Background: an optimization exercise with open tools, aiming at a short achievable clock period and few clock cycles. Do not read the settings as production practice. Function was checked by simulation only, so behaviour that the tests miss may differ from the original. Some runs may be left out. An edit can pass the tests and still lose a function that they never use. Power is estimated from default activity; no workload was simulated.

--- config.mk ---
export PLATFORM = sky130hd
export DESIGN_NAME = myCPU
export DESIGN_NICKNAME = myCPU
export VERILOG_FILES = /design/flow/design.v
export SDC_FILE = /design/flow/constraint.sdc
export NUM_CORES = 4
export LEC_CHECK = 0
export CAP_MARGIN = 20
export CORE_MARGIN = 2
export CORE_UTILIZATION = 40
export SLEW_MARGIN = 20
--- constraint.sdc ---
create_clock -name core_clock -period 8.5 [get_ports {cpu_clk}]
set_input_delay 1.7000 -clock core_clock [delete_from_list [all_inputs] [get_ports {cpu_clk}]]
set_output_delay 1.7000 -clock core_clock [all_outputs]
set_load 0.01 [all_outputs]
--- design.v ---
module pc(
  input wire rst,
  input wire clk,
  input wire[31:0] din,
  input wire data_hazard,
  input wire control_hazard,
  output reg[31:0] pc
);
always @(posedge clk or posedge rst) begin
  if(rst) begin
      pc<=0;
  end
  else if(control_hazard) pc<=din;
  else if(data_hazard) pc<=pc;
  else pc <= din;
end
endmodule
module npc(
  input wire[1:0] op,
  input wire br,
  input wire[31:0] offset,
  input wire[31:0] rs_imm,
  input wire[31:0] pc,
  output wire[31:0] pc4,
  output reg[31:0] npc
);
assign pc4 = pc+4;
always @(*) begin
  if(op == 2'b01) npc = rs_imm;
  else if(op == 2'b10 && br == 1) npc = pc+offset-8;
  else if(op == 2'b10 && br == 0) npc = pc+4;
  else if(op == 2'b11) npc = pc+offset-8;
  else npc = pc+4;
end
endmodule
module IF_ID(
  input wire clk,
  input wire rst,
  input wire[31:0] IF_inst,
  input wire[31:0] IF_pc4,
  input wire data_hazard,
  input wire control_hazard,   
  output reg[31:0] ID_inst,
  output reg[31:0] ID_pc4
);
always @(posedge clk or posedge rst) begin
  if(rst) ID_inst<=0;
  else if(control_hazard) ID_inst<=0;
  else if(data_hazard) ID_inst<=ID_inst;
  else ID_inst<=IF_inst;
end
always @(posedge clk or posedge rst) begin
  if(rst) ID_pc4<=0;
  else if(control_hazard) ID_pc4<=0;
  else if(data_hazard) ID_pc4<=ID_pc4;
  else ID_pc4<=IF_pc4;
end
endmodule
module control #(
    localparam OP_R    = 7'b0110011,
    localparam OP_I    = 7'b0010011,
    localparam OP_LOAD = 7'b0000011,
    localparam OP_S    = 7'b0100011,
    localparam OP_B    = 7'b1100011,
    localparam OP_LUI  = 7'b0110111,
    localparam OP_JAL  = 7'b1101111,
    localparam OP_JALR = 7'b1100111
)
(
  input wire[31:0] inst,
  output reg[1:0] npc_op,
  output reg rf_we,
  output reg[1:0] rf_wsel,
  output reg[2:0] sext_op,
  output reg alub_sel,
  output reg dram_we,
  output reg[3:0] alu_op,
  output reg[1:0] rf_re
);
wire[6:0] opcode = inst[6:0];
wire[2:0] funct3 = inst[14:12];
wire[6:0] funct7 = inst[31:25];
always @(*) begin
  case(opcode)
    OP_R, OP_I, OP_LOAD, OP_LUI, OP_S: npc_op = 2'b00;
    OP_JALR:                           npc_op = 2'b01;
    OP_B:                              npc_op = 2'b10;
    OP_JAL:                            npc_op = 2'b11;
    default:                           npc_op = 2'b00;
  endcase
end
always @(*) begin
  if(opcode == OP_B || opcode == OP_S) rf_we = 0;
  else rf_we  = 1;
end
always @(*) begin
  case(opcode)
    OP_R, OP_I: rf_wsel = 2'b00;
    OP_LOAD: rf_wsel = 2'b01;
    OP_JALR, OP_JAL: rf_wsel = 2'b10;
    OP_LUI: rf_wsel = 2'b11;
    default: rf_wsel = 2'b00;
  endcase
end
always @(*) begin
  case(opcode)
    OP_I:
      case(funct3)
        3'b001, 3'b101: sext_op = 3'b010; 
        default: sext_op = 3'b001;
      endcase
    OP_LOAD, OP_JALR: sext_op = 3'b001;
    OP_LUI: sext_op = 3'b101;
    OP_JAL: sext_op = 3'b110;
    OP_B: sext_op = 3'b100;
    OP_S: sext_op = 3'b011;
    OP_R: sext_op = 3'b000;
    default: sext_op = 3'b000;
  endcase
end
always @ (*) begin
    case (opcode)
        OP_I, OP_LOAD, OP_S, OP_JALR:
            alub_sel = 1;  
        default:
            alub_sel = 0;  
    endcase
end
always @(*) begin
  if(opcode == OP_S) dram_we = 1;
  else dram_we = 0;
end
always @ (*) begin
    case (opcode)
        OP_R: begin
            case (funct3)
                3'b000 : alu_op = funct7[5] ? 4'b0001 : 4'b0000;
                3'b111 : alu_op = 4'b0010;
                3'b110 : alu_op = 4'b0011 ;
                3'b100 : alu_op = 4'b0100;
                3'b001 : alu_op = 4'b0101;
                3'b101 : alu_op = funct7[5] ? 4'b0111 : 4'b0110;
                default: alu_op = 4'b0010;
            endcase
        end
        OP_I: begin
            case (funct3)
                3'b000 : alu_op = 4'b0000;
                3'b111 : alu_op = 4'b0010;
                3'b110 : alu_op = 4'b0011 ;
                3'b100 : alu_op = 4'b0100;
                3'b001 : alu_op = 4'b0101;
                3'b101 : alu_op = funct7[5] ? 4'b0111 : 4'b0110;
                default: alu_op = 4'b0010;
            endcase
        end
        OP_LOAD, OP_S, OP_JALR:
            alu_op = 4'b0000;
        OP_B:begin
            case(funct3)
              3'b000 : alu_op = 4'b1000;
              3'b001 : alu_op = 4'b1001;
              3'b100 : alu_op = 4'b1010;
              3'b101 : alu_op = 4'b1011;
              default: alu_op = 4'b1000;
            endcase
        end
        default:
            alu_op = 4'b0010;
    endcase
end
always @(*) begin
  case(opcode)
    OP_I, OP_LOAD, OP_JALR:
      rf_re = 2'b01;
    OP_LUI, OP_JAL:
      rf_re = 2'b00;
    default: 
      rf_re = 2'b11;
  endcase
end
endmodule
module sext(
  input wire[31:0] din,
  input wire[2:0] op,
  output reg[31:0] ext
);
wire sign=din[31];
always @(*) begin
  if(op == 3'b000) ext=0;
  else if(op == 3'b001) ext={{20{sign}},{din[31:20]}};
  else if(op == 3'b010) ext={{27{1'b0}},{din[24:20]}};
  else if(op == 3'b011) ext={{20{sign}},{din[31:25]},{din[11:7]}};
  else if(op == 3'b100) ext={{19{sign}},{din[31]},{din[7]},{din[30:25]},{din[11:8]},{1'b0}};
  else if(op == 3'b101) ext={{din[31:12]},{12{1'b0}}};
  else if(op == 3'b110) ext={{11{sign}},{din[31]},{din[19:12]},{din[20]},{din[30:21]},{1'b0}};
  else ext = 0;
end
endmodule
module RF(
  input wire clk,
  input wire[4:0] rR1,
  input wire[4:0] rR2,
  input wire[4:0] wR,
  input wire we,
  input wire[1:0] rf_wsel,
  input wire[31:0] pc4,  
  input wire[31:0] ext,  
  input wire[31:0] alu_c,  
  input wire[31:0] rd,   
  output wire[31:0] rD1,
  output wire[31:0] rD2,
  output reg[31:0] wD   
);
reg[31:0] rf[31:0];
assign rD1 = (rR1 == 5'b0)? 32'b0 : rf[rR1];
assign rD2 = (rR2 == 5'b0)? 32'b0 : rf[rR2];
always @(*) begin
  case(rf_wsel)
    2'b00 : wD = alu_c;
    2'b01 : wD = rd;
    2'b10 : wD = pc4;
    2'b11 : wD = ext;
    default: wD = pc4;
  endcase
end
always @(posedge clk) begin
    if(we && (wR != 5'b0)) rf[wR] <= wD;
end
endmodule
module ID_EX(
  input wire clk,
  input wire rst,
  input wire[1:0] ID_npc_op,
  input wire ID_ram_we,
  input wire[3:0] ID_alu_op,
  input wire ID_alub_sel,
  input wire ID_rf_we,
  input wire[1:0] ID_rf_wsel,
  input wire[4:0] ID_wR,
  input wire[31:0] ID_pc4,
  input wire[31:0] ID_rD1,
  input wire[31:0] ID_rD2,
  input wire[31:0] ID_ext,
  output reg[1:0] EX_npc_op,
  output reg EX_ram_we,
  output reg[3:0] EX_alu_op,
  output reg EX_alub_sel,
  output reg EX_rf_we,
  output reg[1:0] EX_rf_wsel,
  output reg[4:0] EX_wR,
  output reg[31:0] EX_pc4,
  output reg[31:0] EX_rD1,
  output reg[31:0] EX_rD2,
  output reg[31:0] EX_ext,
  input wire control_hazard, 
  input wire data_hazard
);
always @(posedge clk or posedge rst) begin
  if(rst) EX_npc_op<=0;
  else if(control_hazard | data_hazard) EX_npc_op<=0;
  else EX_npc_op <= ID_npc_op;
end
always @(posedge clk or posedge rst) begin
  if(rst) EX_ram_we<=0;
  else if(control_hazard | data_hazard) EX_ram_we<=0;
  else EX_ram_we <= ID_ram_we;
end
always @(posedge clk or posedge rst) begin
  if(rst) EX_alu_op<=0;
  else if(control_hazard | data_hazard) EX_alu_op<=0;
  else EX_alu_op <= ID_alu_op;
end
always @(posedge clk or posedge rst) begin
  if(rst) EX_alub_sel<=0;
  else if(control_hazard | data_hazard) EX_alub_sel<=0;
  else EX_alub_sel <= ID_alub_sel;
end
always @(posedge clk or posedge rst) begin
  if(rst) EX_rf_we<=0;
  else if(control_hazard | data_hazard) EX_rf_we<=0;
  else EX_rf_we <= ID_rf_we;
end
always @(posedge clk or posedge rst) begin
  if(rst) EX_rf_wsel<=0;
  else if(control_hazard | data_hazard) EX_rf_wsel<=0;
  else EX_rf_wsel <= ID_rf_wsel;
end
always @(posedge clk or posedge rst) begin
  if(rst) EX_wR<=0;
  else if(control_hazard | data_hazard) EX_wR<=0;
  else EX_wR <= ID_wR;
end
always @(posedge clk or posedge rst) begin
  if(rst) EX_pc4<=0;
  else if(control_hazard | data_hazard) EX_pc4<=0;
  else EX_pc4 <= ID_pc4;
end
always @(posedge clk or posedge rst) begin
  if(rst) EX_rD1<=0;
  else if(control_hazard | data_hazard) EX_rD1<=0;
  else EX_rD1 <= ID_rD1;
end
always @(posedge clk or posedge rst) begin
  if(rst) EX_rD2<=0;
  else if(control_hazard | data_hazard) EX_rD2<=0;
  else EX_rD2 <= ID_rD2;
end
always @(posedge clk or posedge rst) begin
  if(rst) EX_ext<=0;
  else if(control_hazard | data_hazard) EX_ext<=0;
  else EX_ext <= ID_ext;
end
endmodule
module alu(
  input wire[31:0] rs1,
  input wire[31:0] rs2,
  input wire[31:0] imm,
  input wire alub_sel,
  input wire[3:0] alu_op,
  output wire[31:0] alu_c,
  output wire alu_f
);
  wire[31:0] dataA = rs1;
  wire[31:0] dataB = alub_sel ? imm : rs2;
  reg[31:0] result;
    always @(*) begin
        case(alu_op)
            4'b0000 : result = dataA + dataB;
            4'b0001 : result = dataA - dataB;
            4'b0010 : result = dataA & dataB;
            4'b0011  : result = dataA | dataB;
            4'b0100 : result = dataA ^ dataB;
            4'b0101 : result = dataA << dataB[4:0];
            4'b0110 : result = dataA >> dataB[4:0];
            4'b0111 : result = ($signed(dataA)) >>> dataB[4:0];
            default : result = 0;
        endcase
    end
    assign alu_c = result;
    wire[31:0] sub = dataA - dataB;
    wire lt = (dataA[31] ^ dataB[31]) ? dataA[31] : sub[31];
    reg f;
    always @(*) begin
      if(alu_op == 4'b1000 && sub == 0) f = 1;
      else if(alu_op == 4'b1001 && sub != 0) f = 1;
      else if(alu_op == 4'b1010 && lt) f = 1;
      else if(alu_op == 4'b1011 && lt == 0) f = 1;
      else f = 0; 
    end
    assign alu_f = f;
endmodule
module EX_MEM(
  input wire clk,
  input wire rst,
  input wire EX_ram_we,
  input wire EX_rf_we,
  input wire[1:0] EX_rf_wsel,
  input wire[4:0] EX_wR,
  input wire[31:0] EX_pc4,
  input wire[31:0] EX_alu_c,
  input wire[31:0] EX_rD2,
  input wire[31:0] EX_ext,
  output reg MEM_ram_we,
  output reg MEM_rf_we,
  output reg[1:0] MEM_rf_wsel,
  output reg[4:0] MEM_wR,
  output reg[31:0] MEM_pc4,
  output reg[31:0] MEM_alu_c,
  output reg[31:0] MEM_rD2,
  output reg[31:0] MEM_ext
);
always @(posedge clk or posedge rst) begin
  if(rst) MEM_ram_we <= 0;
  else MEM_ram_we <= EX_ram_we;
end
always @(posedge clk or posedge rst) begin
  if(rst) MEM_rf_we <= 0;
  else MEM_rf_we <= EX_rf_we;
end
always @(posedge clk or posedge rst) begin
  if(rst) MEM_rf_wsel <= 0;
  else MEM_rf_wsel <= EX_rf_wsel;
end
always @(posedge clk or posedge rst) begin
  if(rst) MEM_wR <= 0;
  else MEM_wR <= EX_wR;
end
always @(posedge clk or posedge rst) begin
  if(rst) MEM_pc4 <= 0;
  else MEM_pc4 <= EX_pc4;
end
always @(posedge clk or posedge rst) begin
  if(rst) MEM_alu_c <= 0;
  else MEM_alu_c <= EX_alu_c;
end
always @(posedge clk or posedge rst) begin
  if(rst) MEM_rD2 <= 0;
  else MEM_rD2 <= EX_rD2;
end
always @(posedge clk or posedge rst) begin
  if(rst) MEM_ext <= 0;
  else MEM_ext <= EX_ext;
end
endmodule
module MEM_WB(
  input wire clk,
  input wire rst,
  input wire MEM_rf_we,
  input wire[1:0] MEM_rf_wsel,
  input wire[4:0] MEM_wR,
  input wire[31:0] MEM_pc4,
  input wire[31:0] MEM_alu_c,
  input wire[31:0] MEM_rd,
  input wire[31:0] MEM_ext,
  output reg WB_rf_we,
  output reg[1:0] WB_rf_wsel,
  output reg[4:0] WB_wR,
  output reg[31:0] WB_pc4,
  output reg[31:0] WB_alu_c,
  output reg[31:0] WB_rd,
  output reg[31:0] WB_ext
);
always @(posedge clk or posedge rst) begin
  if(rst) WB_rf_we <= 0;
  else WB_rf_we <= MEM_rf_we;
end
always @(posedge clk or posedge rst) begin
  if(rst) WB_rf_wsel <= 0;
  else WB_rf_wsel <= MEM_rf_wsel;
end
always @(posedge clk or posedge rst) begin
  if(rst) WB_wR <= 0;
  else WB_wR <= MEM_wR;
end
always @(posedge clk or posedge rst) begin
  if(rst) WB_pc4 <= 0;
  else WB_pc4 <= MEM_pc4;
end
always @(posedge clk or posedge rst) begin
  if(rst) WB_alu_c <= 0;
  else WB_alu_c <= MEM_alu_c;
end
always @(posedge clk or posedge rst) begin
  if(rst) WB_rd <= 0;
  else WB_rd <= MEM_rd;
end
always @(posedge clk or posedge rst) begin
  if(rst) WB_ext <= 0;
  else WB_ext <= MEM_ext;
end
endmodule
module data_hazard_detection(
  input wire[4:0] ID_rR1,
  input wire[4:0] ID_rR2,
  input wire[1:0] ID_rf_re,  
  input wire[31:0] ID_rD1,
  input wire[31:0] ID_rD2,
  input wire[4:0] EX_wR,
  input wire EX_rf_we,
  input wire[1:0] EX_rf_wsel,
  input wire[31:0] EX_pc4,
  input wire[31:0] EX_ext,
  input wire[31:0] EX_alu_c,
  input wire[4:0] MEM_wR,
  input wire MEM_rf_we,
  input wire[1:0] MEM_rf_wsel,
  input wire[31:0] MEM_pc4,
  input wire[31:0] MEM_ext,
  input wire[31:0] MEM_alu_c,
  input wire[31:0] MEM_rd,
  input wire[4:0] WB_wR,
  input wire WB_rf_we,
  input wire[1:0] WB_rf_wsel,
  input wire[31:0] WB_pc4,
  input wire[31:0] WB_ext,
  input wire[31:0] WB_alu_c,
  input wire[31:0] WB_rd,
  output reg[31:0] new_rD1,
  output reg[31:0] new_rD2,
  output wire data_hazard    
);
wire rR1_a = (ID_rR1 == EX_wR) & EX_rf_we &  ID_rf_re[0] & (ID_rR1 != 5'b0);
wire rR2_a = (ID_rR2 == EX_wR) & EX_rf_we &  ID_rf_re[1] & (ID_rR2 != 5'b0);
wire rR1_b = (ID_rR1 == MEM_wR) & MEM_rf_we &  ID_rf_re[0] & (ID_rR1 != 5'b0);
wire rR2_b = (ID_rR2 == MEM_wR) & MEM_rf_we &  ID_rf_re[1] & (ID_rR2 != 5'b0);
wire rR1_c = (ID_rR1 == WB_wR) & WB_rf_we &  ID_rf_re[0] & (ID_rR1 != 5'b0);
wire rR2_c = (ID_rR2 == WB_wR) & WB_rf_we &  ID_rf_re[1] & (ID_rR2 != 5'b0);
assign data_hazard = (rR1_a && EX_rf_wsel == 2'b01) || (rR2_a && EX_rf_wsel == 2'b01);
always @(*) begin
  if(rR1_a) begin
    case(EX_rf_wsel)
      2'b10: new_rD1=EX_pc4;
      2'b11: new_rD1=EX_ext;
      2'b00: new_rD1=EX_alu_c;
      default: new_rD1=EX_alu_c;
    endcase
  end
  else if(rR1_b) begin
    case(MEM_rf_wsel)
    2'b10: new_rD1=MEM_pc4;
    2'b11: new_rD1=MEM_ext;
    2'b00: new_rD1=MEM_alu_c;
    2'b01: new_rD1=MEM_rd;
    default: new_rD1=MEM_alu_c;
    endcase
  end
  else if(rR1_c) begin
    case(WB_rf_wsel)
    2'b10: new_rD1=WB_pc4;
    2'b11: new_rD1=WB_ext;
    2'b00: new_rD1=WB_alu_c;
    2'b01: new_rD1=WB_rd;
    default: new_rD1=WB_alu_c;
    endcase
  end
  else new_rD1=ID_rD1;
end
always @(*) begin
  if(rR2_a) begin
    case(EX_rf_wsel)
      2'b10: new_rD2=EX_pc4;
      2'b11: new_rD2=EX_ext;
      2'b00: new_rD2=EX_alu_c;
      default: new_rD2=EX_alu_c;
    endcase
  end
  else if(rR2_b) begin
    case(MEM_rf_wsel)
    2'b10: new_rD2=MEM_pc4;
    2'b11: new_rD2=MEM_ext;
    2'b00: new_rD2=MEM_alu_c;
    2'b01: new_rD2=MEM_rd;
    default: new_rD2=MEM_alu_c;
    endcase
  end
  else if(rR2_c) begin
    case(WB_rf_wsel)
    2'b10: new_rD2=WB_pc4;
    2'b11: new_rD2=WB_ext;
    2'b00: new_rD2=WB_alu_c;
    2'b01: new_rD2=WB_rd;
    default: new_rD2=WB_alu_c;
    endcase
  end
  else new_rD2=ID_rD2;
end
endmodule
module control_hazard_detection(
  input wire[1:0] EX_npc_op,
  input wire alu_f,
  output reg control_hazard
);
always @(*) begin
  if(EX_npc_op == 2'b01 || EX_npc_op == 2'b11) control_hazard = 1'b1;
  else if(EX_npc_op == 2'b10 && alu_f == 1) control_hazard = 1'b1;
  else control_hazard = 1'b0;
end
endmodule
`timescale 1ns / 1ps
module myCPU (
    input  wire         cpu_rst,
    input  wire         cpu_clk,
    output wire [13:0]  inst_addr,
    input  wire [31:0]  inst,
    output wire [31:0]  Bus_addr,
    input  wire [31:0]  Bus_rdata,
    output wire         Bus_wen,
    output wire [31:0]  Bus_wdata
);
wire[31:0] pc;
wire[31:0] npc;
wire[31:0] pc4;
wire[31:0] ID_inst;
wire[31:0] ID_pc4;
wire[1:0] npc_op;
wire rf_we;
wire[1:0] rf_wsel;
wire[2:0] sext_op;
wire alub_sel;
wire dram_we;
wire[3:0] alu_op;
wire[1:0] rf_re;
wire[31:0] ext;
wire[31:0] rD1;
wire[31:0] rD2;
wire[31:0] wD;
wire[1:0] EX_npc_op;
wire EX_ram_we;
wire[3:0] EX_alu_op;
wire EX_alub_sel;
wire EX_rf_we;
wire[1:0] EX_rf_wsel;
wire[4:0] EX_wR;
wire[31:0] EX_pc4;
wire[31:0] EX_rD1;
wire[31:0] EX_rD2;
wire[31:0] EX_ext;
wire[31:0] alu_c;
wire alu_f;
wire MEM_ram_we;
wire MEM_rf_we;
wire[1:0] MEM_rf_wsel;
wire[4:0] MEM_wR;
wire[31:0] MEM_pc4;
wire[31:0] MEM_alu_c;
wire[31:0] MEM_rD2;
wire[31:0] MEM_ext;
wire[31:0] rd;
wire WB_rf_we;
wire[1:0] WB_rf_wsel;
wire[4:0] WB_wR;
wire[31:0] WB_pc4;
wire[31:0] WB_alu_c;
wire[31:0] WB_rd;
wire[31:0] WB_ext;
wire[31:0] new_rD1;
wire[31:0] new_rD2;
wire data_hazard;
wire control_hazard;
pc PC(
  .rst(cpu_rst),
  .clk(cpu_clk),
  .din(npc),
  .data_hazard(data_hazard),
  .control_hazard(control_hazard),
  .pc(pc)
);
npc NPC(
  .op(EX_npc_op),
  .br(alu_f),
  .offset(EX_ext),
  .rs_imm(alu_c),
  .pc(pc),
  .pc4(pc4),
  .npc(npc)
);
assign inst_addr = pc[15:2];
IF_ID U_IF_ID(
  .clk(cpu_clk),
  .rst(cpu_rst),
  .IF_inst(inst),
  .IF_pc4(pc4),
  .data_hazard(data_hazard),
  .control_hazard(control_hazard),   
  .ID_inst(ID_inst),
  .ID_pc4(ID_pc4)
);
control CU(
  .inst(ID_inst),
  .npc_op(npc_op),
  .rf_we(rf_we),
  .rf_wsel(rf_wsel),
  .sext_op(sext_op),
  .alub_sel(alub_sel),
  .dram_we(dram_we),
  .alu_op(alu_op),
  .rf_re(rf_re)
);
sext SEXT(
  .din(ID_inst),
  .op(sext_op),
  .ext(ext)
);
RF U_RF(
  .clk(cpu_clk),
  .rR1(ID_inst[19:15]),
  .rR2(ID_inst[24:20]),
  .wR(WB_wR),
  .we(WB_rf_we),
  .rf_wsel(WB_rf_wsel),
  .pc4(WB_pc4),  
  .ext(WB_ext),  
  .alu_c(WB_alu_c),  
  .rd(WB_rd),   
  .rD1(rD1),
  .rD2(rD2),
  .wD(wD)  
);
ID_EX U_ID_EX(
  .clk(cpu_clk),
  .rst(cpu_rst),
  .ID_npc_op(npc_op),
  .ID_ram_we(dram_we),
  .ID_alu_op(alu_op),
  .ID_alub_sel(alub_sel),
  .ID_rf_we(rf_we),
  .ID_rf_wsel(rf_wsel),
  .ID_wR(ID_inst[11:7]),
  .ID_pc4(ID_pc4),
  .ID_rD1(new_rD1),
  .ID_rD2(new_rD2),
  .ID_ext(ext),
  .EX_npc_op(EX_npc_op),
  .EX_ram_we(EX_ram_we),
  .EX_alu_op(EX_alu_op),
  .EX_alub_sel(EX_alub_sel),
  .EX_rf_we(EX_rf_we),
  .EX_rf_wsel(EX_rf_wsel),
  .EX_wR(EX_wR),
  .EX_pc4(EX_pc4),
  .EX_rD1(EX_rD1),
  .EX_rD2(EX_rD2),
  .EX_ext(EX_ext),
  .control_hazard(control_hazard), 
  .data_hazard(data_hazard)
);
alu ALU(
  .rs1(EX_rD1),
  .rs2(EX_rD2),
  .imm(EX_ext),
  .alub_sel(EX_alub_sel),
  .alu_op(EX_alu_op),
  .alu_c(alu_c),
  .alu_f(alu_f)
);
EX_MEM U_EX_MEM(
  .clk(cpu_clk),
  .rst(cpu_rst),
  .EX_ram_we(EX_ram_we),
  .EX_rf_we(EX_rf_we),
  .EX_rf_wsel(EX_rf_wsel),
  .EX_wR(EX_wR),
  .EX_pc4(EX_pc4),
  .EX_alu_c(alu_c),
  .EX_rD2(EX_rD2),
  .EX_ext(EX_ext),
  .MEM_ram_we(MEM_ram_we),
  .MEM_rf_we(MEM_rf_we),
  .MEM_rf_wsel(MEM_rf_wsel),
  .MEM_wR(MEM_wR),
  .MEM_pc4(MEM_pc4),
  .MEM_alu_c(MEM_alu_c),
  .MEM_rD2(MEM_rD2),
  .MEM_ext(MEM_ext)
);
assign Bus_addr = MEM_alu_c;   
assign rd = Bus_rdata;     
assign Bus_wen = MEM_ram_we;  
assign Bus_wdata = MEM_rD2;    
MEM_WB U_MEM_WB(
  .clk(cpu_clk),
  .rst(cpu_rst),
  .MEM_rf_we(MEM_rf_we),
  .MEM_rf_wsel(MEM_rf_wsel),
  .MEM_wR(MEM_wR),
  .MEM_pc4(MEM_pc4),
  .MEM_alu_c(MEM_alu_c),
  .MEM_rd(rd),
  .MEM_ext(MEM_ext),
  .WB_rf_we(WB_rf_we),
  .WB_rf_wsel(WB_rf_wsel),
  .WB_wR(WB_wR),
  .WB_pc4(WB_pc4),
  .WB_alu_c(WB_alu_c),
  .WB_rd(WB_rd),
  .WB_ext(WB_ext)
);
data_hazard_detection U_datahazard_detection(
  .ID_rR1(ID_inst[19:15]),
  .ID_rR2(ID_inst[24:20]),
  .ID_rf_re(rf_re),  
  .ID_rD1(rD1),
  .ID_rD2(rD2),
  .EX_wR(EX_wR),
  .EX_rf_we(EX_rf_we),
  .EX_rf_wsel(EX_rf_wsel),
  .EX_pc4(EX_pc4),
  .EX_ext(EX_ext),
  .EX_alu_c(alu_c),
  .MEM_wR(MEM_wR),
  .MEM_rf_we(MEM_rf_we),
  .MEM_rf_wsel(MEM_rf_wsel),
  .MEM_pc4(MEM_pc4),
  .MEM_ext(MEM_ext),
  .MEM_alu_c(MEM_alu_c),
  .MEM_rd(rd),
  .WB_wR(WB_wR),
  .WB_rf_we(WB_rf_we),
  .WB_rf_wsel(WB_rf_wsel),
  .WB_pc4(WB_pc4),
  .WB_ext(WB_ext),
  .WB_alu_c(WB_alu_c),
  .WB_rd(WB_rd),
  .new_rD1(new_rD1),
  .new_rD2(new_rD2),
  .data_hazard(data_hazard)
);
control_hazard_detection U_control_hazard_detection(
  .EX_npc_op(EX_npc_op),
  .alu_f(alu_f),
  .control_hazard(control_hazard)
);
endmodule
--- run.sh ---
#!/bin/bash
# synth_recipe.tcl (not shown) runs the flow's synth.tcl, then flattens the netlist and writes it again
# the make line also repeats each setting of config.mk as NAME=value (left out here)
make -C /OpenROAD-flow-scripts/flow DESIGN_CONFIG=/design/flow/config.mk WORK_HOME=/design/flow/orfs CLKGATE_MAP_FILE= SYNTH_SCRIPT=/design/flow/synth_recipe.tcl finish
==> results.txt, run 1 <==
Power and ir drop:
- In this run the power density over the cells is 272 nW/um^2.
- The combinational cell power is 7.45 mW.
- The proportion of power drawn by the clock network is 29.3%.
- Per report_power, the combinational group accounts for 30.3% of the total.
- Sequential cells account for 40.4% of the total power.
- The group drawing the most power is registers.

Setup path:
- STA puts the critical path data arrival time at 8.29 ns.
- Measured in cells, the most critical reg-to-reg path has a length of 27.
- The startpoint of the worst setup timing path is U_ID_EX.EX_alub_sel$_DFF_PP0_.
- The cell repeated most along the worst path is sky130_fd_sc_hd__nor2_1.
- The endpoint identified for the worst register-to-register timing path is PC.pc[2]$_DFFE_PP0P_.

Timing:
- The number of hold violations in the final report was 0.

Final layout:
- 3 antenna diodes ended up in the layout.
- The post-route netlist has 23.7% of its cells at a drive strength greater than 1.
- Non-clock buffering takes up 3.37% of total cell area after layout.
- The flip-flop and latch share of the layout cell area is 48.3%.
- The commonest non-fill, non-tap cell in the layout is sky130_fd_sc_hd__edfxtp_1.
- Sequential cells placed in the final layout were counted as 1537.
- The utilization after layout is 45.7%.
- The area occupied by registers is 43600 um^2.

Route:
- After detailed routing, the number of vias per cell comes to 6.33.
- In this run the top signal layer used is met5.

Synth:
- The async set or reset register ratio after synthesis is 33.4%.
- The share of cell area taken by muxes after synthesis is 24.1%.
- The sequential cell area fraction in the yosys report is 54.8%.
- The complex-gate fraction of the synthesized area is 8.13%.
- The gate count of the mapped netlist is 5454.
- The top cell type by area accounts for 38.6% of the synthesized area.

Run status:
- The run finished with no timing, DRC or antenna violations.

Floorplan:
- The core region is 197000 um^2.

Clock network:
- In this run, CTS created clock tree buffers numbering 166.
- Post-CTS repair changed the size of 0 cells.
- The tree is rooted in a sky130_fd_sc_hd__clkbuf_16.

Global route:
- The busiest metal layer after global routing is met2.
- Entering global routing, the biggest net connects 175 pins.
Testbench counts for the RTL of run 1, summed over its fixed seeds: cycles 278,814.
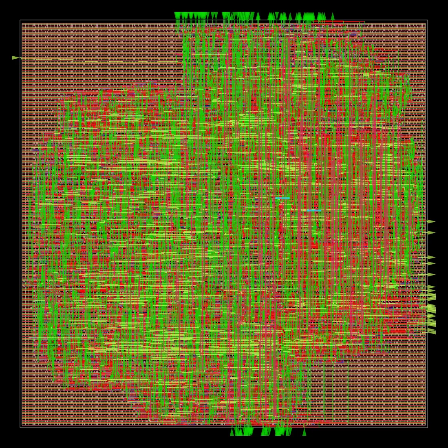
Run 1: the routed nets
WL met1: 112 mm
gr usage total: 28.7%
amount of wire on met2 after detailed routing: 135 mm

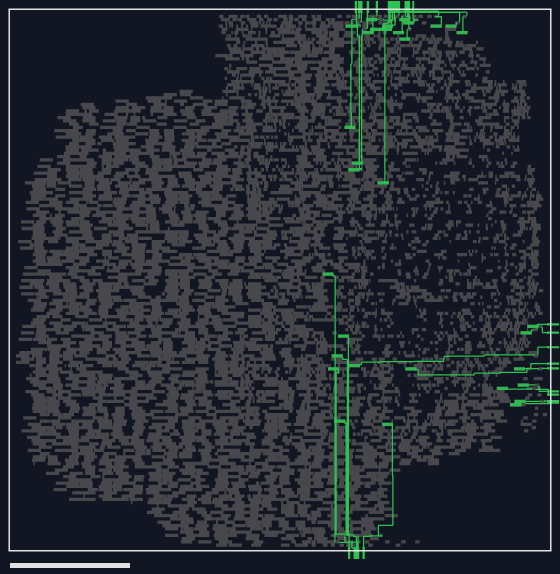
Run 1: port wiring
Bar = 100 um.
`Bus_wdata`: shown in green, bits 32, direction output, edge 17 top, 9 right, 6 bottom, end cells 32, wire 2310 um.

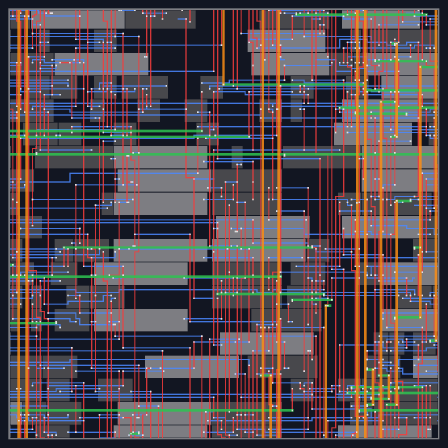
Run 1: close-up of the layout
Window x 200 to 250, y 110 to 160 um. Cells in gray, sequential cells in the stronger gray; small squares are vias.
M4: shown in orange. M2: shown in red. M3: shown in green. M1: shown in blue.
Sequential cells in the window: 27. Netlist names of flops here include `U_RF.rf` (15), `U_EX_MEM.MEM_pc4` (3), `U_MEM_WB.WB_rd` (3). 110 logic cells have their middle in the window. Most frequent: edfxtp_1 (15), mux4_2 (14).

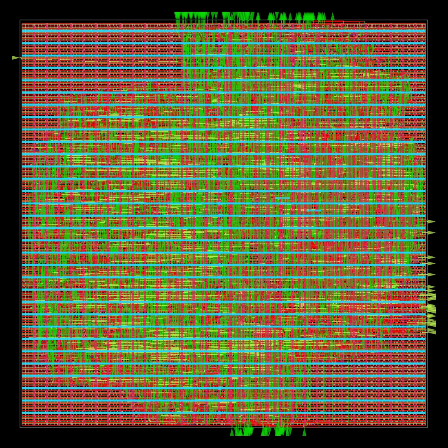
Run 1: the whole layout, all layers
DIE WIDTH: 450 um
total length of routed wires: 292 mm
chip height: 450 um

--- run 2 (changed files replaced; the others as in run 1) ---
==> design.v <==
`timescale 1ns / 1ps
module myCPU (
    input  wire         cpu_rst,
    input  wire         cpu_clk,
    output wire [13:0]  inst_addr,
    input  wire [31:0]  inst,
    output wire [31:0]  Bus_addr,
    input  wire [31:0]  Bus_rdata,
    output wire         Bus_wen,
    output wire [31:0]  Bus_wdata
);
localparam OP_R    = 7'b0110011;
localparam OP_I    = 7'b0010011;
localparam OP_LOAD = 7'b0000011;
localparam OP_S    = 7'b0100011;
localparam OP_B    = 7'b1100011;
localparam OP_LUI  = 7'b0110111;
localparam OP_JAL  = 7'b1101111;
localparam OP_JALR = 7'b1100111;
wire clk = cpu_clk;
wire rst = cpu_rst;
reg  [31:0] pc_f;
reg  [31:0] bv;
reg  [24:0] btag [0:31];
reg  [29:0] btgt [0:31];
reg         ID_valid;
reg  [31:0] ID_inst;
reg  [31:0] ID_pc;
reg  [31:0] ID_pc4;
reg         ID_pred;
reg  [31:0] ID_pnext;
reg         EX_valid;
reg  [31:0] EX_A, EX_B, EX_S;
reg         EX_sub, EX_arith;
reg         EX_sel_add, EX_sel_and, EX_sel_or, EX_sel_xor, EX_sel_sll, EX_sel_sr, EX_sel_link;
reg  [4:0]  EX_rd;
reg         EX_wen, EX_ld, EX_st, EX_br, EX_jalr, EX_ctrl;
reg  [2:0]  EX_f3;
reg         EX_pred;
reg  [31:0] EX_alt, EX_chk, EX_tgt, EX_link, EX_pc;
reg  [31:0] MEM_res, MEM_sd;
reg         MEM_we, MEM_wen, MEM_ld, MEM_ctrl, MEM_taken;
reg  [4:0]  MEM_rd;
reg  [31:0] MEM_pc, MEM_tgt;
reg  [31:0] WB_val;
reg         WB_wen;
reg  [4:0]  WB_rd;
reg  [31:0] rf [1:31];
wire [4:0]  bidx     = pc_f[6:2];
wire        btb_hit  = bv[bidx] & (btag[bidx] == pc_f[31:7]);
wire [31:0] pc_f4    = pc_f + 32'd4;
wire [31:0] pred_nxt = btb_hit ? {btgt[bidx], 2'b00} : pc_f4;
assign inst_addr = pc_f[15:2];
wire [6:0] op  = ID_inst[6:0];
wire [2:0] f3  = ID_inst[14:12];
wire [4:0] rd  = ID_inst[11:7];
wire [4:0] rs1 = ID_inst[19:15];
wire [4:0] rs2 = ID_inst[24:20];
wire is_r    = (op == OP_R);
wire is_i    = (op == OP_I);
wire is_ld   = (op == OP_LOAD);
wire is_st   = (op == OP_S);
wire is_br   = (op == OP_B);
wire is_lui  = (op == OP_LUI);
wire is_jal  = (op == OP_JAL);
wire is_jalr = (op == OP_JALR);
wire use1    = is_r | is_i | is_ld | is_st | is_br | is_jalr;
wire use2    = is_r | is_st | is_br;
wire wen     = (is_r | is_i | is_ld | is_lui | is_jal | is_jalr) & (rd != 5'd0);
wire use_imm = is_i | is_ld | is_st | is_lui | is_jalr;
wire s = ID_inst[31];
wire [31:0] imm_i = {{20{s}}, ID_inst[31:20]};
wire [31:0] imm_s = {{20{s}}, ID_inst[31:25], ID_inst[11:7]};
wire [31:0] imm_b = {{19{s}}, s, ID_inst[7], ID_inst[30:25], ID_inst[11:8], 1'b0};
wire [31:0] imm_u = {ID_inst[31:12], 12'b0};
wire [31:0] imm_j = {{11{s}}, s, ID_inst[19:12], ID_inst[20], ID_inst[30:21], 1'b0};
wire [31:0] imm   = is_lui ? imm_u : is_st ? imm_s : imm_i;
wire [31:0] id_tgt = ID_pc + (is_jal ? imm_j : imm_b);
wire [31:0] id_chk = ID_pnext - imm_i;
wire        mis_ex;
wire [31:0] ex_res;
wire [31:0] mem_fwd = MEM_ld ? Bus_rdata : MEM_res;
wire h1_ex  = EX_wen  & (EX_rd  == rs1);
wire h2_ex  = EX_wen  & (EX_rd  == rs2);
wire h1_mem = MEM_wen & (MEM_rd == rs1);
wire h2_mem = MEM_wen & (MEM_rd == rs2);
wire h1_wb  = WB_wen  & (WB_rd  == rs1);
wire h2_wb  = WB_wen  & (WB_rd  == rs2);
wire stall = ID_valid & EX_ld & ((h1_ex & use1) | (h2_ex & use2));
wire [31:0] rf1 = (rs1 == 5'd0) ? 32'd0 : rf[rs1];
wire [31:0] rf2 = (rs2 == 5'd0) ? 32'd0 : rf[rs2];
wire [31:0] fwd1 = h1_ex ? ex_res : h1_mem ? mem_fwd : h1_wb ? WB_val : rf1;
wire [31:0] fwd2 = h2_ex ? ex_res : h2_mem ? mem_fwd : h2_wb ? WB_val : rf2;
wire st_taken = is_jal | (is_br & s);
wire is_ctrl  = is_jal | is_jalr | is_br;
wire redir_take = ID_valid & ~ID_pred & st_taken;
wire redir_back = ID_valid & ID_pred & ~is_ctrl;
wire redir_id   = (redir_take | redir_back) & ~stall;
wire id_pred    = redir_take ? 1'b1 : redir_back ? 1'b0 : ID_pred;
wire [31:0] redir_pc = redir_back ? ID_pc4 : id_tgt;
wire [31:0] bx  = EX_B ^ {32{EX_sub}};
wire [31:0] sum = EX_A + bx + {31'd0, EX_sub};
wire        eq  = (EX_A == EX_B);
wire        lt  = (EX_A[31] ^ EX_B[31]) ? EX_A[31] : sum[31];
wire        cond = EX_f3[2] ? (lt ^ EX_f3[0]) : (eq ^ EX_f3[0]);
wire [31:0] sll = EX_A << EX_B[4:0];
wire [31:0] sr  = $signed({EX_arith & EX_A[31], EX_A}) >>> EX_B[4:0];
assign ex_res = ({32{EX_sel_add}}  & sum)
              | ({32{EX_sel_and}}  & (EX_A & EX_B))
              | ({32{EX_sel_or}}   & (EX_A | EX_B))
              | ({32{EX_sel_xor}}  & (EX_A ^ EX_B))
              | ({32{EX_sel_sll}}  & sll)
              | ({32{EX_sel_sr}}   & sr)
              | ({32{EX_sel_link}} & EX_link);
wire mis_br   = EX_br & (cond != EX_pred);
wire mis_jalr = EX_jalr & (EX_A != EX_chk);
assign mis_ex = mis_br | mis_jalr;
wire [31:0] ex_redir = EX_jalr ? sum : EX_alt;
always @(posedge clk or posedge rst) begin
  if (rst) begin
    pc_f     <= 32'd0;
    ID_valid <= 1'b0;
    EX_valid <= 1'b0;
    EX_wen <= 1'b0; EX_ld <= 1'b0; EX_st <= 1'b0; EX_br <= 1'b0; EX_jalr <= 1'b0; EX_ctrl <= 1'b0;
    MEM_we <= 1'b0; MEM_wen <= 1'b0; MEM_ld <= 1'b0; MEM_ctrl <= 1'b0;
    WB_wen <= 1'b0;
  end else begin
    if (mis_ex)        pc_f <= ex_redir;
    else if (stall)    pc_f <= pc_f;
    else if (redir_id) pc_f <= redir_pc;
    else               pc_f <= pred_nxt;
    if (mis_ex | redir_id) ID_valid <= 1'b0;
    else if (!stall)       ID_valid <= 1'b1;
    if (mis_ex | stall | ~ID_valid) begin
      EX_valid <= 1'b0;
      EX_wen <= 1'b0; EX_ld <= 1'b0; EX_st <= 1'b0; EX_br <= 1'b0; EX_jalr <= 1'b0; EX_ctrl <= 1'b0;
    end else begin
      EX_valid <= 1'b1;
      EX_wen  <= wen;
      EX_ld   <= is_ld;
      EX_st   <= is_st;
      EX_br   <= is_br;
      EX_jalr <= is_jalr;
      EX_ctrl <= is_ctrl;
    end
    MEM_we   <= EX_st;
    MEM_wen  <= EX_wen;
    MEM_ld   <= EX_ld;
    MEM_ctrl <= EX_ctrl;
    WB_wen <= MEM_wen;
  end
end
always @(posedge clk or posedge rst) begin
  if (rst) bv <= 32'd0;
  else if (MEM_ctrl) begin
    if (MEM_taken) bv[MEM_pc[6:2]] <= 1'b1;
    else if (btag[MEM_pc[6:2]] == MEM_pc[31:7]) bv[MEM_pc[6:2]] <= 1'b0;
  end
end
always @(posedge clk) begin
  if (MEM_ctrl & MEM_taken) begin
    btag[MEM_pc[6:2]] <= MEM_pc[31:7];
    btgt[MEM_pc[6:2]] <= MEM_tgt[31:2];
  end
  if (!stall) begin
    ID_inst  <= inst;
    ID_pc    <= pc_f;
    ID_pc4   <= pc_f4;
    ID_pred  <= btb_hit;
    ID_pnext <= pred_nxt;
  end
  EX_A       <= use1 ? fwd1 : 32'd0;
  EX_B       <= use_imm ? imm : fwd2;
  EX_S       <= fwd2;
  EX_sub     <= is_br | (is_r & (f3 == 3'b000) & ID_inst[30]);
  EX_arith   <= ID_inst[30];
  EX_sel_add <= ((is_r | is_i) & (f3 == 3'b000)) | is_ld | is_st | is_lui;
  EX_sel_and <= (is_r | is_i) & (f3 == 3'b111);
  EX_sel_or  <= (is_r | is_i) & (f3 == 3'b110);
  EX_sel_xor <= (is_r | is_i) & (f3 == 3'b100);
  EX_sel_sll <= (is_r | is_i) & (f3 == 3'b001);
  EX_sel_sr  <= (is_r | is_i) & (f3 == 3'b101);
  EX_sel_link <= is_jal | is_jalr;
  EX_rd      <= rd;
  EX_f3      <= f3;
  EX_pred    <= id_pred;
  EX_alt     <= id_pred ? ID_pc4 : id_tgt;
  EX_chk     <= id_chk;
  EX_tgt     <= id_tgt;
  EX_link    <= ID_pc4;
  EX_pc      <= ID_pc;
  MEM_res   <= ex_res;
  MEM_sd    <= EX_S;
  MEM_rd    <= EX_rd;
  MEM_taken <= EX_br ? cond : 1'b1;
  MEM_pc    <= EX_pc;
  MEM_tgt   <= EX_jalr ? sum : EX_tgt;
  WB_val <= mem_fwd;
  WB_rd  <= MEM_rd;
  if (WB_wen) rf[WB_rd] <= WB_val;
end
assign Bus_addr  = MEM_res;
assign Bus_wdata = MEM_sd;
assign Bus_wen   = MEM_we;
endmodule
==> config.mk <==
export PLATFORM = sky130hd
export DESIGN_NAME = myCPU
export DESIGN_NICKNAME = myCPU
export VERILOG_FILES = /design/flow/design.v
export SDC_FILE = /design/flow/constraint.sdc
export NUM_CORES = 4
export LEC_CHECK = 0
export ABC_CLOCK_PERIOD_IN_PS = 3000
export CAP_MARGIN = 20
export CORE_MARGIN = 2
export CORE_UTILIZATION = 40
export SETUP_SLACK_MARGIN = 5.0
export SLEW_MARGIN = 20
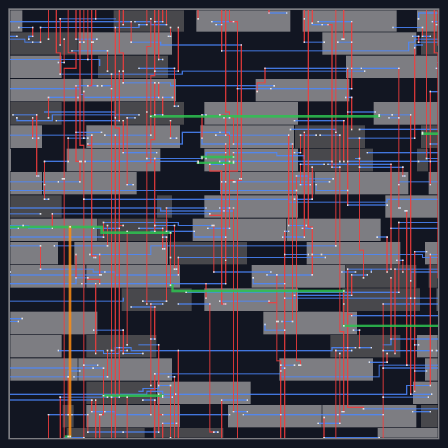
Run 2: close-up of the layout
Window x 286 to 336, y 162 to 212 um. Cells in gray, sequential cells in the stronger gray; small squares are vias.
M2: shown in red. M1: shown in blue. M3: shown in green. M4: shown in orange.
Most frequent: edfxtp_1 (40), mux4_2 (13), clkbuf_16 (3). Netlist names of flops here include `btgt` (40). Sequential cells in the window: 40. 59 logic cells have their middle in the window.

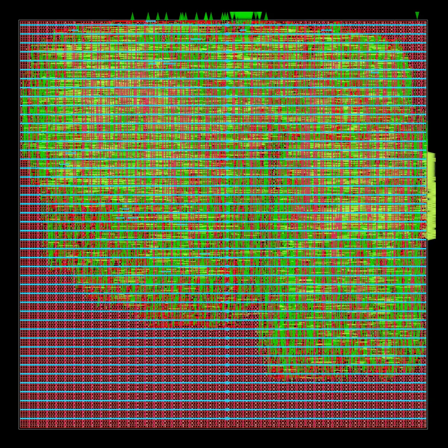
Run 2: the whole layout, all layers
I/O pins: 145
final non-filler cell area: 183000 um^2
total length of routed wires: 561 mm
row count: 227

==> run 2 against run 1 <==
  * Power rose by 130%
  * Final area up 100%
  * Routed wire length rose by 92%
  * Clock skew grew 0.030 ns
  * Largest cell class unchanged
  * Still clean on timing, DRC and antenna
==> results.txt, run 2 <==
Setup path:
- Counting stages on the worst path, the most repeated cell is sky130_fd_sc_hd__buf_12.
- The logic depth of the worst register-to-register path is 16 (-41%).
- The startpoint identified for the worst register-to-register timing path is pc_f[4]$_DFFE_PP0P_.
- The data arrival at the endpoint of the critical path is 5.41 ns (-2.88 ns).
- The critical path starts at pc_f[4]$_DFFE_PP0P_.
- The worst register-to-register path ends at pc_f[19]$_DFFE_PP0P_.
- The critical path is of the reg2reg type.

Power and ir drop:
- The combinational cell power is 18.6 mW (+150%).
- The proportion of power drawn by the clock network is 27.8% (-1.5 points).
- The proportion of power drawn by combinational gates is 32.6% (+2.3 points).
- The cell leakage power is 62.7 nW.
- The group drawing the most power is registers.
- The sequential fraction of design power came to 39.6% (-0.8 points).
- The areal power density over the cells is 311 nW/um^2 (+14%).

Floorplan:
- The overall die width is 622 um (+38%).
- The height of the chip came to 622 um (+38%).
- The core outline area is 381000 um^2 (+93%).

Synth:
- The predominant post-synthesis flop cell is sky130_fd_sc_hd__edfxtp_1.
- The async set or reset register ratio after synthesis is 2.23% (-31 points).
- The parity-gate share of the synthesized area counting xor and xnor cells is 1.40%.
- The synthesized-area fraction occupied by and/or/nand/nor cells is 3.82%.
- The sequential cell area fraction in the yosys report was 63.6% (+8.8 points).
- The gate count of the mapped netlist is 9062 (+66%).
- The share of cell area taken by muxes after synthesis was 21.1% (-3.0 points).
- The area share of the largest cell type after synthesis came to 56.5% (+18 points).
- The complex-gate fraction of the synthesized area is 6.28% (-1.9 points).

Final layout:
- The layout net count is 9893.
- In the final layout, the multi-input gates occupy 56800 um^2.
- The sequential cell count is 3401 (+120%).
- The diode insertion count for antenna repair is 15 (+12).
- The share of final-layout standard cells stronger than drive strength 1 is 33.0% (+9.3 points).
- The area occupied by registers is 97500 um^2 (+120%).
- In the layout the commonest cells are 2879 x sky130_fd_sc_hd__edfxtp_1, 1156 x sky130_fd_sc_hd__mux4_2, 412 x sky130_fd_sc_hd__mux2i_1.
- The utilization after layout came to 48.1% (+2.4 points).
- The library cell used most frequently in the layout, excluding fill and tap cells, is sky130_fd_sc_hd__edfxtp_1.
- The data-path buffer share of cell area in the final layout is 5.58% (+2.2 points).
- The flip-flop and latch share of the layout cell area is 53.2% (+4.8 points).

Route:
- The routed metal-1 wire length is 205 mm (+82%).
- The detailed-routed wire length on met2 came to 257 mm (+90%).
- The via count normalized by instance count is 6.49 (+2.5%).
- The highest metal layer carrying signal wires in the routed design is met5.

Clock network:
- The TritonCTS buffer count is 355 (+110%).
- The number of gates resized after CTS is 820 (+820).
- The buffer cell driving the clock tree root is sky130_fd_sc_hd__clkbuf_16.
- Counting along the longest clock path gives a buffer depth of 4.

Run status:
- The flow ran to the end and the layout has no timing, DRC or antenna violations.

Timing:
- The setup total negative slack is 0 ns.
- The number of hold violations in the final report was 0 (unchanged).
- The count of final setup violators is 0.

Global route:
- The maximum number of pins on one net before global-route repair was 121 (-31%).
- The via count of the first global-routing pass is 94400.
- The busiest metal layer after global routing is met2.
- The overall fraction of global-route tracks in use was 28.0% (-0.73 points).
Testbench counts for the RTL of run 2, summed over its fixed seeds: cycles 214,292.
==> run 3: a larger rewrite; changed files in full <==
==> design.v <==
`timescale 1ns / 1ps
module myCPU (
    input  wire         cpu_rst,
    input  wire         cpu_clk,
    output wire [13:0]  inst_addr,
    input  wire [31:0]  inst,
    output wire [31:0]  Bus_addr,
    input  wire [31:0]  Bus_rdata,
    output wire         Bus_wen,
    output wire [31:0]  Bus_wdata
);
localparam OP_R    = 7'b0110011;
localparam OP_I    = 7'b0010011;
localparam OP_LOAD = 7'b0000011;
localparam OP_S    = 7'b0100011;
localparam OP_B    = 7'b1100011;
localparam OP_LUI  = 7'b0110111;
localparam OP_JAL  = 7'b1101111;
localparam OP_JALR = 7'b1100111;
wire clk = cpu_clk;
wire rst = cpu_rst;
reg  [31:0] pc_f;
reg  [31:0] bv;
reg  [8:0]  btag [0:31];
reg  [13:0] btgt [0:31];
reg         ID_valid;
reg  [31:0] ID_inst;
reg  [31:0] ID_pc;
reg  [31:0] ID_pc4;
reg         ID_pred;
reg  [31:0] ID_pnext;
reg         EX_valid;
reg  [31:0] EX_A, EX_B, EX_S;
reg         EX_sub, EX_arith;
reg         EX_sel_add, EX_sel_and, EX_sel_or, EX_sel_xor, EX_sel_sll, EX_sel_sr, EX_sel_link;
reg  [4:0]  EX_rd;
reg         EX_wen, EX_ld, EX_st, EX_br, EX_jal, EX_jalr;
reg  [2:0]  EX_f3;
reg         EX_pnpc4;
reg  [31:0] EX_pnext, EX_chk, EX_tgt, EX_pc4, EX_pc;
reg         mis_r;
reg  [31:0] tgt_r;
reg  [31:0] MEM_res, MEM_sd;
reg         MEM_we, MEM_wen, MEM_ld, MEM_ctrl, MEM_taken, MEM_tagm;
reg  [4:0]  MEM_rd;
reg  [31:0] MEM_pc;
reg  [13:0] MEM_tgt;
reg  [31:0] WB_val;
reg         WB_wen;
reg  [4:0]  WB_rd;
reg  [31:0] rf [1:31];
wire [4:0]  bidx     = pc_f[6:2];
wire        btb_hit  = bv[bidx] & (btag[bidx] == pc_f[15:7]);
wire [31:0] pc_f4    = pc_f + 32'd4;
wire [31:0] pred_nxt = btb_hit ? {pc_f[31:16], btgt[bidx], 2'b00} : pc_f4;
assign inst_addr = pc_f[15:2];
wire [6:0] op  = ID_inst[6:0];
wire [2:0] f3  = ID_inst[14:12];
wire [4:0] rd  = ID_inst[11:7];
wire [4:0] rs1 = ID_inst[19:15];
wire [4:0] rs2 = ID_inst[24:20];
wire is_r    = (op == OP_R);
wire is_i    = (op == OP_I);
wire is_ld   = (op == OP_LOAD);
wire is_st   = (op == OP_S);
wire is_br   = (op == OP_B);
wire is_lui  = (op == OP_LUI);
wire is_jal  = (op == OP_JAL);
wire is_jalr = (op == OP_JALR);
wire use1    = is_r | is_i | is_ld | is_st | is_br | is_jalr;
wire use2    = is_r | is_st | is_br;
wire wen     = (is_r | is_i | is_ld | is_lui | is_jal | is_jalr) & (rd != 5'd0);
wire use_imm = is_i | is_ld | is_st | is_lui | is_jalr;
wire s = ID_inst[31];
wire [31:0] imm_i = {{20{s}}, ID_inst[31:20]};
wire [31:0] imm_s = {{20{s}}, ID_inst[31:25], ID_inst[11:7]};
wire [31:0] imm_b = {{19{s}}, s, ID_inst[7], ID_inst[30:25], ID_inst[11:8], 1'b0};
wire [31:0] imm_u = {ID_inst[31:12], 12'b0};
wire [31:0] imm_j = {{11{s}}, s, ID_inst[19:12], ID_inst[20], ID_inst[30:21], 1'b0};
wire [31:0] imm   = is_lui ? imm_u : is_st ? imm_s : imm_i;
wire [31:0] tgt_b  = ID_pc + imm_b;
wire [31:0] tgt_j  = ID_pc + imm_j;
wire [31:0] id_tgt = is_jal ? tgt_j : tgt_b;
wire [31:0] id_chk = ID_pnext - imm_i;
wire [31:0] mem_fwd = MEM_ld ? Bus_rdata : MEM_res;
wire h1_ex  = EX_wen  & (EX_rd  == rs1);
wire h2_ex  = EX_wen  & (EX_rd  == rs2);
wire h1_mem = MEM_wen & (MEM_rd == rs1);
wire h2_mem = MEM_wen & (MEM_rd == rs2);
wire h1_wb  = WB_wen  & (WB_rd  == rs1);
wire h2_wb  = WB_wen  & (WB_rd  == rs2);
wire stall = ID_valid & EX_ld & ((h1_ex & use1) | (h2_ex & use2));
wire [31:0] rf1 = (rs1 == 5'd0) ? 32'd0 : rf[rs1];
wire [31:0] rf2 = (rs2 == 5'd0) ? 32'd0 : rf[rs2];
wire st_taken = is_jal | (is_br & s);
wire redir_id = ID_valid & ~ID_pred & st_taken & ~stall & ~mis_r;
wire [31:0] bx  = EX_B ^ {32{EX_sub}};
wire [31:0] sum = EX_A + bx + {31'd0, EX_sub};
wire        eq  = (EX_A == EX_B);
wire        lt  = (EX_A[31] ^ EX_B[31]) ? EX_A[31] : sum[31];
wire        cond = EX_f3[2] ? (lt ^ EX_f3[0]) : (eq ^ EX_f3[0]);
wire [31:0] sll = EX_A << EX_B[4:0];
wire [31:0] sr  = $signed({EX_arith & EX_A[31], EX_A}) >>> EX_B[4:0];
wire [31:0] ex_oth = ({32{EX_sel_and}}  & (EX_A & EX_B))
                   | ({32{EX_sel_or}}   & (EX_A | EX_B))
                   | ({32{EX_sel_xor}}  & (EX_A ^ EX_B))
                   | ({32{EX_sel_sll}}  & sll)
                   | ({32{EX_sel_sr}}   & sr)
                   | ({32{EX_sel_link}} & EX_pc4);
wire [31:0] ex_res = ({32{EX_sel_add}} & sum) | ex_oth;
wire eq_tgt = (EX_tgt == EX_pnext);
wire taken  = EX_jal | (EX_br & cond);
wire mis    = EX_valid & ~mis_r & (
                EX_jalr ? (EX_A != EX_chk) :
                taken   ? ~eq_tgt : ~EX_pnpc4);
wire [31:0] red_tgt = EX_jalr ? sum : taken ? EX_tgt : EX_pc4;
wire s1_ex  = use1 & h1_ex;
wire s1_mem = use1 & ~h1_ex & h1_mem;
wire s1_wb  = use1 & ~h1_ex & ~h1_mem & h1_wb;
wire s1_rf  = use1 & ~h1_ex & ~h1_mem & ~h1_wb;
wire s2_ex  = h2_ex;
wire s2_mem = ~h2_ex & h2_mem;
wire s2_wb  = ~h2_ex & ~h2_mem & h2_wb;
wire s2_rf  = ~h2_ex & ~h2_mem & ~h2_wb;
wire [31:0] fwd1 = ({32{s1_ex & EX_sel_add}} & sum) | ({32{s1_ex}} & ex_oth)
                 | ({32{s1_mem}} & mem_fwd) | ({32{s1_wb}} & WB_val) | ({32{s1_rf}} & rf1);
wire [31:0] fwd2 = ({32{s2_ex & EX_sel_add}} & sum) | ({32{s2_ex}} & ex_oth)
                 | ({32{s2_mem}} & mem_fwd) | ({32{s2_wb}} & WB_val) | ({32{s2_rf}} & rf2);
wire [31:0] opb  = ({32{~use_imm & s2_ex & EX_sel_add}} & sum) | ({32{~use_imm & s2_ex}} & ex_oth)
                 | ({32{~use_imm & s2_mem}} & mem_fwd) | ({32{~use_imm & s2_wb}} & WB_val)
                 | ({32{~use_imm & s2_rf}} & rf2) | ({32{use_imm}} & imm);
always @(posedge clk or posedge rst) begin
  if (rst) begin
    pc_f     <= 32'd0;
    ID_valid <= 1'b0;
    EX_valid <= 1'b0;
    EX_wen <= 1'b0; EX_ld <= 1'b0; EX_st <= 1'b0; EX_br <= 1'b0; EX_jal <= 1'b0; EX_jalr <= 1'b0;
    mis_r <= 1'b0;
    MEM_we <= 1'b0; MEM_wen <= 1'b0; MEM_ld <= 1'b0; MEM_ctrl <= 1'b0;
    WB_wen <= 1'b0;
  end else begin
    if (mis_r)         pc_f <= tgt_r;
    else if (stall)    pc_f <= pc_f;
    else if (redir_id) pc_f <= id_tgt;
    else               pc_f <= pred_nxt;
    if (mis_r | redir_id) ID_valid <= 1'b0;
    else if (!stall)      ID_valid <= 1'b1;
    if (mis_r | stall | ~ID_valid) begin
      EX_valid <= 1'b0;
      EX_wen <= 1'b0; EX_ld <= 1'b0; EX_st <= 1'b0; EX_br <= 1'b0; EX_jal <= 1'b0; EX_jalr <= 1'b0;
    end else begin
      EX_valid <= 1'b1;
      EX_wen  <= wen;
      EX_ld   <= is_ld;
      EX_st   <= is_st;
      EX_br   <= is_br;
      EX_jal  <= is_jal;
      EX_jalr <= is_jalr;
    end
    mis_r <= mis;
    MEM_we   <= EX_st & ~mis_r;
    MEM_wen  <= EX_wen & ~mis_r;
    MEM_ld   <= EX_ld & ~mis_r;
    MEM_ctrl <= (EX_br | EX_jal | EX_jalr) & ~mis_r;
    WB_wen <= MEM_wen;
  end
end
always @(posedge clk or posedge rst) begin
  if (rst) bv <= 32'd0;
  else if (MEM_ctrl) begin
    if (MEM_taken)     bv[MEM_pc[6:2]] <= 1'b1;
    else if (MEM_tagm) bv[MEM_pc[6:2]] <= 1'b0;
  end
end
always @(posedge clk) begin
  if (MEM_ctrl & MEM_taken) begin
    btag[MEM_pc[6:2]] <= MEM_pc[15:7];
    btgt[MEM_pc[6:2]] <= MEM_tgt;
  end
  if (!stall) begin
    ID_inst  <= inst;
    ID_pc    <= pc_f;
    ID_pc4   <= pc_f4;
    ID_pred  <= btb_hit;
    ID_pnext <= pred_nxt;
  end
  EX_A       <= fwd1;
  EX_B       <= opb;
  EX_S       <= fwd2;
  EX_sub     <= is_br | (is_r & (f3 == 3'b000) & ID_inst[30]);
  EX_arith   <= ID_inst[30];
  EX_sel_add <= ((is_r | is_i) & (f3 == 3'b000)) | is_ld | is_st | is_lui;
  EX_sel_and <= (is_r | is_i) & (f3 == 3'b111);
  EX_sel_or  <= (is_r | is_i) & (f3 == 3'b110);
  EX_sel_xor <= (is_r | is_i) & (f3 == 3'b100);
  EX_sel_sll <= (is_r | is_i) & (f3 == 3'b001);
  EX_sel_sr  <= (is_r | is_i) & (f3 == 3'b101);
  EX_sel_link <= is_jal | is_jalr;
  EX_rd      <= rd;
  EX_f3      <= f3;
  EX_pnext   <= redir_id ? id_tgt : ID_pnext;
  EX_pnpc4   <= ~redir_id & (ID_pnext == ID_pc4);
  EX_chk     <= id_chk;
  EX_tgt     <= id_tgt;
  EX_pc4     <= ID_pc4;
  EX_pc      <= ID_pc;
  tgt_r <= red_tgt;
  MEM_res   <= ex_res;
  MEM_sd    <= EX_S;
  MEM_rd    <= EX_rd;
  MEM_taken <= taken | EX_jalr;
  MEM_tagm  <= (btag[EX_pc[6:2]] == EX_pc[15:7]);
  MEM_pc    <= EX_pc;
  MEM_tgt   <= EX_jalr ? sum[15:2] : EX_tgt[15:2];
  WB_val <= mem_fwd;
  WB_rd  <= MEM_rd;
  if (WB_wen) rf[WB_rd] <= WB_val;
end
assign Bus_addr  = MEM_res;
assign Bus_wdata = MEM_sd;
assign Bus_wen   = MEM_we;
endmodule
==> config.mk <==
export PLATFORM = sky130hd
export DESIGN_NAME = myCPU
export DESIGN_NICKNAME = myCPU
export VERILOG_FILES = /design/flow/design.v
export SDC_FILE = /design/flow/constraint.sdc
export NUM_CORES = 4
export LEC_CHECK = 0
export ABC_CLOCK_PERIOD_IN_PS = 3000
export CAP_MARGIN = 20
export CORE_MARGIN = 2
export CORE_UTILIZATION = 40
export CTS_BUF_LIST = sky130_fd_sc_hd__clkbuf_16 sky130_fd_sc_hd__clkbuf_8
export CTS_CLUSTER_DIAMETER = 60
export CTS_CLUSTER_SIZE = 30
export SETUP_SLACK_MARGIN = 5.0
export SLEW_MARGIN = 20
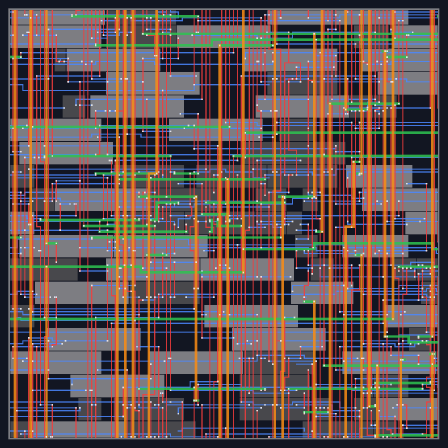
Run 3: close-up of the layout
Window x 240 to 290, y 134 to 184 um. Cells in gray, sequential cells in the stronger gray; small squares are vias.
M4: shown in orange. M1: shown in blue. M3: shown in green. M2: shown in red.
78 logic cells have their middle in the window. Most frequent: edfxtp_1 (30), mux4_2 (16), a22oi_1 (9). Sequential cells in the window: 35. Netlist names of flops here include `rf` (30), `WB_val` (3), `MEM_res` (2).

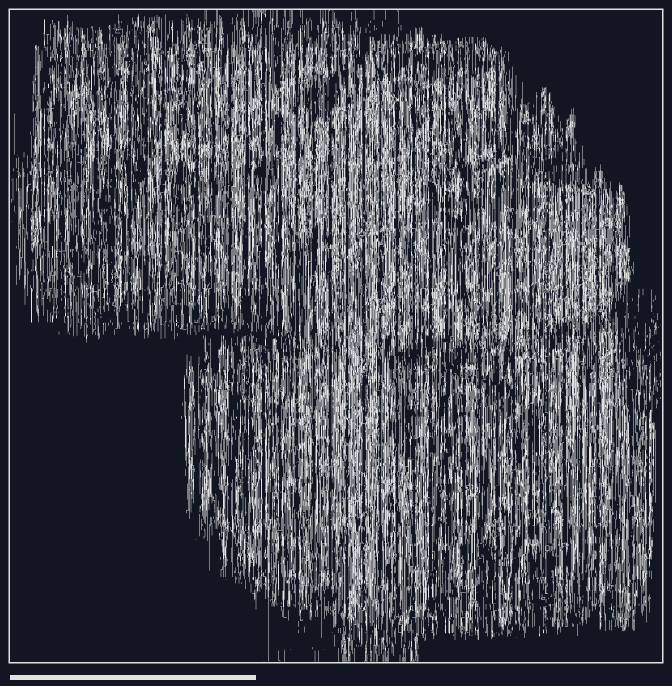
Run 3: signal wires on met2
Bar = 200 um.
The longest straight run is 175 um. 6804 nets have wire on it. The layer holds 44% of the routed length. The wires run mostly vertical.

==> run 3 against run 2 <==
  * Via count fell by 25%
  * Clock power fell by about 40%
  * Global-route usage is 0.081 points higher
  * First-iteration DRC count down 28%
  * Largest cell class unchanged
  * Cell count down 25%
  * Utilization shrank 0.18 points
  * Power shrank 38%
  * Non-clock buffer count fell by 150
  * Critical path depth grew 3
==> results.txt, run 3 <==
Worst hold path:
- The path with the worst hold slack has its endpoint at MEM_sd[4]$_DFF_P_.

Final layout:
- The share of final-layout standard cells stronger than drive strength 1 is 33.6% (+0.56 points).
- The multi-input gate area in the final layout is 45200 um^2 (-20%).
- The cell kind with the greatest summed area is registers.
- The data-path buffer share of cell area in the final layout is 5.88% (+0.30 points).
- The library cell used most frequently in the layout, excluding fill and tap cells, is sky130_fd_sc_hd__edfxtp_1.
- The area occupied by registers was 66500 um^2 (-32%).
- In the layout the commonest cells are 1855 x sky130_fd_sc_hd__edfxtp_1, 906 x sky130_fd_sc_hd__mux4_2, 387 x sky130_fd_sc_hd__buf_4.
- The utilization after layout came to 47.9% (-0.18 points).
- The diode insertion count for antenna repair was 22 (+7).
- Measured on the final layout, the clock distribution area share stands at 4.96%.
- The layout net count is 7606 (-23%).
- The flip-flop and latch share of the layout cell area is 50.6% (-2.5 points).

Route:
- The via count normalized by instance count came to 6.47 (-0.33%).
- The highest metal layer used by the detailed router is met5.
- The detailed-routed wire length on met2 is 179 mm (-30%).

Floorplan:
- The area of the die is 280000 um^2.
- The number of cell rows is 192 (-15%).
- The height of the chip was 530 um (-15%).
- The core outline area is 274000 um^2 (-28%).
- The overall die width came to 530 um (-15%).
- The number of top-level pins is 145 (unchanged).

Clock network:
- The TritonCTS buffer count is 185 (-48%).
- The cell sitting at the root of the clock tree is a sky130_fd_sc_hd__clkbuf_16.
- The buffer depth of the longest clock path is 4 (unchanged).
- The number of gates resized after CTS is 623 (-24%).

Setup path:
- The worst register-to-register path ends at pc_f[25]$_DFFE_PP0P_.
- In this run the critical register-to-register path is launched from ID_inst[5]$_DFFE_PN_.
- The data arrival at the endpoint of the critical path was 4.89 ns (-0.52 ns).
- In this run the number of cells on the critical path is 19.
- The critical path starts at ID_inst[5]$_DFFE_PN_.
- The critical path in this run is classified as reg2reg.

Synth:
- The share of cell area taken by muxes after synthesis came to 21.6% (+0.46 points).
- The parity-gate share of the synthesized area counting xor and xnor cells is 2.30% (+0.90 points).
- The gate count of the mapped netlist is 6972 (-23%).
- The synthesized-area fraction occupied by and/or/nand/nor cells was 4.87% (+1.1 points).
- The complex-gate fraction of the synthesized area was 6.81% (+0.53 points).
- The sequential cell area fraction in the yosys report is 60.0% (-3.6 points).

Power and ir drop:
- The sequential fraction of design power is 44.2% (+4.6 points).
- The combinational cell power is 10.1 mW (-46%).
- Ranked by power, first place goes to registers.
- The proportion of power drawn by the clock network is 27.0% (-0.8 points).
- The cell leakage power came to 44.8 nW (-29%).
- The areal power density over the cells was 268 nW/um^2 (-14%).
- The proportion of power drawn by combinational gates was 28.8% (-3.8 points).
- The switching power is 12.0 mW.

Timing:
- The number of hold violations in the final report came to 0 (unchanged).
- The setup total negative slack came to 0 ns (unchanged).

Global route:
- The maximum number of pins on one net before global-route repair is 103 (-15%).
- The busiest metal layer after global routing is met2.
- The via count of the first global-routing pass was 70200 (-26%).

Run status:
- The run finished with no timing, DRC or antenna violations.

Flow run:
- The max-capacitance violation count is 0.
Testbench counts for the RTL of run 3, summed over its fixed seeds: cycles 218,737.
==> run 4: changes to the inputs <==
--- a/config.mk
+++ b/config.mk
@@ -11,5 +11,2 @@
 export CORE_UTILIZATION = 40
-export CTS_BUF_LIST = sky130_fd_sc_hd__clkbuf_16 sky130_fd_sc_hd__clkbuf_8
-export CTS_CLUSTER_DIAMETER = 60
-export CTS_CLUSTER_SIZE = 30
 export SETUP_SLACK_MARGIN = 5.0
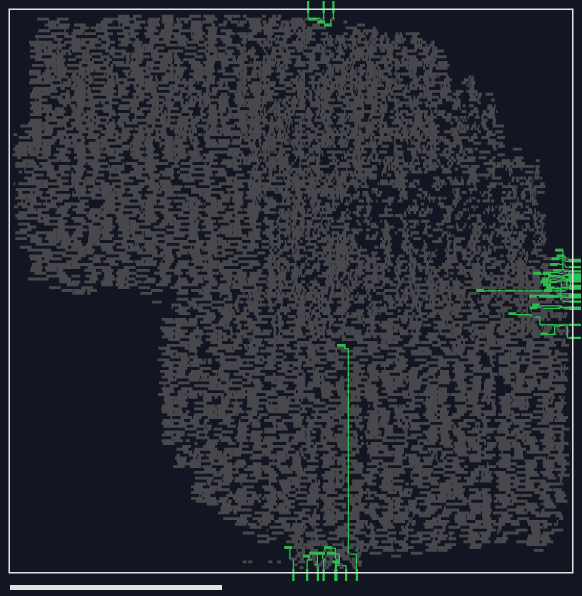
Run 4: port wiring
Bar = 200 um.
`Bus_wdata`: shown in green, bits 32, direction output, edge 21 right, 8 bottom, 3 top, end cells 32, wire 976 um.

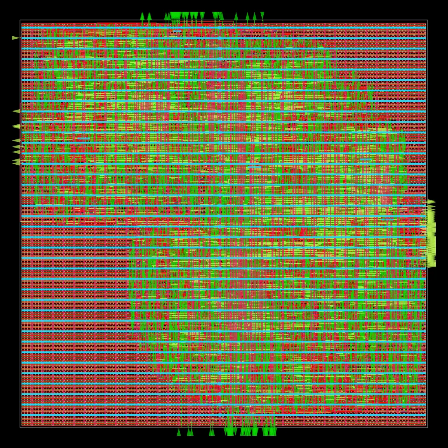
Run 4: the whole layout, all layers
die footprint: 280000 um^2
row count: 192
DIE WIDTH: 530 um
final design utilization: 49.0%
count of placed standard cells in the final layout, fillers left out: 11400

==> run 4 against run 3 <==
  * Sequential power hardly changed
  * Sequential cell count stayed put
  * Clock power is 21% higher
==> results.txt, run 4 <==
Run status:
- The flow ran to the end and the layout has no timing, DRC or antenna violations.

Final layout:
- The share of final layout cell area taken by clock buffers and inverters was 6.44% (+1.5 points).
- The flip-flop and latch share of the layout cell area is 49.5% (-1.1 points).
- The data-path buffer share of cell area in the final layout is 6.16% (+0.27 points).
- The share of final-layout standard cells stronger than drive strength 1 is 34.4% (+0.82 points).
- The area occupied by registers is 66500 um^2 (about the same).
- The biggest slice of the area belongs to registers.
- The layout net count was 7722 (+1.5%).
- The final-layout fill cell count is 22700.
- The multi-input gate area in the final layout came to 45400 um^2 (+0.61%).
- In the layout the commonest cells are 1855 x sky130_fd_sc_hd__edfxtp_1, 906 x sky130_fd_sc_hd__mux4_2, 376 x sky130_fd_sc_hd__buf_4.

Setup path:
- The worst register-to-register path ends at pc_f[25]$_DFFE_PP0P_.
- The beginning of the worst register-to-register path is ID_inst[2]$_DFFE_PN_.
- The total stage count of the critical path is 22 (+3).
- The critical path is of the reg2reg type.

Synth:
- The share of cell area taken by muxes after synthesis is 21.6% (unchanged).
- The complex-gate fraction of the synthesized area is 6.81% (unchanged).
- The synthesized-area fraction occupied by and/or/nand/nor cells was 4.87% (unchanged).
- The sequential cell area fraction in the yosys report was 60.0% (unchanged).

Global route:
- The via count of the first global-routing pass is 71300 (+1.6%).
- In this run the most used layer during global routing was met2.

Power and ir drop:
- The proportion of power drawn by combinational gates is 27.6% (-1.2 points).
- The switching power came to 12.1 mW (+0.95%).
- The cell leakage power is 46.1 nW (+2.8%).
- The areal power density over the cells is 279 nW/um^2 (+4.2%).
- The sequential fraction of design power is 41.5% (-2.7 points).
- The group drawing the most power is registers.

Floorplan:
- The number of top-level pins was 145 (unchanged).
- The core outline area is 274000 um^2 (unchanged).

Worst hold path:
- The path with the worst hold slack has its endpoint at MEM_sd[29]$_DFF_P_.

Clock network:
- The TritonCTS buffer count is 264 (+43%).
- The number of gates resized after CTS is 641 (+2.9%).
- Counting every sink on the clock net gives 2365.
- The buffer cell driving the clock tree root is sky130_fd_sc_hd__clkbuf_16.

Timing:
- The setup total negative slack is 0 ns (unchanged).

Route:
- After detailed routing, the average wire length per cell comes to 35.6 um.
- The detailed router used layers up to and including met5.
- The via count normalized by instance count is 6.46 (-0.23%).

Flow run:
- The max-capacitance violation count was 0 (unchanged).
==> run 5: changes to the inputs <==
--- a/design.v
+++ b/design.v
@@ -1,2 +1,32 @@
 `timescale 1ns / 1ps
+module ksadd #(parameter W = 32) (
+  input  wire [W-1:0] a,
+  input  wire [W-1:0] b,
+  input  wire         ci,
+  output wire [W-1:0] s,
+  output wire [W-1:0] sn
+);
+  wire [W-1:0] p0 = a ^ b;
+  wire [W-1:0] g0 = (a & b) | {{(W-1){1'b0}}, p0[0] & ci};
+  wire [6*W-1:0] g, p;
+  assign g[W-1:0] = g0;
+  assign p[W-1:0] = p0;
+  genvar l, i;
+  generate
+    for (l = 0; l < 5; l = l + 1) begin : lv
+      for (i = 0; i < W; i = i + 1) begin : bt
+        if (i >= (1 << l)) begin : m
+          assign g[(l+1)*W+i] = g[l*W+i] | (p[l*W+i] & g[l*W+i-(1 << l)]);
+          assign p[(l+1)*W+i] = p[l*W+i] & p[l*W+i-(1 << l)];
+        end else begin : c
+          assign g[(l+1)*W+i] = g[l*W+i];
+          assign p[(l+1)*W+i] = p[l*W+i];
+        end
+      end
+    end
+  endgenerate
+  wire [W-1:0] c = {g[5*W+W-2:5*W], ci};
+  assign s  = p0 ^ c;
+  assign sn = ~(p0 ^ c);
+endmodule
 module myCPU (
@@ -31,4 +61,5 @@
 reg  [31:0] ID_pnext;
+reg  [31:0] ID_tgtb, ID_tgtj;
 reg         EX_valid;
-reg  [31:0] EX_A, EX_B, EX_S;
+reg  [31:0] EX_A, EX_Bx, EX_S;
 reg         EX_sub, EX_arith;
@@ -56,2 +87,8 @@
 assign inst_addr = pc_f[15:2];
+wire        fs = inst[31];
+wire [31:0] f_imm_b = {{19{fs}}, fs, inst[7], inst[30:25], inst[11:8], 1'b0};
+wire [31:0] f_imm_j = {{11{fs}}, fs, inst[19:12], inst[20], inst[30:21], 1'b0};
+wire [31:0] f_tgtb, f_tgtj, f_unb, f_unj;
+ksadd #(32) u_tgtb (.a(pc_f), .b(f_imm_b), .ci(1'b0), .s(f_tgtb), .sn(f_unb));
+ksadd #(32) u_tgtj (.a(pc_f), .b(f_imm_j), .ci(1'b0), .s(f_tgtj), .sn(f_unj));
 wire [6:0] op  = ID_inst[6:0];
@@ -76,10 +113,8 @@
 wire [31:0] imm_s = {{20{s}}, ID_inst[31:25], ID_inst[11:7]};
-wire [31:0] imm_b = {{19{s}}, s, ID_inst[7], ID_inst[30:25], ID_inst[11:8], 1'b0};
 wire [31:0] imm_u = {ID_inst[31:12], 12'b0};
-wire [31:0] imm_j = {{11{s}}, s, ID_inst[19:12], ID_inst[20], ID_inst[30:21], 1'b0};
 wire [31:0] imm   = is_lui ? imm_u : is_st ? imm_s : imm_i;
-wire [31:0] tgt_b  = ID_pc + imm_b;
-wire [31:0] tgt_j  = ID_pc + imm_j;
-wire [31:0] id_tgt = is_jal ? tgt_j : tgt_b;
-wire [31:0] id_chk = ID_pnext - imm_i;
+wire [31:0] id_tgt = is_jal ? ID_tgtj : ID_tgtb;
+wire [31:0] id_chk, id_chkn;
+ksadd #(32) u_chk (.a(ID_pnext), .b(~imm_i), .ci(1'b1), .s(id_chk), .sn(id_chkn));
+wire sub_id = is_br | (is_r & (f3 == 3'b000) & ID_inst[30]);
 wire [31:0] mem_fwd = MEM_ld ? Bus_rdata : MEM_res;
@@ -96,12 +131,12 @@
 wire redir_id = ID_valid & ~ID_pred & st_taken & ~stall & ~mis_r;
-wire [31:0] bx  = EX_B ^ {32{EX_sub}};
-wire [31:0] sum = EX_A + bx + {31'd0, EX_sub};
-wire        eq  = (EX_A == EX_B);
-wire        lt  = (EX_A[31] ^ EX_B[31]) ? EX_A[31] : sum[31];
+wire [31:0] sum, sumn;
+ksadd #(32) u_alu (.a(EX_A), .b(EX_Bx), .ci(EX_sub), .s(sum), .sn(sumn));
+wire        eq  = &(EX_A ^ EX_Bx);
+wire        lt  = (EX_A[31] ~^ EX_Bx[31]) ? EX_A[31] : sum[31];
 wire        cond = EX_f3[2] ? (lt ^ EX_f3[0]) : (eq ^ EX_f3[0]);
-wire [31:0] sll = EX_A << EX_B[4:0];
-wire [31:0] sr  = $signed({EX_arith & EX_A[31], EX_A}) >>> EX_B[4:0];
-wire [31:0] ex_oth = ({32{EX_sel_and}}  & (EX_A & EX_B))
-                   | ({32{EX_sel_or}}   & (EX_A | EX_B))
-                   | ({32{EX_sel_xor}}  & (EX_A ^ EX_B))
+wire [31:0] sll = EX_A << EX_Bx[4:0];
+wire [31:0] sr  = $signed({EX_arith & EX_A[31], EX_A}) >>> EX_Bx[4:0];
+wire [31:0] ex_oth = ({32{EX_sel_and}}  & (EX_A & EX_Bx))
+                   | ({32{EX_sel_or}}   & (EX_A | EX_Bx))
+                   | ({32{EX_sel_xor}}  & (EX_A ^ EX_Bx))
                    | ({32{EX_sel_sll}}  & sll)
@@ -128,5 +163,8 @@
                  | ({32{s2_mem}} & mem_fwd) | ({32{s2_wb}} & WB_val) | ({32{s2_rf}} & rf2);
-wire [31:0] opb  = ({32{~use_imm & s2_ex & EX_sel_add}} & sum) | ({32{~use_imm & s2_ex}} & ex_oth)
-                 | ({32{~use_imm & s2_mem}} & mem_fwd) | ({32{~use_imm & s2_wb}} & WB_val)
-                 | ({32{~use_imm & s2_rf}} & rf2) | ({32{use_imm}} & imm);
+wire [31:0] subv = {32{sub_id}};
+wire [31:0] opb  = ({32{~use_imm & ~sub_id & s2_ex & EX_sel_add}} & sum)
+                 | ({32{~use_imm &  sub_id & s2_ex & EX_sel_add}} & sumn)
+                 | ({32{~use_imm & s2_ex & ~EX_sel_add}} & (ex_oth ^ subv))
+                 | ({32{~use_imm & s2_mem}} & (mem_fwd ^ subv)) | ({32{~use_imm & s2_wb}} & (WB_val ^ subv))
+                 | ({32{~use_imm & s2_rf}} & (rf2 ^ subv)) | ({32{use_imm}} & imm);
 always @(posedge clk or posedge rst) begin
@@ -185,7 +223,9 @@
     ID_pnext <= pred_nxt;
+    ID_tgtb  <= f_tgtb;
+    ID_tgtj  <= f_tgtj;
   end
   EX_A       <= fwd1;
-  EX_B       <= opb;
+  EX_Bx      <= opb;
   EX_S       <= fwd2;
-  EX_sub     <= is_br | (is_r & (f3 == 3'b000) & ID_inst[30]);
+  EX_sub     <= sub_id;
   EX_arith   <= ID_inst[30];
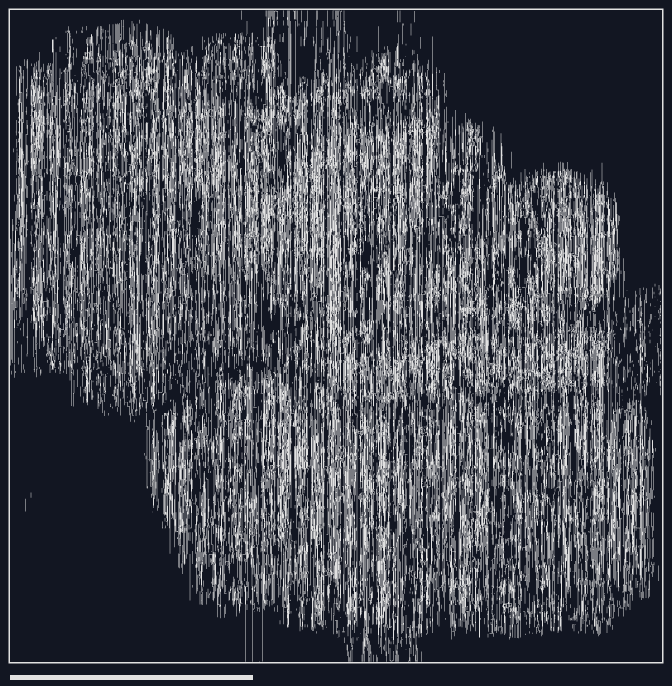
Run 5: signal wires on met2
Bar = 200 um.
The layer carries 183 mm of wire. The wires run mostly vertical.

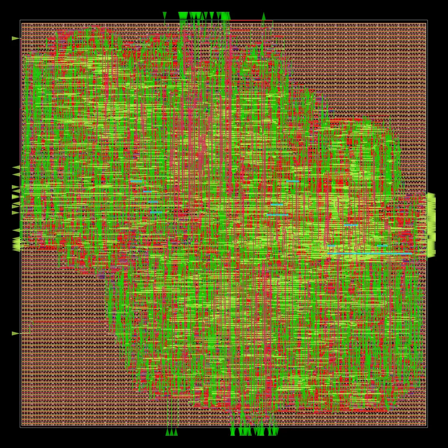
Run 5: the routed nets
WL met1: 157 mm
amount of wire on met2 after detailed routing: 183 mm

==> run 5 against run 4 <==
  * Utilization fell by 1.1 points
  * Critical path type unchanged
  * Cell count grew 2.2%
  * Still clean on timing, DRC and antenna
  * First-iteration DRC count is 3.6% lower
  * Worst setup slack gained 0.0035 ns
  * Sequential cell count up 47
  * Sequential power about the same
  * Via count rose by 0.95%
  * Critical endpoint is now tgt_r[15]$_DFF_P_
  * Highest routed layer unchanged
  * Routed wire length is essentially flat
  * Area after synthesis increased by 3.0%
  * Clock skew rose by 0.015 ns
==> results.txt, run 5 <==
Run status:
- The flow ran to the end and the layout has no timing, DRC or antenna violations.

Final layout:
- The multi-input gate area in the final layout is 46000 um^2 (+1.2%).
- The layout net count is 7888 (+2.1%).
- The area occupied by registers was 67900 um^2 (+2.2%).
- The share of final layout cell area taken by clock buffers and inverters came to 6.25% (-0.19 points).
- The cell kind with the greatest summed area is registers.
- Relative to the synthesized area, the layout overhead comes to 18.8%.
- The data-path buffer share of cell area in the final layout is 5.29% (-0.86 points).
- In the layout the commonest cells are 1901 x sky130_fd_sc_hd__edfxtp_1, 924 x sky130_fd_sc_hd__mux4_2, 356 x sky130_fd_sc_hd__dfxtp_1.
- The utilization after layout was 47.8% (-1.1 points).
- The flip-flop and latch share of the layout cell area came to 50.3% (+0.72 points).
- The final-layout fill cell count is 23800 (+4.7%).
- The register bank with the most flops is rf.
- The share of final-layout standard cells stronger than drive strength 1 is 31.7% (-2.7 points).

Synth:
- Synthesis produced 7281 cells.
- The complex-gate fraction of the synthesized area was 6.92% (+0.11 points).
- The synthesized-area fraction occupied by and/or/nand/nor cells is 4.65% (-0.22 points).
- The sequential cell area fraction in the yosys report came to 59.5% (-0.50 points).
- The largest area contributor in the netlist is sky130_fd_sc_hd__edfxtp_1.
- The parity-gate share of the synthesized area counting xor and xnor cells is 2.46%.
- The number of distinct library cells after synthesis is 103.

Power and ir drop:
- The cell leakage power is 46.6 nW (+1.1%).
- The group drawing the most power is registers.
- The areal power density over the cells was 276 nW/um^2 (-0.90%).
- The switching power is 12.0 mW (-0.70%).
- The proportion of power drawn by combinational gates is 27.4% (-0.2 points).
- The sequential fraction of design power is 42.3% (+0.8 points).

Route:
- Routed signal wires occupy layers up through met5.
- The wire length per cell is 34.9 um (-2.1%).

Global route:
- The busiest metal layer after global routing is met2.
- The via count of the first global-routing pass is 73400 (+2.9%).
- For this run the aggregate overflow at the end of global routing stands at 0.

Placement:
- The final HPWL from detailed placement is 250 mm.
- The cell count after placement is 10800.

Clock network:
- The count of clock tree sinks is 2412 (+2.0%).
- The buffer cell driving the clock tree root is sky130_fd_sc_hd__clkbuf_16.
- The TritonCTS buffer count is 268 (+1.5%).
- The number of gates resized after CTS is 604 (-5.8%).

Timing:
- The setup total negative slack was 0 ns (unchanged).

Setup path:
- The total stage count of the critical path was 21 (-4.5%).
- The setup path with the least slack is of type reg2reg.
- The worst register-to-register path ends at tgt_r[15]$_DFF_P_.
- The startpoint identified for the worst register-to-register timing path is EX_Bx[4]$_DFF_P_.

Floorplan:
- The core outline area is 283000 um^2 (+3.1%).
- The number of cell rows is 195 (+1.6%).
- The number of top-level pins is 145 (unchanged).
- The area of the die is 289000 um^2 (+2.9%).

Worst hold path:
- The endpoint of the worst hold path is MEM_sd[3]$_DFF_P_.

Flow run:
- The max-capacitance violation count is 0 (unchanged).
Testbench counts for the RTL of run 5, summed over its fixed seeds: cycles 218,737.
==> run 6: changes to the inputs <==
--- a/design.v
+++ b/design.v
@@ -72,3 +72,5 @@
 reg         mis_r;
-reg  [31:0] tgt_r;
+reg  [31:0] tgt_a, tgt_n;
+reg         tgt_s;
+reg  [13:0] pc_on;
 reg  [31:0] MEM_res, MEM_sd;
@@ -86,3 +88,3 @@
 wire [31:0] pred_nxt = btb_hit ? {pc_f[31:16], btgt[bidx], 2'b00} : pc_f4;
-assign inst_addr = pc_f[15:2];
+assign inst_addr = ~pc_on;
 wire        fs = inst[31];
@@ -120,4 +122,11 @@
 wire [31:0] mem_fwd = MEM_ld ? Bus_rdata : MEM_res;
-wire h1_ex  = EX_wen  & (EX_rd  == rs1);
-wire h2_ex  = EX_wen  & (EX_rd  == rs2);
+wire [31:0] tgt_r = tgt_s ? tgt_a : tgt_n;
+wire m2       = ID_valid & (ID_pc == tgt_r);
+wire m3       = (pc_f == tgt_r);
+wire kill_id  = mis_r & ~m2;
+wire redirect = mis_r & ~m2 & ~m3;
+wire ID_live  = ID_valid & ~kill_id;
+wire ex_wen_l = EX_wen & ~mis_r;
+wire h1_ex  = ex_wen_l & (EX_rd  == rs1);
+wire h2_ex  = ex_wen_l & (EX_rd  == rs2);
 wire h1_mem = MEM_wen & (MEM_rd == rs1);
@@ -126,3 +135,3 @@
 wire h2_wb  = WB_wen  & (WB_rd  == rs2);
-wire stall = ID_valid & EX_ld & ((h1_ex & use1) | (h2_ex & use2));
+wire stall = ID_live & EX_ld & ((h1_ex & use1) | (h2_ex & use2));
 wire [31:0] rf1 = (rs1 == 5'd0) ? 32'd0 : rf[rs1];
@@ -130,3 +139,3 @@
 wire st_taken = is_jal | (is_br & s);
-wire redir_id = ID_valid & ~ID_pred & st_taken & ~stall & ~mis_r;
+wire redir_id = ID_live & ~ID_pred & st_taken & ~stall;
 wire [31:0] sum, sumn;
@@ -150,3 +159,2 @@
                 taken   ? ~eq_tgt : ~EX_pnpc4);
-wire [31:0] red_tgt = EX_jalr ? sum : taken ? EX_tgt : EX_pc4;
 wire s1_ex  = use1 & h1_ex;
@@ -169,2 +177,3 @@
                  | ({32{~use_imm & s2_rf}} & (rf2 ^ subv)) | ({32{use_imm}} & imm);
+wire [31:0] pc_nxt = redirect ? tgt_r : stall ? pc_f : redir_id ? id_tgt : pred_nxt;
 always @(posedge clk or posedge rst) begin
@@ -172,2 +181,3 @@
     pc_f     <= 32'd0;
+    pc_on    <= 14'h3fff;
     ID_valid <= 1'b0;
@@ -179,9 +189,7 @@
   end else begin
-    if (mis_r)         pc_f <= tgt_r;
-    else if (stall)    pc_f <= pc_f;
-    else if (redir_id) pc_f <= id_tgt;
-    else               pc_f <= pred_nxt;
-    if (mis_r | redir_id) ID_valid <= 1'b0;
+    pc_f  <= pc_nxt;
+    pc_on <= ~pc_nxt[15:2];
+    if (redirect | redir_id) ID_valid <= 1'b0;
     else if (!stall)      ID_valid <= 1'b1;
-    if (mis_r | stall | ~ID_valid) begin
+    if (stall | ~ID_live) begin
       EX_valid <= 1'b0;
@@ -246,3 +254,5 @@
   EX_pc      <= ID_pc;
-  tgt_r <= red_tgt;
+  tgt_a <= EX_jalr ? sum : EX_tgt;
+  tgt_n <= EX_pc4;
+  tgt_s <= EX_jalr | taken;
   MEM_res   <= ex_res;
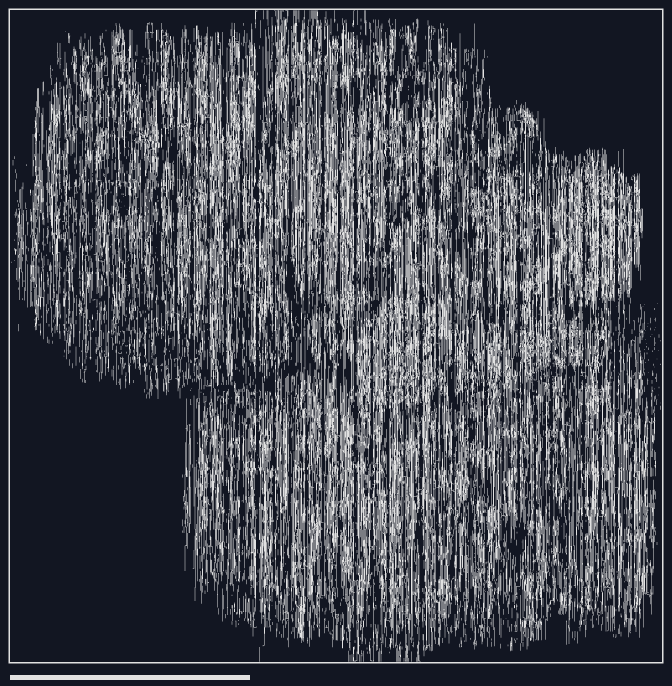
Run 6: signal wires on met2
Bar = 200 um.
The layer holds 44% of the routed length. The wires run mostly vertical. The longest straight run is 198 um. The layer carries 188 mm of wire.
overall via count from detail_route: 75900
total length of routed wires: 424 mm
GRT met2 Usage: 42.3%

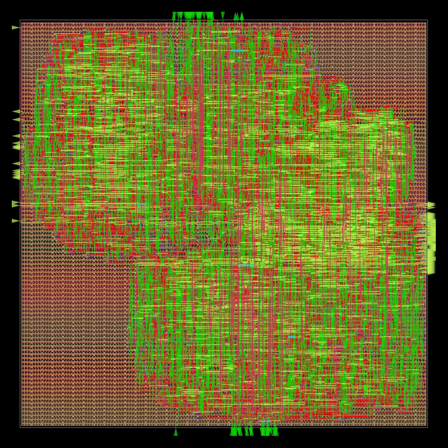
Run 6: the routed nets
gr usage total: 28.1%
amount of wire on met2 after detailed routing: 188 mm
met3 layer wire length in the routed design: 45.2 mm

==> run 6 against run 5 <==
  * Still clean on timing, DRC and antenna
  * Highest routed layer unchanged
  * Sequential cell count increased by 48
  * Global-route usage increased by 0.56 points
  * Clock-buffer cell count increased by 9
  * Critical path type unchanged
  * Largest cell class unchanged
  * Critical path depth decreased by 3
  * Synthesized cell count increased by 1.1%
  * Largest power group unchanged
  * Clock power increased by 8%
==> results.txt, run 6 <==
Clock network:
- Clock tree synthesis selected as its root buffer the cell sky130_fd_sc_hd__clkbuf_16.
- TritonCTS built the clock tree.
- After clock tree synthesis, the setup repair step added 129 buffers.
- The TritonCTS buffer count is 277 (+3.4%).

Floorplan:
- The number of top-level pins is 145 (unchanged).
- The core outline area is 288000 um^2 (+2.0%).
- The number of cell rows is 197 (+1.0%).
- The area of the die is 294000 um^2 (+1.8%).

Global route:
- The via count of the first global-routing pass is 74000 (+0.77%).
- The wire length of the first global-routing pass is 582 mm.
- The busiest metal layer after global routing is met2.

Final layout:
- The multi-input gate area in the final layout is 47000 um^2 (+2.2%).
- The area occupied by registers came to 69200 um^2 (+1.8%).
- The data-path buffer share of cell area in the final layout is 4.88% (-0.42 points).
- The share of final layout cell area taken by clock buffers and inverters came to 6.69% (+0.44 points).
- The library cells used most frequently in the layout, excluding fill and tap cells, are 1917 x sky130_fd_sc_hd__edfxtp_1, 948 x sky130_fd_sc_hd__mux4_2, 374 x sky130_fd_sc_hd__dfxtp_1.
- The relative area change from synthesis to final layout was 18.8% (about the same).
- The register bank with the most flops is rf.
- The utilization after layout is 47.8% (-0.067 points).
- The layout net count is 7956 (+0.86%).
- The share of final-layout standard cells stronger than drive strength 1 is 32.1% (+0.41 points).
- The number of antenna diodes in the final layout is 14.
- Ranked by total area, the top cell class in this layout is registers.

Synth:
- The parity-gate share of the synthesized area counting xor and xnor cells was 2.79% (+0.33 points).
- The synthesized-area fraction occupied by and/or/nand/nor cells came to 4.90% (+0.25 points).
- Summed over all instances, the cell type with the most area after synthesis is sky130_fd_sc_hd__edfxtp_1.
- The complex-gate fraction of the synthesized area came to 6.64% (-0.28 points).
- The number of distinct library cells after synthesis came to 94 (-8.7%).

Setup path:
- The endpoint identified for the worst register-to-register timing path is mis_r$_DFF_PP0_.
- The beginning of the worst register-to-register path is EX_Bx[3]$_DFF_P_.
- The total stage count of the critical path is 18 (-14%).
- The worst setup path is of the reg2reg kind.
- The end point of the critical path is mis_r$_DFF_PP0_.

Power and ir drop:
- The sequential fraction of design power is 42.8% (+0.5 points).
- The power dissipated in the clock network is 12.2 mW.
- The proportion of power drawn by combinational gates is 24.9% (-2.5 points).
- The cell leakage power is 47.4 nW (+1.6%).
- The group drawing the most power is registers.
- The areal power density over the cells came to 273 nW/um^2 (-1.3%).

Worst hold path:
- The endpoint of the worst hold path is MEM_sd[23]$_DFF_P_.

Timing:
- Setup repair after global routing could not meet its margin everywhere.
- Hold is met by 0.326 ns.
- Across the routed clock network, the largest skew measured is 0.111 ns.

Placement:
- The cell count after placement is 11000 (+1.7%).
- The final HPWL from detailed placement came to 262 mm (+4.8%).

Flow run:
- The max-capacitance violation count was 0 (unchanged).

Run status:
- The run finished with no timing, DRC or antenna violations.

Route:
- The wire length per cell is 36.1 um (+3.3%).
- The routed metal-1 wire length came to 163 mm (+3.7%).
Testbench counts for the RTL of run 6, summed over its fixed seeds: cycles 216,787.
==> run 7: changes to the inputs <==
--- a/design.v
+++ b/design.v
@@ -55,2 +55,5 @@
 reg  [13:0] btgt [0:31];
+reg  [5:0]  bcnt  [0:31];
+reg  [5:0]  btrip [0:31];
+reg  [31:0] bconf, bexit;
 reg         ID_valid;
@@ -59,5 +62,5 @@
 reg  [31:0] ID_pc4;
-reg         ID_pred;
+reg         ID_pred, ID_pnt;
 reg  [31:0] ID_pnext;
-reg  [31:0] ID_tgtb, ID_tgtj;
+reg  [31:0] ID_tgtb, ID_tgtj, ID_jr1, ID_jr2;
 reg         EX_valid;
@@ -67,3 +70,3 @@
 reg  [4:0]  EX_rd;
-reg         EX_wen, EX_ld, EX_st, EX_br, EX_jal, EX_jalr;
+reg         EX_wen, EX_ld, EX_st, EX_br, EX_jal, EX_jalr, EX_back;
 reg  [2:0]  EX_f3;
@@ -76,3 +79,3 @@
 reg  [31:0] MEM_res, MEM_sd;
-reg         MEM_we, MEM_wen, MEM_ld, MEM_ctrl, MEM_taken, MEM_tagm;
+reg         MEM_we, MEM_wen, MEM_ld, MEM_ctrl, MEM_taken, MEM_tagm, MEM_back, MEM_link;
 reg  [4:0]  MEM_rd;
@@ -85,3 +88,4 @@
 wire [4:0]  bidx     = pc_f[6:2];
-wire        btb_hit  = bv[bidx] & (btag[bidx] == pc_f[15:7]);
+wire        btb_any  = bv[bidx] & (btag[bidx] == pc_f[15:7]);
+wire        btb_hit  = btb_any & ~bexit[bidx];
 wire [31:0] pc_f4    = pc_f + 32'd4;
@@ -95,2 +99,6 @@
 ksadd #(32) u_tgtj (.a(pc_f), .b(f_imm_j), .ci(1'b0), .s(f_tgtj), .sn(f_unj));
+wire [31:0] f_imm_i = {{20{fs}}, inst[31:20]};
+wire [31:0] f_jr1, f_jr2, f_unr1, f_unr2;
+ksadd #(32) u_jr1 (.a(ID_pc4), .b(f_imm_i), .ci(1'b0), .s(f_jr1), .sn(f_unr1));
+ksadd #(32) u_jr2 (.a(EX_pc4), .b(f_imm_i), .ci(1'b0), .s(f_jr2), .sn(f_unr2));
 wire [6:0] op  = ID_inst[6:0];
@@ -138,4 +146,10 @@
 wire [31:0] rf2 = (rs2 == 5'd0) ? 32'd0 : rf[rs2];
-wire st_taken = is_jal | (is_br & s);
+wire lk_ex  = h1_ex & EX_sel_link;
+wire lk_mem = ~h1_ex & h1_mem & MEM_link;
+wire [31:0] lk_val = lk_ex ? EX_pc4 : MEM_res;
+wire [31:0] jr_tgt = lk_ex ? ID_jr1 : ID_jr2;
+wire jr_ok    = is_jalr & (lk_ex | lk_mem);
+wire st_taken = is_jal | (is_br & s & ~ID_pnt) | jr_ok;
 wire redir_id = ID_live & ~ID_pred & st_taken & ~stall;
+wire [31:0] rd_tgt = is_jalr ? jr_tgt : id_tgt;
 wire [31:0] sum, sumn;
@@ -177,3 +191,3 @@
                  | ({32{~use_imm & s2_rf}} & (rf2 ^ subv)) | ({32{use_imm}} & imm);
-wire [31:0] pc_nxt = redirect ? tgt_r : stall ? pc_f : redir_id ? id_tgt : pred_nxt;
+wire [31:0] pc_nxt = redirect ? tgt_r : stall ? pc_f : redir_id ? rd_tgt : pred_nxt;
 always @(posedge clk or posedge rst) begin
@@ -184,3 +198,3 @@
     EX_valid <= 1'b0;
-    EX_wen <= 1'b0; EX_ld <= 1'b0; EX_st <= 1'b0; EX_br <= 1'b0; EX_jal <= 1'b0; EX_jalr <= 1'b0;
+    EX_wen <= 1'b0; EX_ld <= 1'b0; EX_st <= 1'b0; EX_br <= 1'b0; EX_jal <= 1'b0; EX_jalr <= 1'b0; EX_back <= 1'b0;
     mis_r <= 1'b0;
@@ -195,3 +209,3 @@
       EX_valid <= 1'b0;
-      EX_wen <= 1'b0; EX_ld <= 1'b0; EX_st <= 1'b0; EX_br <= 1'b0; EX_jal <= 1'b0; EX_jalr <= 1'b0;
+      EX_wen <= 1'b0; EX_ld <= 1'b0; EX_st <= 1'b0; EX_br <= 1'b0; EX_jal <= 1'b0; EX_jalr <= 1'b0; EX_back <= 1'b0;
     end else begin
@@ -204,2 +218,3 @@
       EX_jalr <= is_jalr;
+      EX_back <= is_br & s;
     end
@@ -216,4 +231,4 @@
   else if (MEM_ctrl) begin
-    if (MEM_taken)     bv[MEM_pc[6:2]] <= 1'b1;
-    else if (MEM_tagm) bv[MEM_pc[6:2]] <= 1'b0;
+    if (MEM_taken)                bv[MEM_pc[6:2]] <= 1'b1;
+    else if (MEM_tagm & ~MEM_back) bv[MEM_pc[6:2]] <= 1'b0;
   end
@@ -225,2 +240,19 @@
   end
+  if (MEM_ctrl) begin
+    if (MEM_taken) begin
+      if (MEM_tagm) begin
+        if (bcnt[MEM_pc[6:2]] != 6'd63) bcnt[MEM_pc[6:2]] <= bcnt[MEM_pc[6:2]] + 6'd1;
+        bexit[MEM_pc[6:2]] <= bconf[MEM_pc[6:2]] & (bcnt[MEM_pc[6:2]] + 6'd1 == btrip[MEM_pc[6:2]]);
+      end else begin
+        bcnt[MEM_pc[6:2]]  <= 6'd1;
+        bconf[MEM_pc[6:2]] <= 1'b0;
+        bexit[MEM_pc[6:2]] <= 1'b0;
+      end
+    end else if (MEM_tagm & MEM_back) begin
+      btrip[MEM_pc[6:2]] <= bcnt[MEM_pc[6:2]];
+      bconf[MEM_pc[6:2]] <= (bcnt[MEM_pc[6:2]] != 6'd63);
+      bcnt[MEM_pc[6:2]]  <= 6'd0;
+      bexit[MEM_pc[6:2]] <= 1'b0;
+    end
+  end
   if (!stall) begin
@@ -230,2 +262,3 @@
     ID_pred  <= btb_hit;
+    ID_pnt   <= btb_any & ~btb_hit;
     ID_pnext <= pred_nxt;
@@ -233,2 +266,4 @@
     ID_tgtj  <= f_tgtj;
+    ID_jr1   <= f_jr1;
+    ID_jr2   <= f_jr2;
   end
@@ -248,5 +283,5 @@
   EX_f3      <= f3;
-  EX_pnext   <= redir_id ? id_tgt : ID_pnext;
+  EX_pnext   <= redir_id ? rd_tgt : ID_pnext;
   EX_pnpc4   <= ~redir_id & (ID_pnext == ID_pc4);
-  EX_chk     <= id_chk;
+  EX_chk     <= (redir_id & is_jalr) ? lk_val : id_chk;
   EX_tgt     <= id_tgt;
@@ -261,3 +296,5 @@
   MEM_taken <= taken | EX_jalr;
-  MEM_tagm  <= (btag[EX_pc[6:2]] == EX_pc[15:7]);
+  MEM_tagm  <= bv[EX_pc[6:2]] & (btag[EX_pc[6:2]] == EX_pc[15:7]);
+  MEM_back  <= EX_back;
+  MEM_link  <= EX_sel_link;
   MEM_pc    <= EX_pc;
--- a/config.mk
+++ b/config.mk
@@ -10,3 +10,4 @@
 export CORE_MARGIN = 2
-export CORE_UTILIZATION = 40
+export CORE_UTILIZATION = 60
+export PLACE_DENSITY = 0.75
 export SETUP_SLACK_MARGIN = 5.0
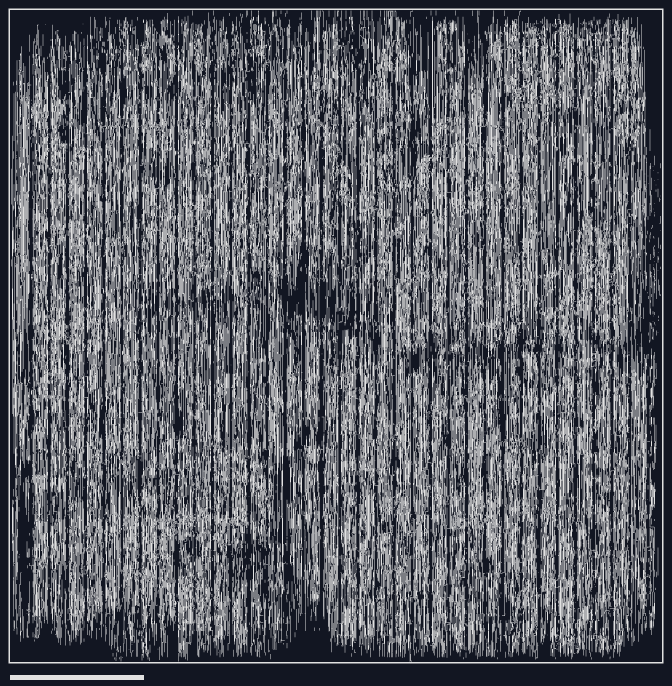
Run 7: signal wires on met2
Bar = 100 um.
The layer holds 45% of the routed length. The longest straight run is 172 um. The wires run mostly vertical. The layer carries 240 mm of wire.

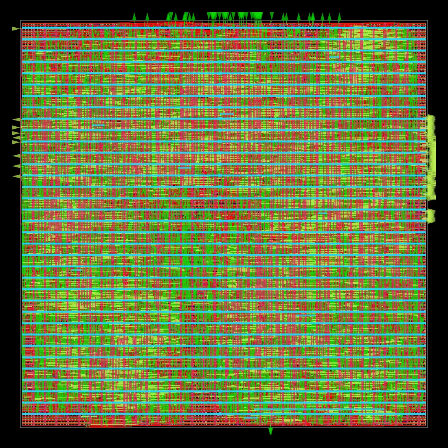
Run 7: the whole layout, all layers
final non-filler cell area: 167000 um^2
count of placed standard cells in the final layout, fillers left out: 13000
chip height: 488 um
DIE WIDTH: 488 um

==> run 7 against run 6 <==
  * Worst setup slack got worse by 0.047 ns
  * Sequential power increased by 26%
  * Routed wire length rose by 27%
  * Utilization increased by 24 points
  * Area after synthesis grew 21%
  * Fmax is 1.2% lower
  * Die area fell by 19%
  * Sequential cell count grew 516
  * Power increased by 35%
  * Non-clock buffer count increased by 219
  * Final area increased by 21%
  * Clock-buffer cell count up 51
  * Critical endpoint is now bexit[14]$_DFFE_PP_
  * Largest power group unchanged
==> results.txt, run 7 <==
Power and ir drop:
- The sequential fraction of design power is 40.2% (-2.6 points).
- The cell leakage power came to 58.5 nW (+23%).
- The proportion of power drawn by combinational gates is 32.1% (+7.2 points).
- The power dissipated in the clock network is 14.0 mW (+15%).
- The areal power density over the cells is 303 nW/um^2 (+11%).
- Of all power groups, the one with the highest power is registers.

Setup path:
- In this run the worst setup path terminates at bexit[14]$_DFFE_PP_.
- The data arrival at the endpoint of the critical path is 4.79 ns.
- The startpoint identified for the worst register-to-register timing path is MEM_pc[2]$_DFF_P_.
- The type of the worst setup path is reg2reg.
- The total stage count of the critical path is 14 (-4).
- In this run the critical register-to-register path is captured at bexit[14]$_DFFE_PP_.
- The most numerous cell type found on the critical path is sky130_fd_sc_hd__buf_12.

Route:
- The overall routed net length is 539 mm (+27%).
- The routed metal-1 wire length is 177 mm (+8.6%).
- The met3 wire length was 73.1 mm (+62%).
- The detailed-routed wire length on met2 is 240 mm (+28%).
- The wire length per cell was 41.4 um (+15%).
- The via count is 98100 (+29%).

Worst hold path:
- For hold timing, the worst endpoint is MEM_sd[23]$_DFF_P_.
- The number of instances on the worst hold path is 0.

Synth:
- The number of distinct library cells after synthesis is 95 (+1.1%).
- For this run, asynchronously set or reset flops after synthesis account for 3.13%.
- The complex-gate fraction of the synthesized area is 7.14% (+0.50 points).
- The largest area contributor in the netlist is sky130_fd_sc_hd__edfxtp_1.
- The parity-gate share of the synthesized area counting xor and xnor cells is 2.66% (-0.13 points).

Final layout:
- In the layout the commonest cells are 2430 x sky130_fd_sc_hd__edfxtp_1, 1059 x sky130_fd_sc_hd__mux4_2, 560 x sky130_fd_sc_hd__nand2_1.
- The data-path buffer share of cell area in the final layout was 5.87% (+1.0 points).
- By area, registers come first.
- The relative area change from synthesis to final layout is 19.0%.
- The register with the most flip-flops in the layout has 992 of them.
- The share of final-layout standard cells stronger than drive strength 1 is 32.5% (+0.43 points).
- Ranked by flip-flop count, first place goes to rf.
- The share of final layout cell area taken by clock buffers and inverters is 6.14% (-0.54 points).
- The utilization after layout was 71.8% (+24 points).
- The layout net count was 9998 (+26%).
- The diode insertion count for antenna repair came to 20 (+6).

Timing:
- Setup repair after global routing could not meet its margin everywhere.
- The worst clock skew on the final layout is 0.104 ns (-0.00730 ns).
- The worst hold slack came to 0.326 ns (-0.000376 ns).
- The setup total negative slack is 0 ns.
- The max-slew violation count is 0.

Run status:
- The flow ran to the end and the layout has no timing, DRC or antenna violations.

Floorplan:
- The number of top-level pins is 145 (unchanged).
- The core outline area came to 233000 um^2 (-19%).
- The area of the die came to 238000 um^2 (-19%).

Clock network:
- The TritonCTS buffer count was 324 (+17%).
- After clock tree synthesis, the clock-pin slew on the worst setup and hold paths is 0.06 ns.
- The buffer cell driving the clock tree root is sky130_fd_sc_hd__clkbuf_16.
- TritonCTS built the clock tree.

Placement:
- The final HPWL from detailed placement is 319 mm (+22%).
- The cell count after placement is 12000 (+8.9%).

Global route:
- The via count of the first global-routing pass came to 94400 (+28%).
- The overall fraction of global-route tracks in use is 44.5% (+16 points).
- met2 is the most crowded layer.
- The wire length of the first global-routing pass is 734 mm (+26%).
- The met2 track utilization from global routing is 66.6% (+24 points).

Flow run:
- The max-capacitance violation count is 0 (unchanged).
Testbench counts for the RTL of run 7, summed over its fixed seeds: cycles 211,957.
==> run 8: changes to the inputs <==
--- a/config.mk
+++ b/config.mk
@@ -10,4 +10,3 @@
 export CORE_MARGIN = 2
-export CORE_UTILIZATION = 60
-export PLACE_DENSITY = 0.75
+export CORE_UTILIZATION = 40
 export SETUP_SLACK_MARGIN = 5.0
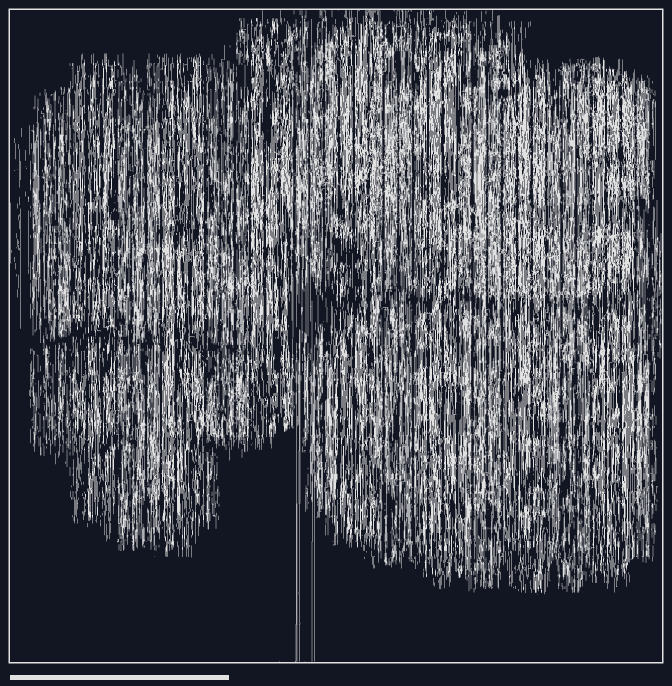
Run 8: signal wires on met2
Bar = 200 um.
The wires run mostly vertical. The layer holds 45% of the routed length.

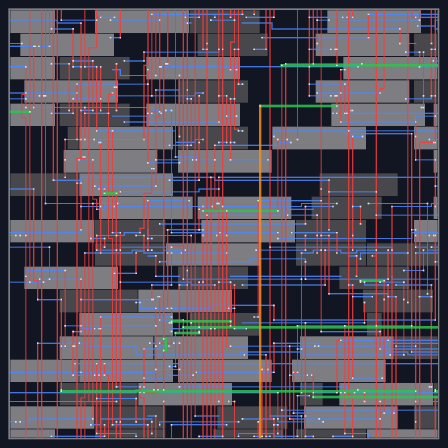
Run 8: close-up of the layout
Window x 273 to 323, y 154 to 204 um. Cells in gray, sequential cells in the stronger gray; small squares are vias.
M3: shown in green. M4: shown in orange. M2: shown in red. M1: shown in blue.
60 logic cells have their middle in the window. Sequential cells in the window: 34. Most frequent: edfxtp_1 (34), mux4_2 (18), clkbuf_16 (5). Netlist names of flops here include `rf` (34).

==> run 8 against run 7 <==
  * Largest cell class unchanged
  * Area after synthesis unchanged
  * First-iteration DRC count down 14%
  * Sequential power about the same
  * Largest power group unchanged
  * Critical endpoint is now bexit[3]$_DFFE_PP_
  * Worst hold slack worse by 0.00091 ns
  * Register-to-register slack better by 0.15 ns
  * Utilization down 23 points
==> results.txt, run 8 <==
Worst hold path:
- The number of instances on the worst hold path was 0 (unchanged).
- The endpoint of the worst hold path is MEM_sd[8]$_DFF_P_.

Global route:
- The overall fraction of global-route tracks in use was 28.0% (-17 points).
- The met2 track utilization from global routing came to 42.6% (-24 points).
- The wire length of the first global-routing pass is 705 mm (-4.0%).
- The layer flagged by global routing as most heavily used is met2.
- The via count of the first global-routing pass is 90400 (-4.2%).

Timing:
- The worst clock skew on the final layout is 0.0471 ns (-0.0571 ns).
- The setup total negative slack is 0 ns (unchanged).
- Setup repair after global routing could not meet its margin everywhere.
- The worst hold slack is 0.325 ns (-0.000910 ns).
- The max-slew violation count is 0 (unchanged).

Final layout:
- The utilization after layout is 48.4% (-23 points).
- In the layout the commonest cells are 2430 x sky130_fd_sc_hd__edfxtp_1, 1059 x sky130_fd_sc_hd__mux4_2, 551 x sky130_fd_sc_hd__nand2_1.
- The diode insertion count for antenna repair is 19 (-5.0%).
- The register bank with the most flops is rf.
- The number of standard cells in the final layout excluding fillers is 14600 (+12%).
- The final non-filler cell area came to 169000 um^2 (+1.2%).
- The data-path buffer share of cell area in the final layout came to 5.61% (-0.26 points).
- The share of final layout cell area taken by clock buffers and inverters is 6.30% (+0.16 points).
- The layout net count is 9970 (-0.28%).
- The flip-flop count of the largest register, all copies and words added was 992 (unchanged).

Setup path:
- The data arrival at the endpoint of the critical path is 4.56 ns (-0.23 ns).
- The beginning of the worst register-to-register path is MEM_pc[2]$_DFF_P_.
- The worst setup path is of the reg2reg kind.
- The total stage count of the critical path came to 13 (-1).

Floorplan:
- The area of the die is 356000 um^2 (+50%).
- The number of top-level pins was 145 (unchanged).
- The overall die width is 596 um (+22%).
- The height of the chip was 596 um (+22%).

Synth:
- The parity-gate share of the synthesized area counting xor and xnor cells was 2.66% (unchanged).
- The async set or reset register ratio after synthesis came to 3.13% (unchanged).
- The largest area contributor in the netlist is sky130_fd_sc_hd__edfxtp_1.
- The number of distinct library cells after synthesis is 95 (unchanged).

Power and ir drop:
- The group drawing the most power is registers.
- The cell leakage power is 58.3 nW (-0.25%).

Route:
- The routed metal-1 wire length is 197 mm (+11%).
- The overall routed net length is 515 mm (-4.4%).
- The via count is 93700 (-4.5%).
- The met3 wire length is 55.1 mm (-25%).
- The detailed-routed wire length on met2 is 231 mm (-3.9%).

Clock network:
- The clock-pin slew of the registers on the worst-case setup and hold paths came to 0.06 ns (about the same).
- The TritonCTS buffer count came to 320 (-1.2%).
- Clock tree synthesis selected as its root buffer the cell sky130_fd_sc_hd__clkbuf_16.
- TritonCTS built the clock tree.

Run status:
- The run finished with no timing, DRC or antenna violations.

Placement:
- The final HPWL from detailed placement came to 315 mm (-1.1%).
- The cell count after placement was 13500 (+13%).

Flow run:
- The max-capacitance violation count is 0 (unchanged).
==> run 9: changes to the inputs <==
--- a/design.v
+++ b/design.v
@@ -67,2 +67,3 @@
 reg  [31:0] EX_A, EX_Bx, EX_S;
+reg         EX_sfwd;
 reg         EX_sub, EX_arith;
@@ -83,2 +84,4 @@
 reg  [13:0] MEM_tgt;
+reg  [5:0]  MEM_cnt1, MEM_cnt0;
+reg         MEM_ext, MEM_cnf;
 reg  [31:0] WB_val;
@@ -91,3 +94,2 @@
 wire [31:0] pc_f4    = pc_f + 32'd4;
-wire [31:0] pred_nxt = btb_hit ? {pc_f[31:16], btgt[bidx], 2'b00} : pc_f4;
 assign inst_addr = ~pc_on;
@@ -103,2 +105,11 @@
 ksadd #(32) u_jr2 (.a(EX_pc4), .b(f_imm_i), .ci(1'b0), .s(f_jr2), .sn(f_unr2));
+wire        f_jal = (inst[6:0] == 7'b1101111);
+wire        f_bwd = (inst[6:0] == 7'b1100011) & fs;
+wire        f_st  = (f_jal | f_bwd) & ~btb_any;
+wire [13:0] f_fb, f_fj, f_fbn, f_fjn;
+ksadd #(14) u_fb (.a(pc_f[15:2]), .b(f_imm_b[15:2]), .ci(1'b0), .s(f_fb), .sn(f_fbn));
+ksadd #(14) u_fj (.a(pc_f[15:2]), .b(f_imm_j[15:2]), .ci(1'b0), .s(f_fj), .sn(f_fjn));
+wire [13:0] f_fast = f_jal ? f_fj : f_fb;
+wire [31:0] pred_nxt = btb_hit ? {pc_f[31:16], btgt[bidx], 2'b00} :
+                       f_st    ? {pc_f[31:16], f_fast, 2'b00} : pc_f4;
 wire [6:0] op  = ID_inst[6:0];
@@ -151,3 +162,3 @@
 wire jr_ok    = is_jalr & (lk_ex | lk_mem);
-wire st_taken = is_jal | (is_br & s & ~ID_pnt) | jr_ok;
+wire st_taken = jr_ok;
 wire redir_id = ID_live & ~ID_pred & st_taken & ~stall;
@@ -170,5 +181,9 @@
 wire taken  = EX_jal | (EX_br & cond);
-wire mis    = EX_valid & ~mis_r & (
-                EX_jalr ? (EX_A != EX_chk) :
-                taken   ? ~eq_tgt : ~EX_pnpc4);
+wire mT     = ~eq_tgt;
+wire mN     = ~EX_pnpc4;
+wire x1     = EX_f3[0] ? mN : mT;
+wire x0     = EX_f3[0] ? mT : mN;
+wire cc     = EX_f3[2] ? lt : eq;
+wire mis_o  = EX_jalr ? (EX_A != EX_chk) : EX_jal ? mT : mN;
+wire mis    = EX_valid & ~mis_r & (EX_br ? (cc ? x1 : x0) : mis_o);
 wire s1_ex  = use1 & h1_ex;
@@ -183,4 +198,3 @@
                  | ({32{s1_mem}} & mem_fwd) | ({32{s1_wb}} & WB_val) | ({32{s1_rf}} & rf1);
-wire [31:0] fwd2 = ({32{s2_ex & EX_sel_add}} & sum) | ({32{s2_ex}} & ex_oth)
-                 | ({32{s2_mem}} & mem_fwd) | ({32{s2_wb}} & WB_val) | ({32{s2_rf}} & rf2);
+wire [31:0] fwd2 = ({32{s2_mem}} & mem_fwd) | ({32{s2_wb}} & WB_val) | ({32{s2_rf}} & rf2);
 wire [31:0] subv = {32{sub_id}};
@@ -243,4 +257,4 @@
       if (MEM_tagm) begin
-        if (bcnt[MEM_pc[6:2]] != 6'd63) bcnt[MEM_pc[6:2]] <= bcnt[MEM_pc[6:2]] + 6'd1;
-        bexit[MEM_pc[6:2]] <= bconf[MEM_pc[6:2]] & (bcnt[MEM_pc[6:2]] + 6'd1 == btrip[MEM_pc[6:2]]);
+        bcnt[MEM_pc[6:2]]  <= MEM_cnt1;
+        bexit[MEM_pc[6:2]] <= MEM_ext;
       end else begin
@@ -251,4 +265,4 @@
     end else if (MEM_tagm & MEM_back) begin
-      btrip[MEM_pc[6:2]] <= bcnt[MEM_pc[6:2]];
-      bconf[MEM_pc[6:2]] <= (bcnt[MEM_pc[6:2]] != 6'd63);
+      btrip[MEM_pc[6:2]] <= MEM_cnt0;
+      bconf[MEM_pc[6:2]] <= MEM_cnf;
       bcnt[MEM_pc[6:2]]  <= 6'd0;
@@ -261,3 +275,3 @@
     ID_pc4   <= pc_f4;
-    ID_pred  <= btb_hit;
+    ID_pred  <= btb_hit | f_st;
     ID_pnt   <= btb_any & ~btb_hit;
@@ -272,2 +286,3 @@
   EX_S       <= fwd2;
+  EX_sfwd    <= s2_ex;
   EX_sub     <= sub_id;
@@ -293,3 +308,3 @@
   MEM_res   <= ex_res;
-  MEM_sd    <= EX_S;
+  MEM_sd    <= EX_sfwd ? MEM_res : EX_S;
   MEM_rd    <= EX_rd;
@@ -298,2 +313,6 @@
   MEM_back  <= EX_back;
+  MEM_cnt0  <= bcnt[EX_pc[6:2]];
+  MEM_cnt1  <= (bcnt[EX_pc[6:2]] == 6'd63) ? 6'd63 : bcnt[EX_pc[6:2]] + 6'd1;
+  MEM_ext   <= bconf[EX_pc[6:2]] & (bcnt[EX_pc[6:2]] + 6'd1 == btrip[EX_pc[6:2]]);
+  MEM_cnf   <= (bcnt[EX_pc[6:2]] != 6'd63);
   MEM_link  <= EX_sel_link;
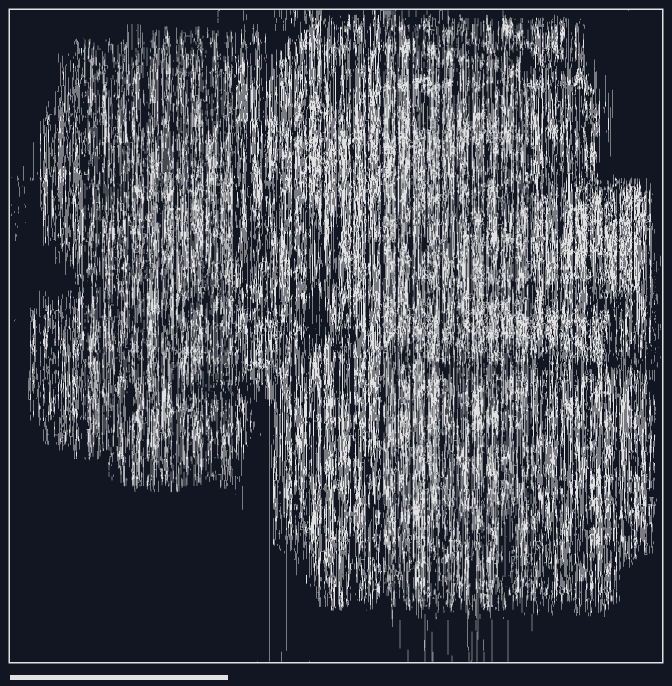
Run 9: signal wires on met2
Bar = 200 um.
The layer carries 228 mm of wire. The wires run mostly vertical. 9001 nets have wire on it. The layer holds 45% of the routed length.
overall via count from detail_route: 94300
GRT met2 Usage: 41.9%
total length of routed wires: 510 mm

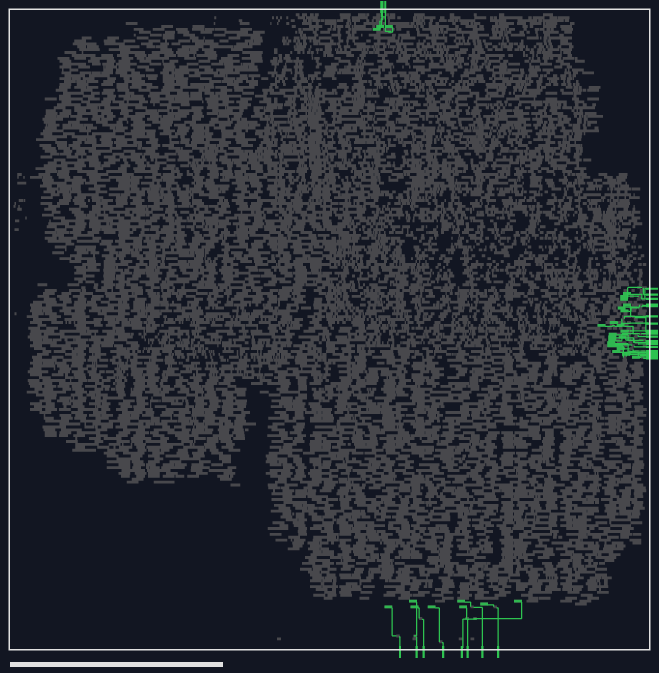
Run 9: port wiring
Bar = 200 um.
`Bus_wdata`: shown in green, bits 32, direction output, edge 21 right, 8 bottom, 3 top, end cells 32, wire 1060 um.

==> run 9 against run 8 <==
  * Cell count rose by 1.7%
  * Utilization about the same
  * Synthesized cell count up 0.93%
  * Power rose by 1.5%
  * Worst hold slack improved by 0.032 ns
  * Sequential power barely moved
  * Sequential share of layout area shrank 0.29 points
  * Routed wire length down 0.96%
  * Register-to-register slack worse by 0.19 ns
  * Non-clock buffer count down 1
  * First-iteration DRC count down 8.2%
  * Worst setup slack got worse by 0.19 ns
  * Critical path type unchanged
  * Highest routed layer unchanged
==> results.txt, run 9 <==
Final layout:
- The share of final layout cell area taken by clock buffers and inverters came to 6.32% (+0.015 points).
- The diode insertion count for antenna repair is 35 (+16).
- The flip-flop count of the largest register, all copies and words added is 992 (unchanged).
- The final non-filler cell area is 171000 um^2 (+0.90%).
- Counting flops per register, the top entry is rf.

Power and ir drop:
- The cell leakage power is 58.8 nW (+0.82%).

Timing:
- The setup total negative slack is 0 ns (unchanged).
- The max-slew violation count came to 0 (unchanged).
- The worst clock skew on the final layout is 0.0510 ns (+0.00387 ns).
- The worst hold slack is 0.356 ns (+0.0316 ns).

Synth:
- The async set or reset register ratio after synthesis is 3.11% (-0.015 points).

Route:
- The detailed-routed wire length on met2 is 228 mm (-1.1%).
- The met3 wire length was 57.7 mm (+4.6%).
- The routed metal-1 wire length is 196 mm (-0.35%).

Global route:
- The wire length of the first global-routing pass came to 703 mm (-0.27%).
- The via count of the first global-routing pass came to 91400 (+1.1%).

Worst hold path:
- The path with the worst hold slack has its endpoint at MEM_back$_DFF_P_.
- The number of instances on the worst hold path is 0 (unchanged).

Setup path:
- The beginning of the worst register-to-register path is pc_f[2]$_DFF_PP0_.
- The data arrival at the endpoint of the critical path was 4.83 ns (+0.27 ns).
- The total stage count of the critical path is 13 (unchanged).

Clock network:
- The TritonCTS buffer count came to 327 (+2.2%).
- The root buffer cell chosen for the clock tree is sky130_fd_sc_hd__clkbuf_16.

Run status:
- The flow ran to the end and the layout has no timing, DRC or antenna violations.

Placement:
- The final HPWL from detailed placement is 319 mm (+1.1%).

Floorplan:
- The number of top-level pins is 145 (unchanged).
Testbench counts for the RTL of run 9, summed over its fixed seeds: cycles 207,390.
==> run 10: changes to the inputs <==
--- a/design.v
+++ b/design.v
@@ -85,2 +85,4 @@
 reg  [5:0]  MEM_cnt1, MEM_cnt0;
+reg  [5:0]  EX_bcnt, EX_btrip;
+reg         EX_bconf;
 reg         MEM_ext, MEM_cnf;
@@ -91,4 +93,11 @@
 wire [4:0]  bidx     = pc_f[6:2];
-wire        btb_any  = bv[bidx] & (btag[bidx] == pc_f[15:7]);
-wire        btb_hit  = btb_any & ~bexit[bidx];
+wire [31:0] bm;
+genvar bi;
+generate
+  for (bi = 0; bi < 32; bi = bi + 1) begin : btbm
+    assign bm[bi] = bv[bi] & (btag[bi] == pc_f[15:7]);
+  end
+endgenerate
+wire        btb_any  = bm[bidx];
+wire        btb_ex   = bexit[bidx];
 wire [31:0] pc_f4    = pc_f + 32'd4;
@@ -107,3 +116,3 @@
 wire        f_bwd = (inst[6:0] == 7'b1100011) & fs;
-wire        f_st  = (f_jal | f_bwd) & ~btb_any;
+wire        f_jf  = f_jal | f_bwd;
 wire [13:0] f_fb, f_fj, f_fbn, f_fjn;
@@ -112,4 +121,5 @@
 wire [13:0] f_fast = f_jal ? f_fj : f_fb;
-wire [31:0] pred_nxt = btb_hit ? {pc_f[31:16], btgt[bidx], 2'b00} :
-                       f_st    ? {pc_f[31:16], f_fast, 2'b00} : pc_f4;
+wire [13:0] pred_lo  = btb_any ? (btb_ex ? pc_f4[15:2] : btgt[bidx]) :
+                                 (f_jf ? f_fast : pc_f4[15:2]);
+wire [31:0] pred_nxt = {pc_f4[31:16], pred_lo, pc_f4[1:0]};
 wire [6:0] op  = ID_inst[6:0];
@@ -142,4 +152,4 @@
 wire [31:0] tgt_r = tgt_s ? tgt_a : tgt_n;
-wire m2       = ID_valid & (ID_pc == tgt_r);
-wire m3       = (pc_f == tgt_r);
+wire m2       = ID_valid & (tgt_s ? (ID_pc == tgt_a) : (ID_pc == tgt_n));
+wire m3       = tgt_s ? (pc_f == tgt_a) : (pc_f == tgt_n);
 wire kill_id  = mis_r & ~m2;
@@ -163,3 +173,4 @@
 wire st_taken = jr_ok;
-wire redir_id = ID_live & ~ID_pred & st_taken & ~stall;
+wire id_rd    = ~ID_pred & st_taken;
+wire redir_id = ID_live & id_rd & ~stall;
 wire [31:0] rd_tgt = is_jalr ? jr_tgt : id_tgt;
@@ -275,4 +286,4 @@
     ID_pc4   <= pc_f4;
-    ID_pred  <= btb_hit | f_st;
-    ID_pnt   <= btb_any & ~btb_hit;
+    ID_pred  <= btb_any ? ~btb_ex : f_jf;
+    ID_pnt   <= btb_any & btb_ex;
     ID_pnext <= pred_nxt;
@@ -298,5 +309,5 @@
   EX_f3      <= f3;
-  EX_pnext   <= redir_id ? rd_tgt : ID_pnext;
-  EX_pnpc4   <= ~redir_id & (ID_pnext == ID_pc4);
-  EX_chk     <= (redir_id & is_jalr) ? lk_val : id_chk;
+  EX_pnext   <= id_rd ? rd_tgt : ID_pnext;
+  EX_pnpc4   <= ~id_rd & (ID_pnext == ID_pc4);
+  EX_chk     <= (id_rd & is_jalr) ? lk_val : id_chk;
   EX_tgt     <= id_tgt;
@@ -304,2 +315,5 @@
   EX_pc      <= ID_pc;
+  EX_bcnt    <= bcnt[ID_pc[6:2]];
+  EX_btrip   <= btrip[ID_pc[6:2]];
+  EX_bconf   <= bconf[ID_pc[6:2]];
   tgt_a <= EX_jalr ? sum : EX_tgt;
@@ -313,6 +327,6 @@
   MEM_back  <= EX_back;
-  MEM_cnt0  <= bcnt[EX_pc[6:2]];
-  MEM_cnt1  <= (bcnt[EX_pc[6:2]] == 6'd63) ? 6'd63 : bcnt[EX_pc[6:2]] + 6'd1;
-  MEM_ext   <= bconf[EX_pc[6:2]] & (bcnt[EX_pc[6:2]] + 6'd1 == btrip[EX_pc[6:2]]);
-  MEM_cnf   <= (bcnt[EX_pc[6:2]] != 6'd63);
+  MEM_cnt0  <= EX_bcnt;
+  MEM_cnt1  <= (EX_bcnt == 6'd63) ? 6'd63 : EX_bcnt + 6'd1;
+  MEM_ext   <= EX_bconf & (EX_bcnt + 6'd1 == EX_btrip);
+  MEM_cnf   <= (EX_bcnt != 6'd63);
   MEM_link  <= EX_sel_link;
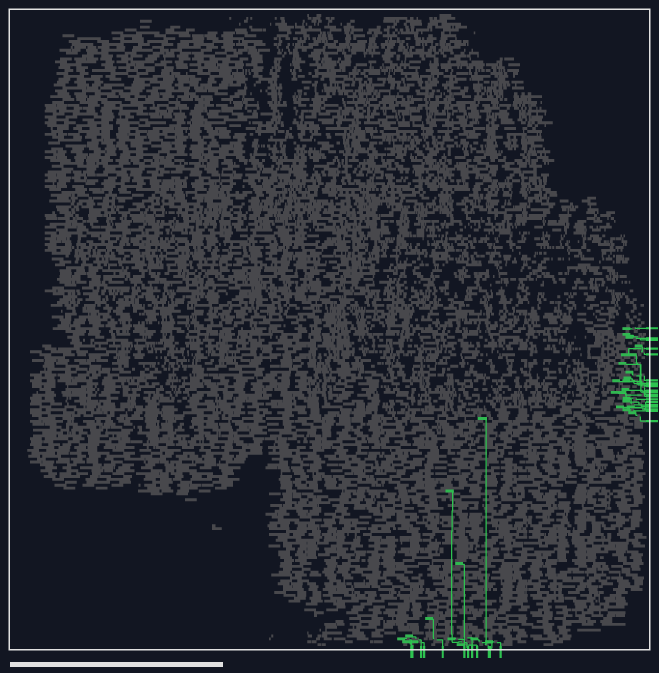
Run 10: port wiring
Bar = 200 um.
`Bus_wdata`: shown in green, bits 32, direction output, edge 20 right, 12 bottom, end cells 32, wire 1030 um.
Port-buffer cells: 144

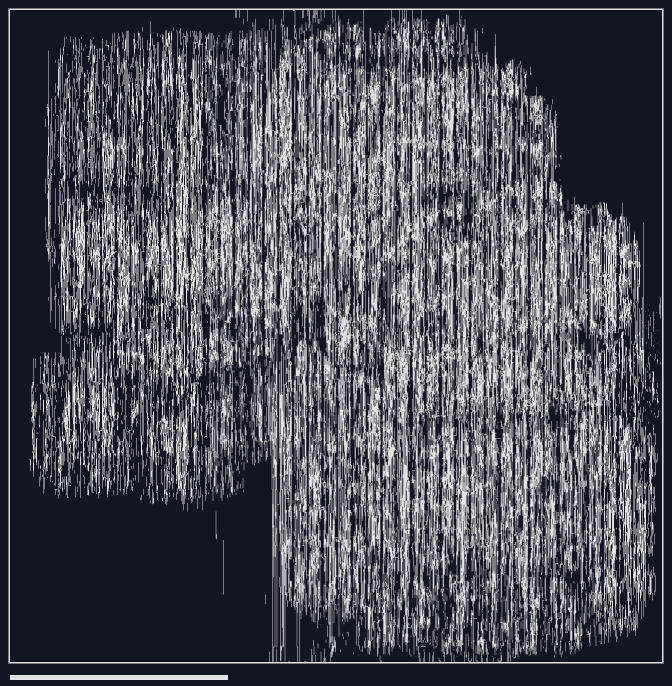
Run 10: signal wires on met2
Bar = 200 um.
The longest straight run is 230 um. The layer holds 46% of the routed length. 9003 nets have wire on it. The layer carries 235 mm of wire.
overall via count from detail_route: 92900
total length of routed wires: 512 mm
GRT met2 Usage: 43.4%

==> run 10 against run 9 <==
  * Sequential power about the same
  * Clock-buffer cell count up 9
  * Critical endpoint is now EX_Bx[31]$_DFF_P_
  * Power fell by 1.1%
  * Via count fell by 1.5%
  * Worst hold slack worse by 0.016 ns
  * Largest cell class unchanged
  * Worst setup slack gained 0.14 ns
  * Synthesized cell count up 2.2%
  * Cell count grew 0.92%
  * Routed wire length grew 0.29%
  * Utilization fell by 0.83 points
  * Critical path depth rose by 6
==> results.txt, run 10 <==
Setup path:
- For this design, the slowest cell found on the critical path is sky130_fd_sc_hd__fa_2.
- The data arrival at the endpoint of the critical path is 4.71 ns (-0.12 ns).
- The cell family contributing the most delay on the critical path is compound AO/OA/AOI/OAI gates.
- The critical-path maximum fanout is 3.
- The total stage count of the critical path is 19 (+6).
- The startpoint identified for the worst register-to-register timing path is EX_A[1]$_DFF_P_.

Route:
- The detailed-routed wire length on met2 came to 235 mm (+2.8%).
- The highest metal layer used by the detailed router is met5.
- The met3 wire length came to 48.0 mm (-17%).
- The routed metal-1 wire length is 198 mm (+0.96%).

Final layout:
- The diode insertion count for antenna repair was 23 (-34%).
- The clock buffers instantiated in the layout total 433.
- The register bank with the most flops is rf.
- In the layout the commonest cells are 2411 x sky130_fd_sc_hd__edfxtp_1, 1024 x sky130_fd_sc_hd__mux4_2, 579 x sky130_fd_sc_hd__nand2_1.
- The relative area change from synthesis to final layout is 18.3%.
- The share of final layout cell area taken by clock buffers and inverters is 6.29% (-0.029 points).
- The final non-filler cell area is 168000 um^2 (-1.6%).
- The flip-flop count of the largest register, all copies and words added is 992 (unchanged).
- The biggest slice of the area belongs to registers.

Global route:
- The via count of the first global-routing pass was 91400 (-0.013%).
- The wire length of the first global-routing pass is 709 mm (+0.93%).
- The layer flagged by global routing as most heavily used is met2.

Power and ir drop:
- The sequential fraction of design power is 40.3%.
- The combinational cell power is 15.7 mW.
- The cell leakage power came to 57.3 nW (-2.5%).
- The share of total power consumed by net switching is 33.8%.

Clock network:
- The number of gates resized after CTS is 726.
- The count of clock tree sinks is 2985.
- The TritonCTS buffer count is 327 (unchanged).
- The tree is rooted in a sky130_fd_sc_hd__clkbuf_16.

Worst hold path:
- The number of instances on the worst hold path is 0 (unchanged).
- The path with the worst hold slack has its endpoint at MEM_pc[14]$_DFF_P_.

Timing:
- Setup violations remaining at the end of the flow were counted as 0.
- The worst clock skew on the final layout is 0.119 ns (+0.0677 ns).
- The max-slew violation count is 0 (unchanged).
- The setup total negative slack is 0 ns (unchanged).
- The number of hold violations in the final report came to 0.

Synth:
- The async set or reset register ratio after synthesis is 3.12% (+0.0052 points).

Floorplan:
- The number of top-level pins is 145 (unchanged).

Run status:
- The flow ran to the end and the layout has no timing, DRC or antenna violations.

Placement:
- The final HPWL from detailed placement is 324 mm (+1.7%).
Testbench counts for the RTL of run 10, summed over its fixed seeds: cycles 207,390.

==> afterwards: timing with drivers on the ports <==
In the flow no input, the clock included, has a driving cell. The finished layouts below were timed again as built, in two steps. Step 1 assumes that a clkbuf_16 drives the clock port and a buf_2 every other input. Step 2 moves the port delays by t, midway between the first and last clock arrival at a register: inputs arrive t later, outputs are due t later. That takes back most of the time a late clock gives input paths. Slacks: no drivers / after step 1 / after step 2; pairs: no drivers / after step 1.
run	shift t [ns]	slack for setup (ns)	worst slew at a driven data input, ns
run 1	0.899	0.890 / 0.890 / 0.890	0.06
run 2	1.042	3.962 / 3.962 / 3.962	0.10
run 3	0.958	4.397 / 4.397 / 4.397	0.20
run 4	0.960	4.371 / 4.371 / 4.371	0.20
run 5	0.984	4.374 / 4.374 / 3.904	0.19
run 6	0.975	4.560 / 4.560 / 4.050	0.21
run 7	1.042	4.513 / 4.513 / 3.993	0.12
run 8	1.014	4.662 / 4.662 / 3.696	0.24
run 9	1.042	4.472 / 4.472 / 3.744	0.28
run 10	1.025	4.608 / 4.608 / 3.774	0.29
After both steps setup and hold are still met in every run listed. The setup slack of run 8, which loses most, moves by 0.000 ns with the drivers and by -0.966 ns with both steps.
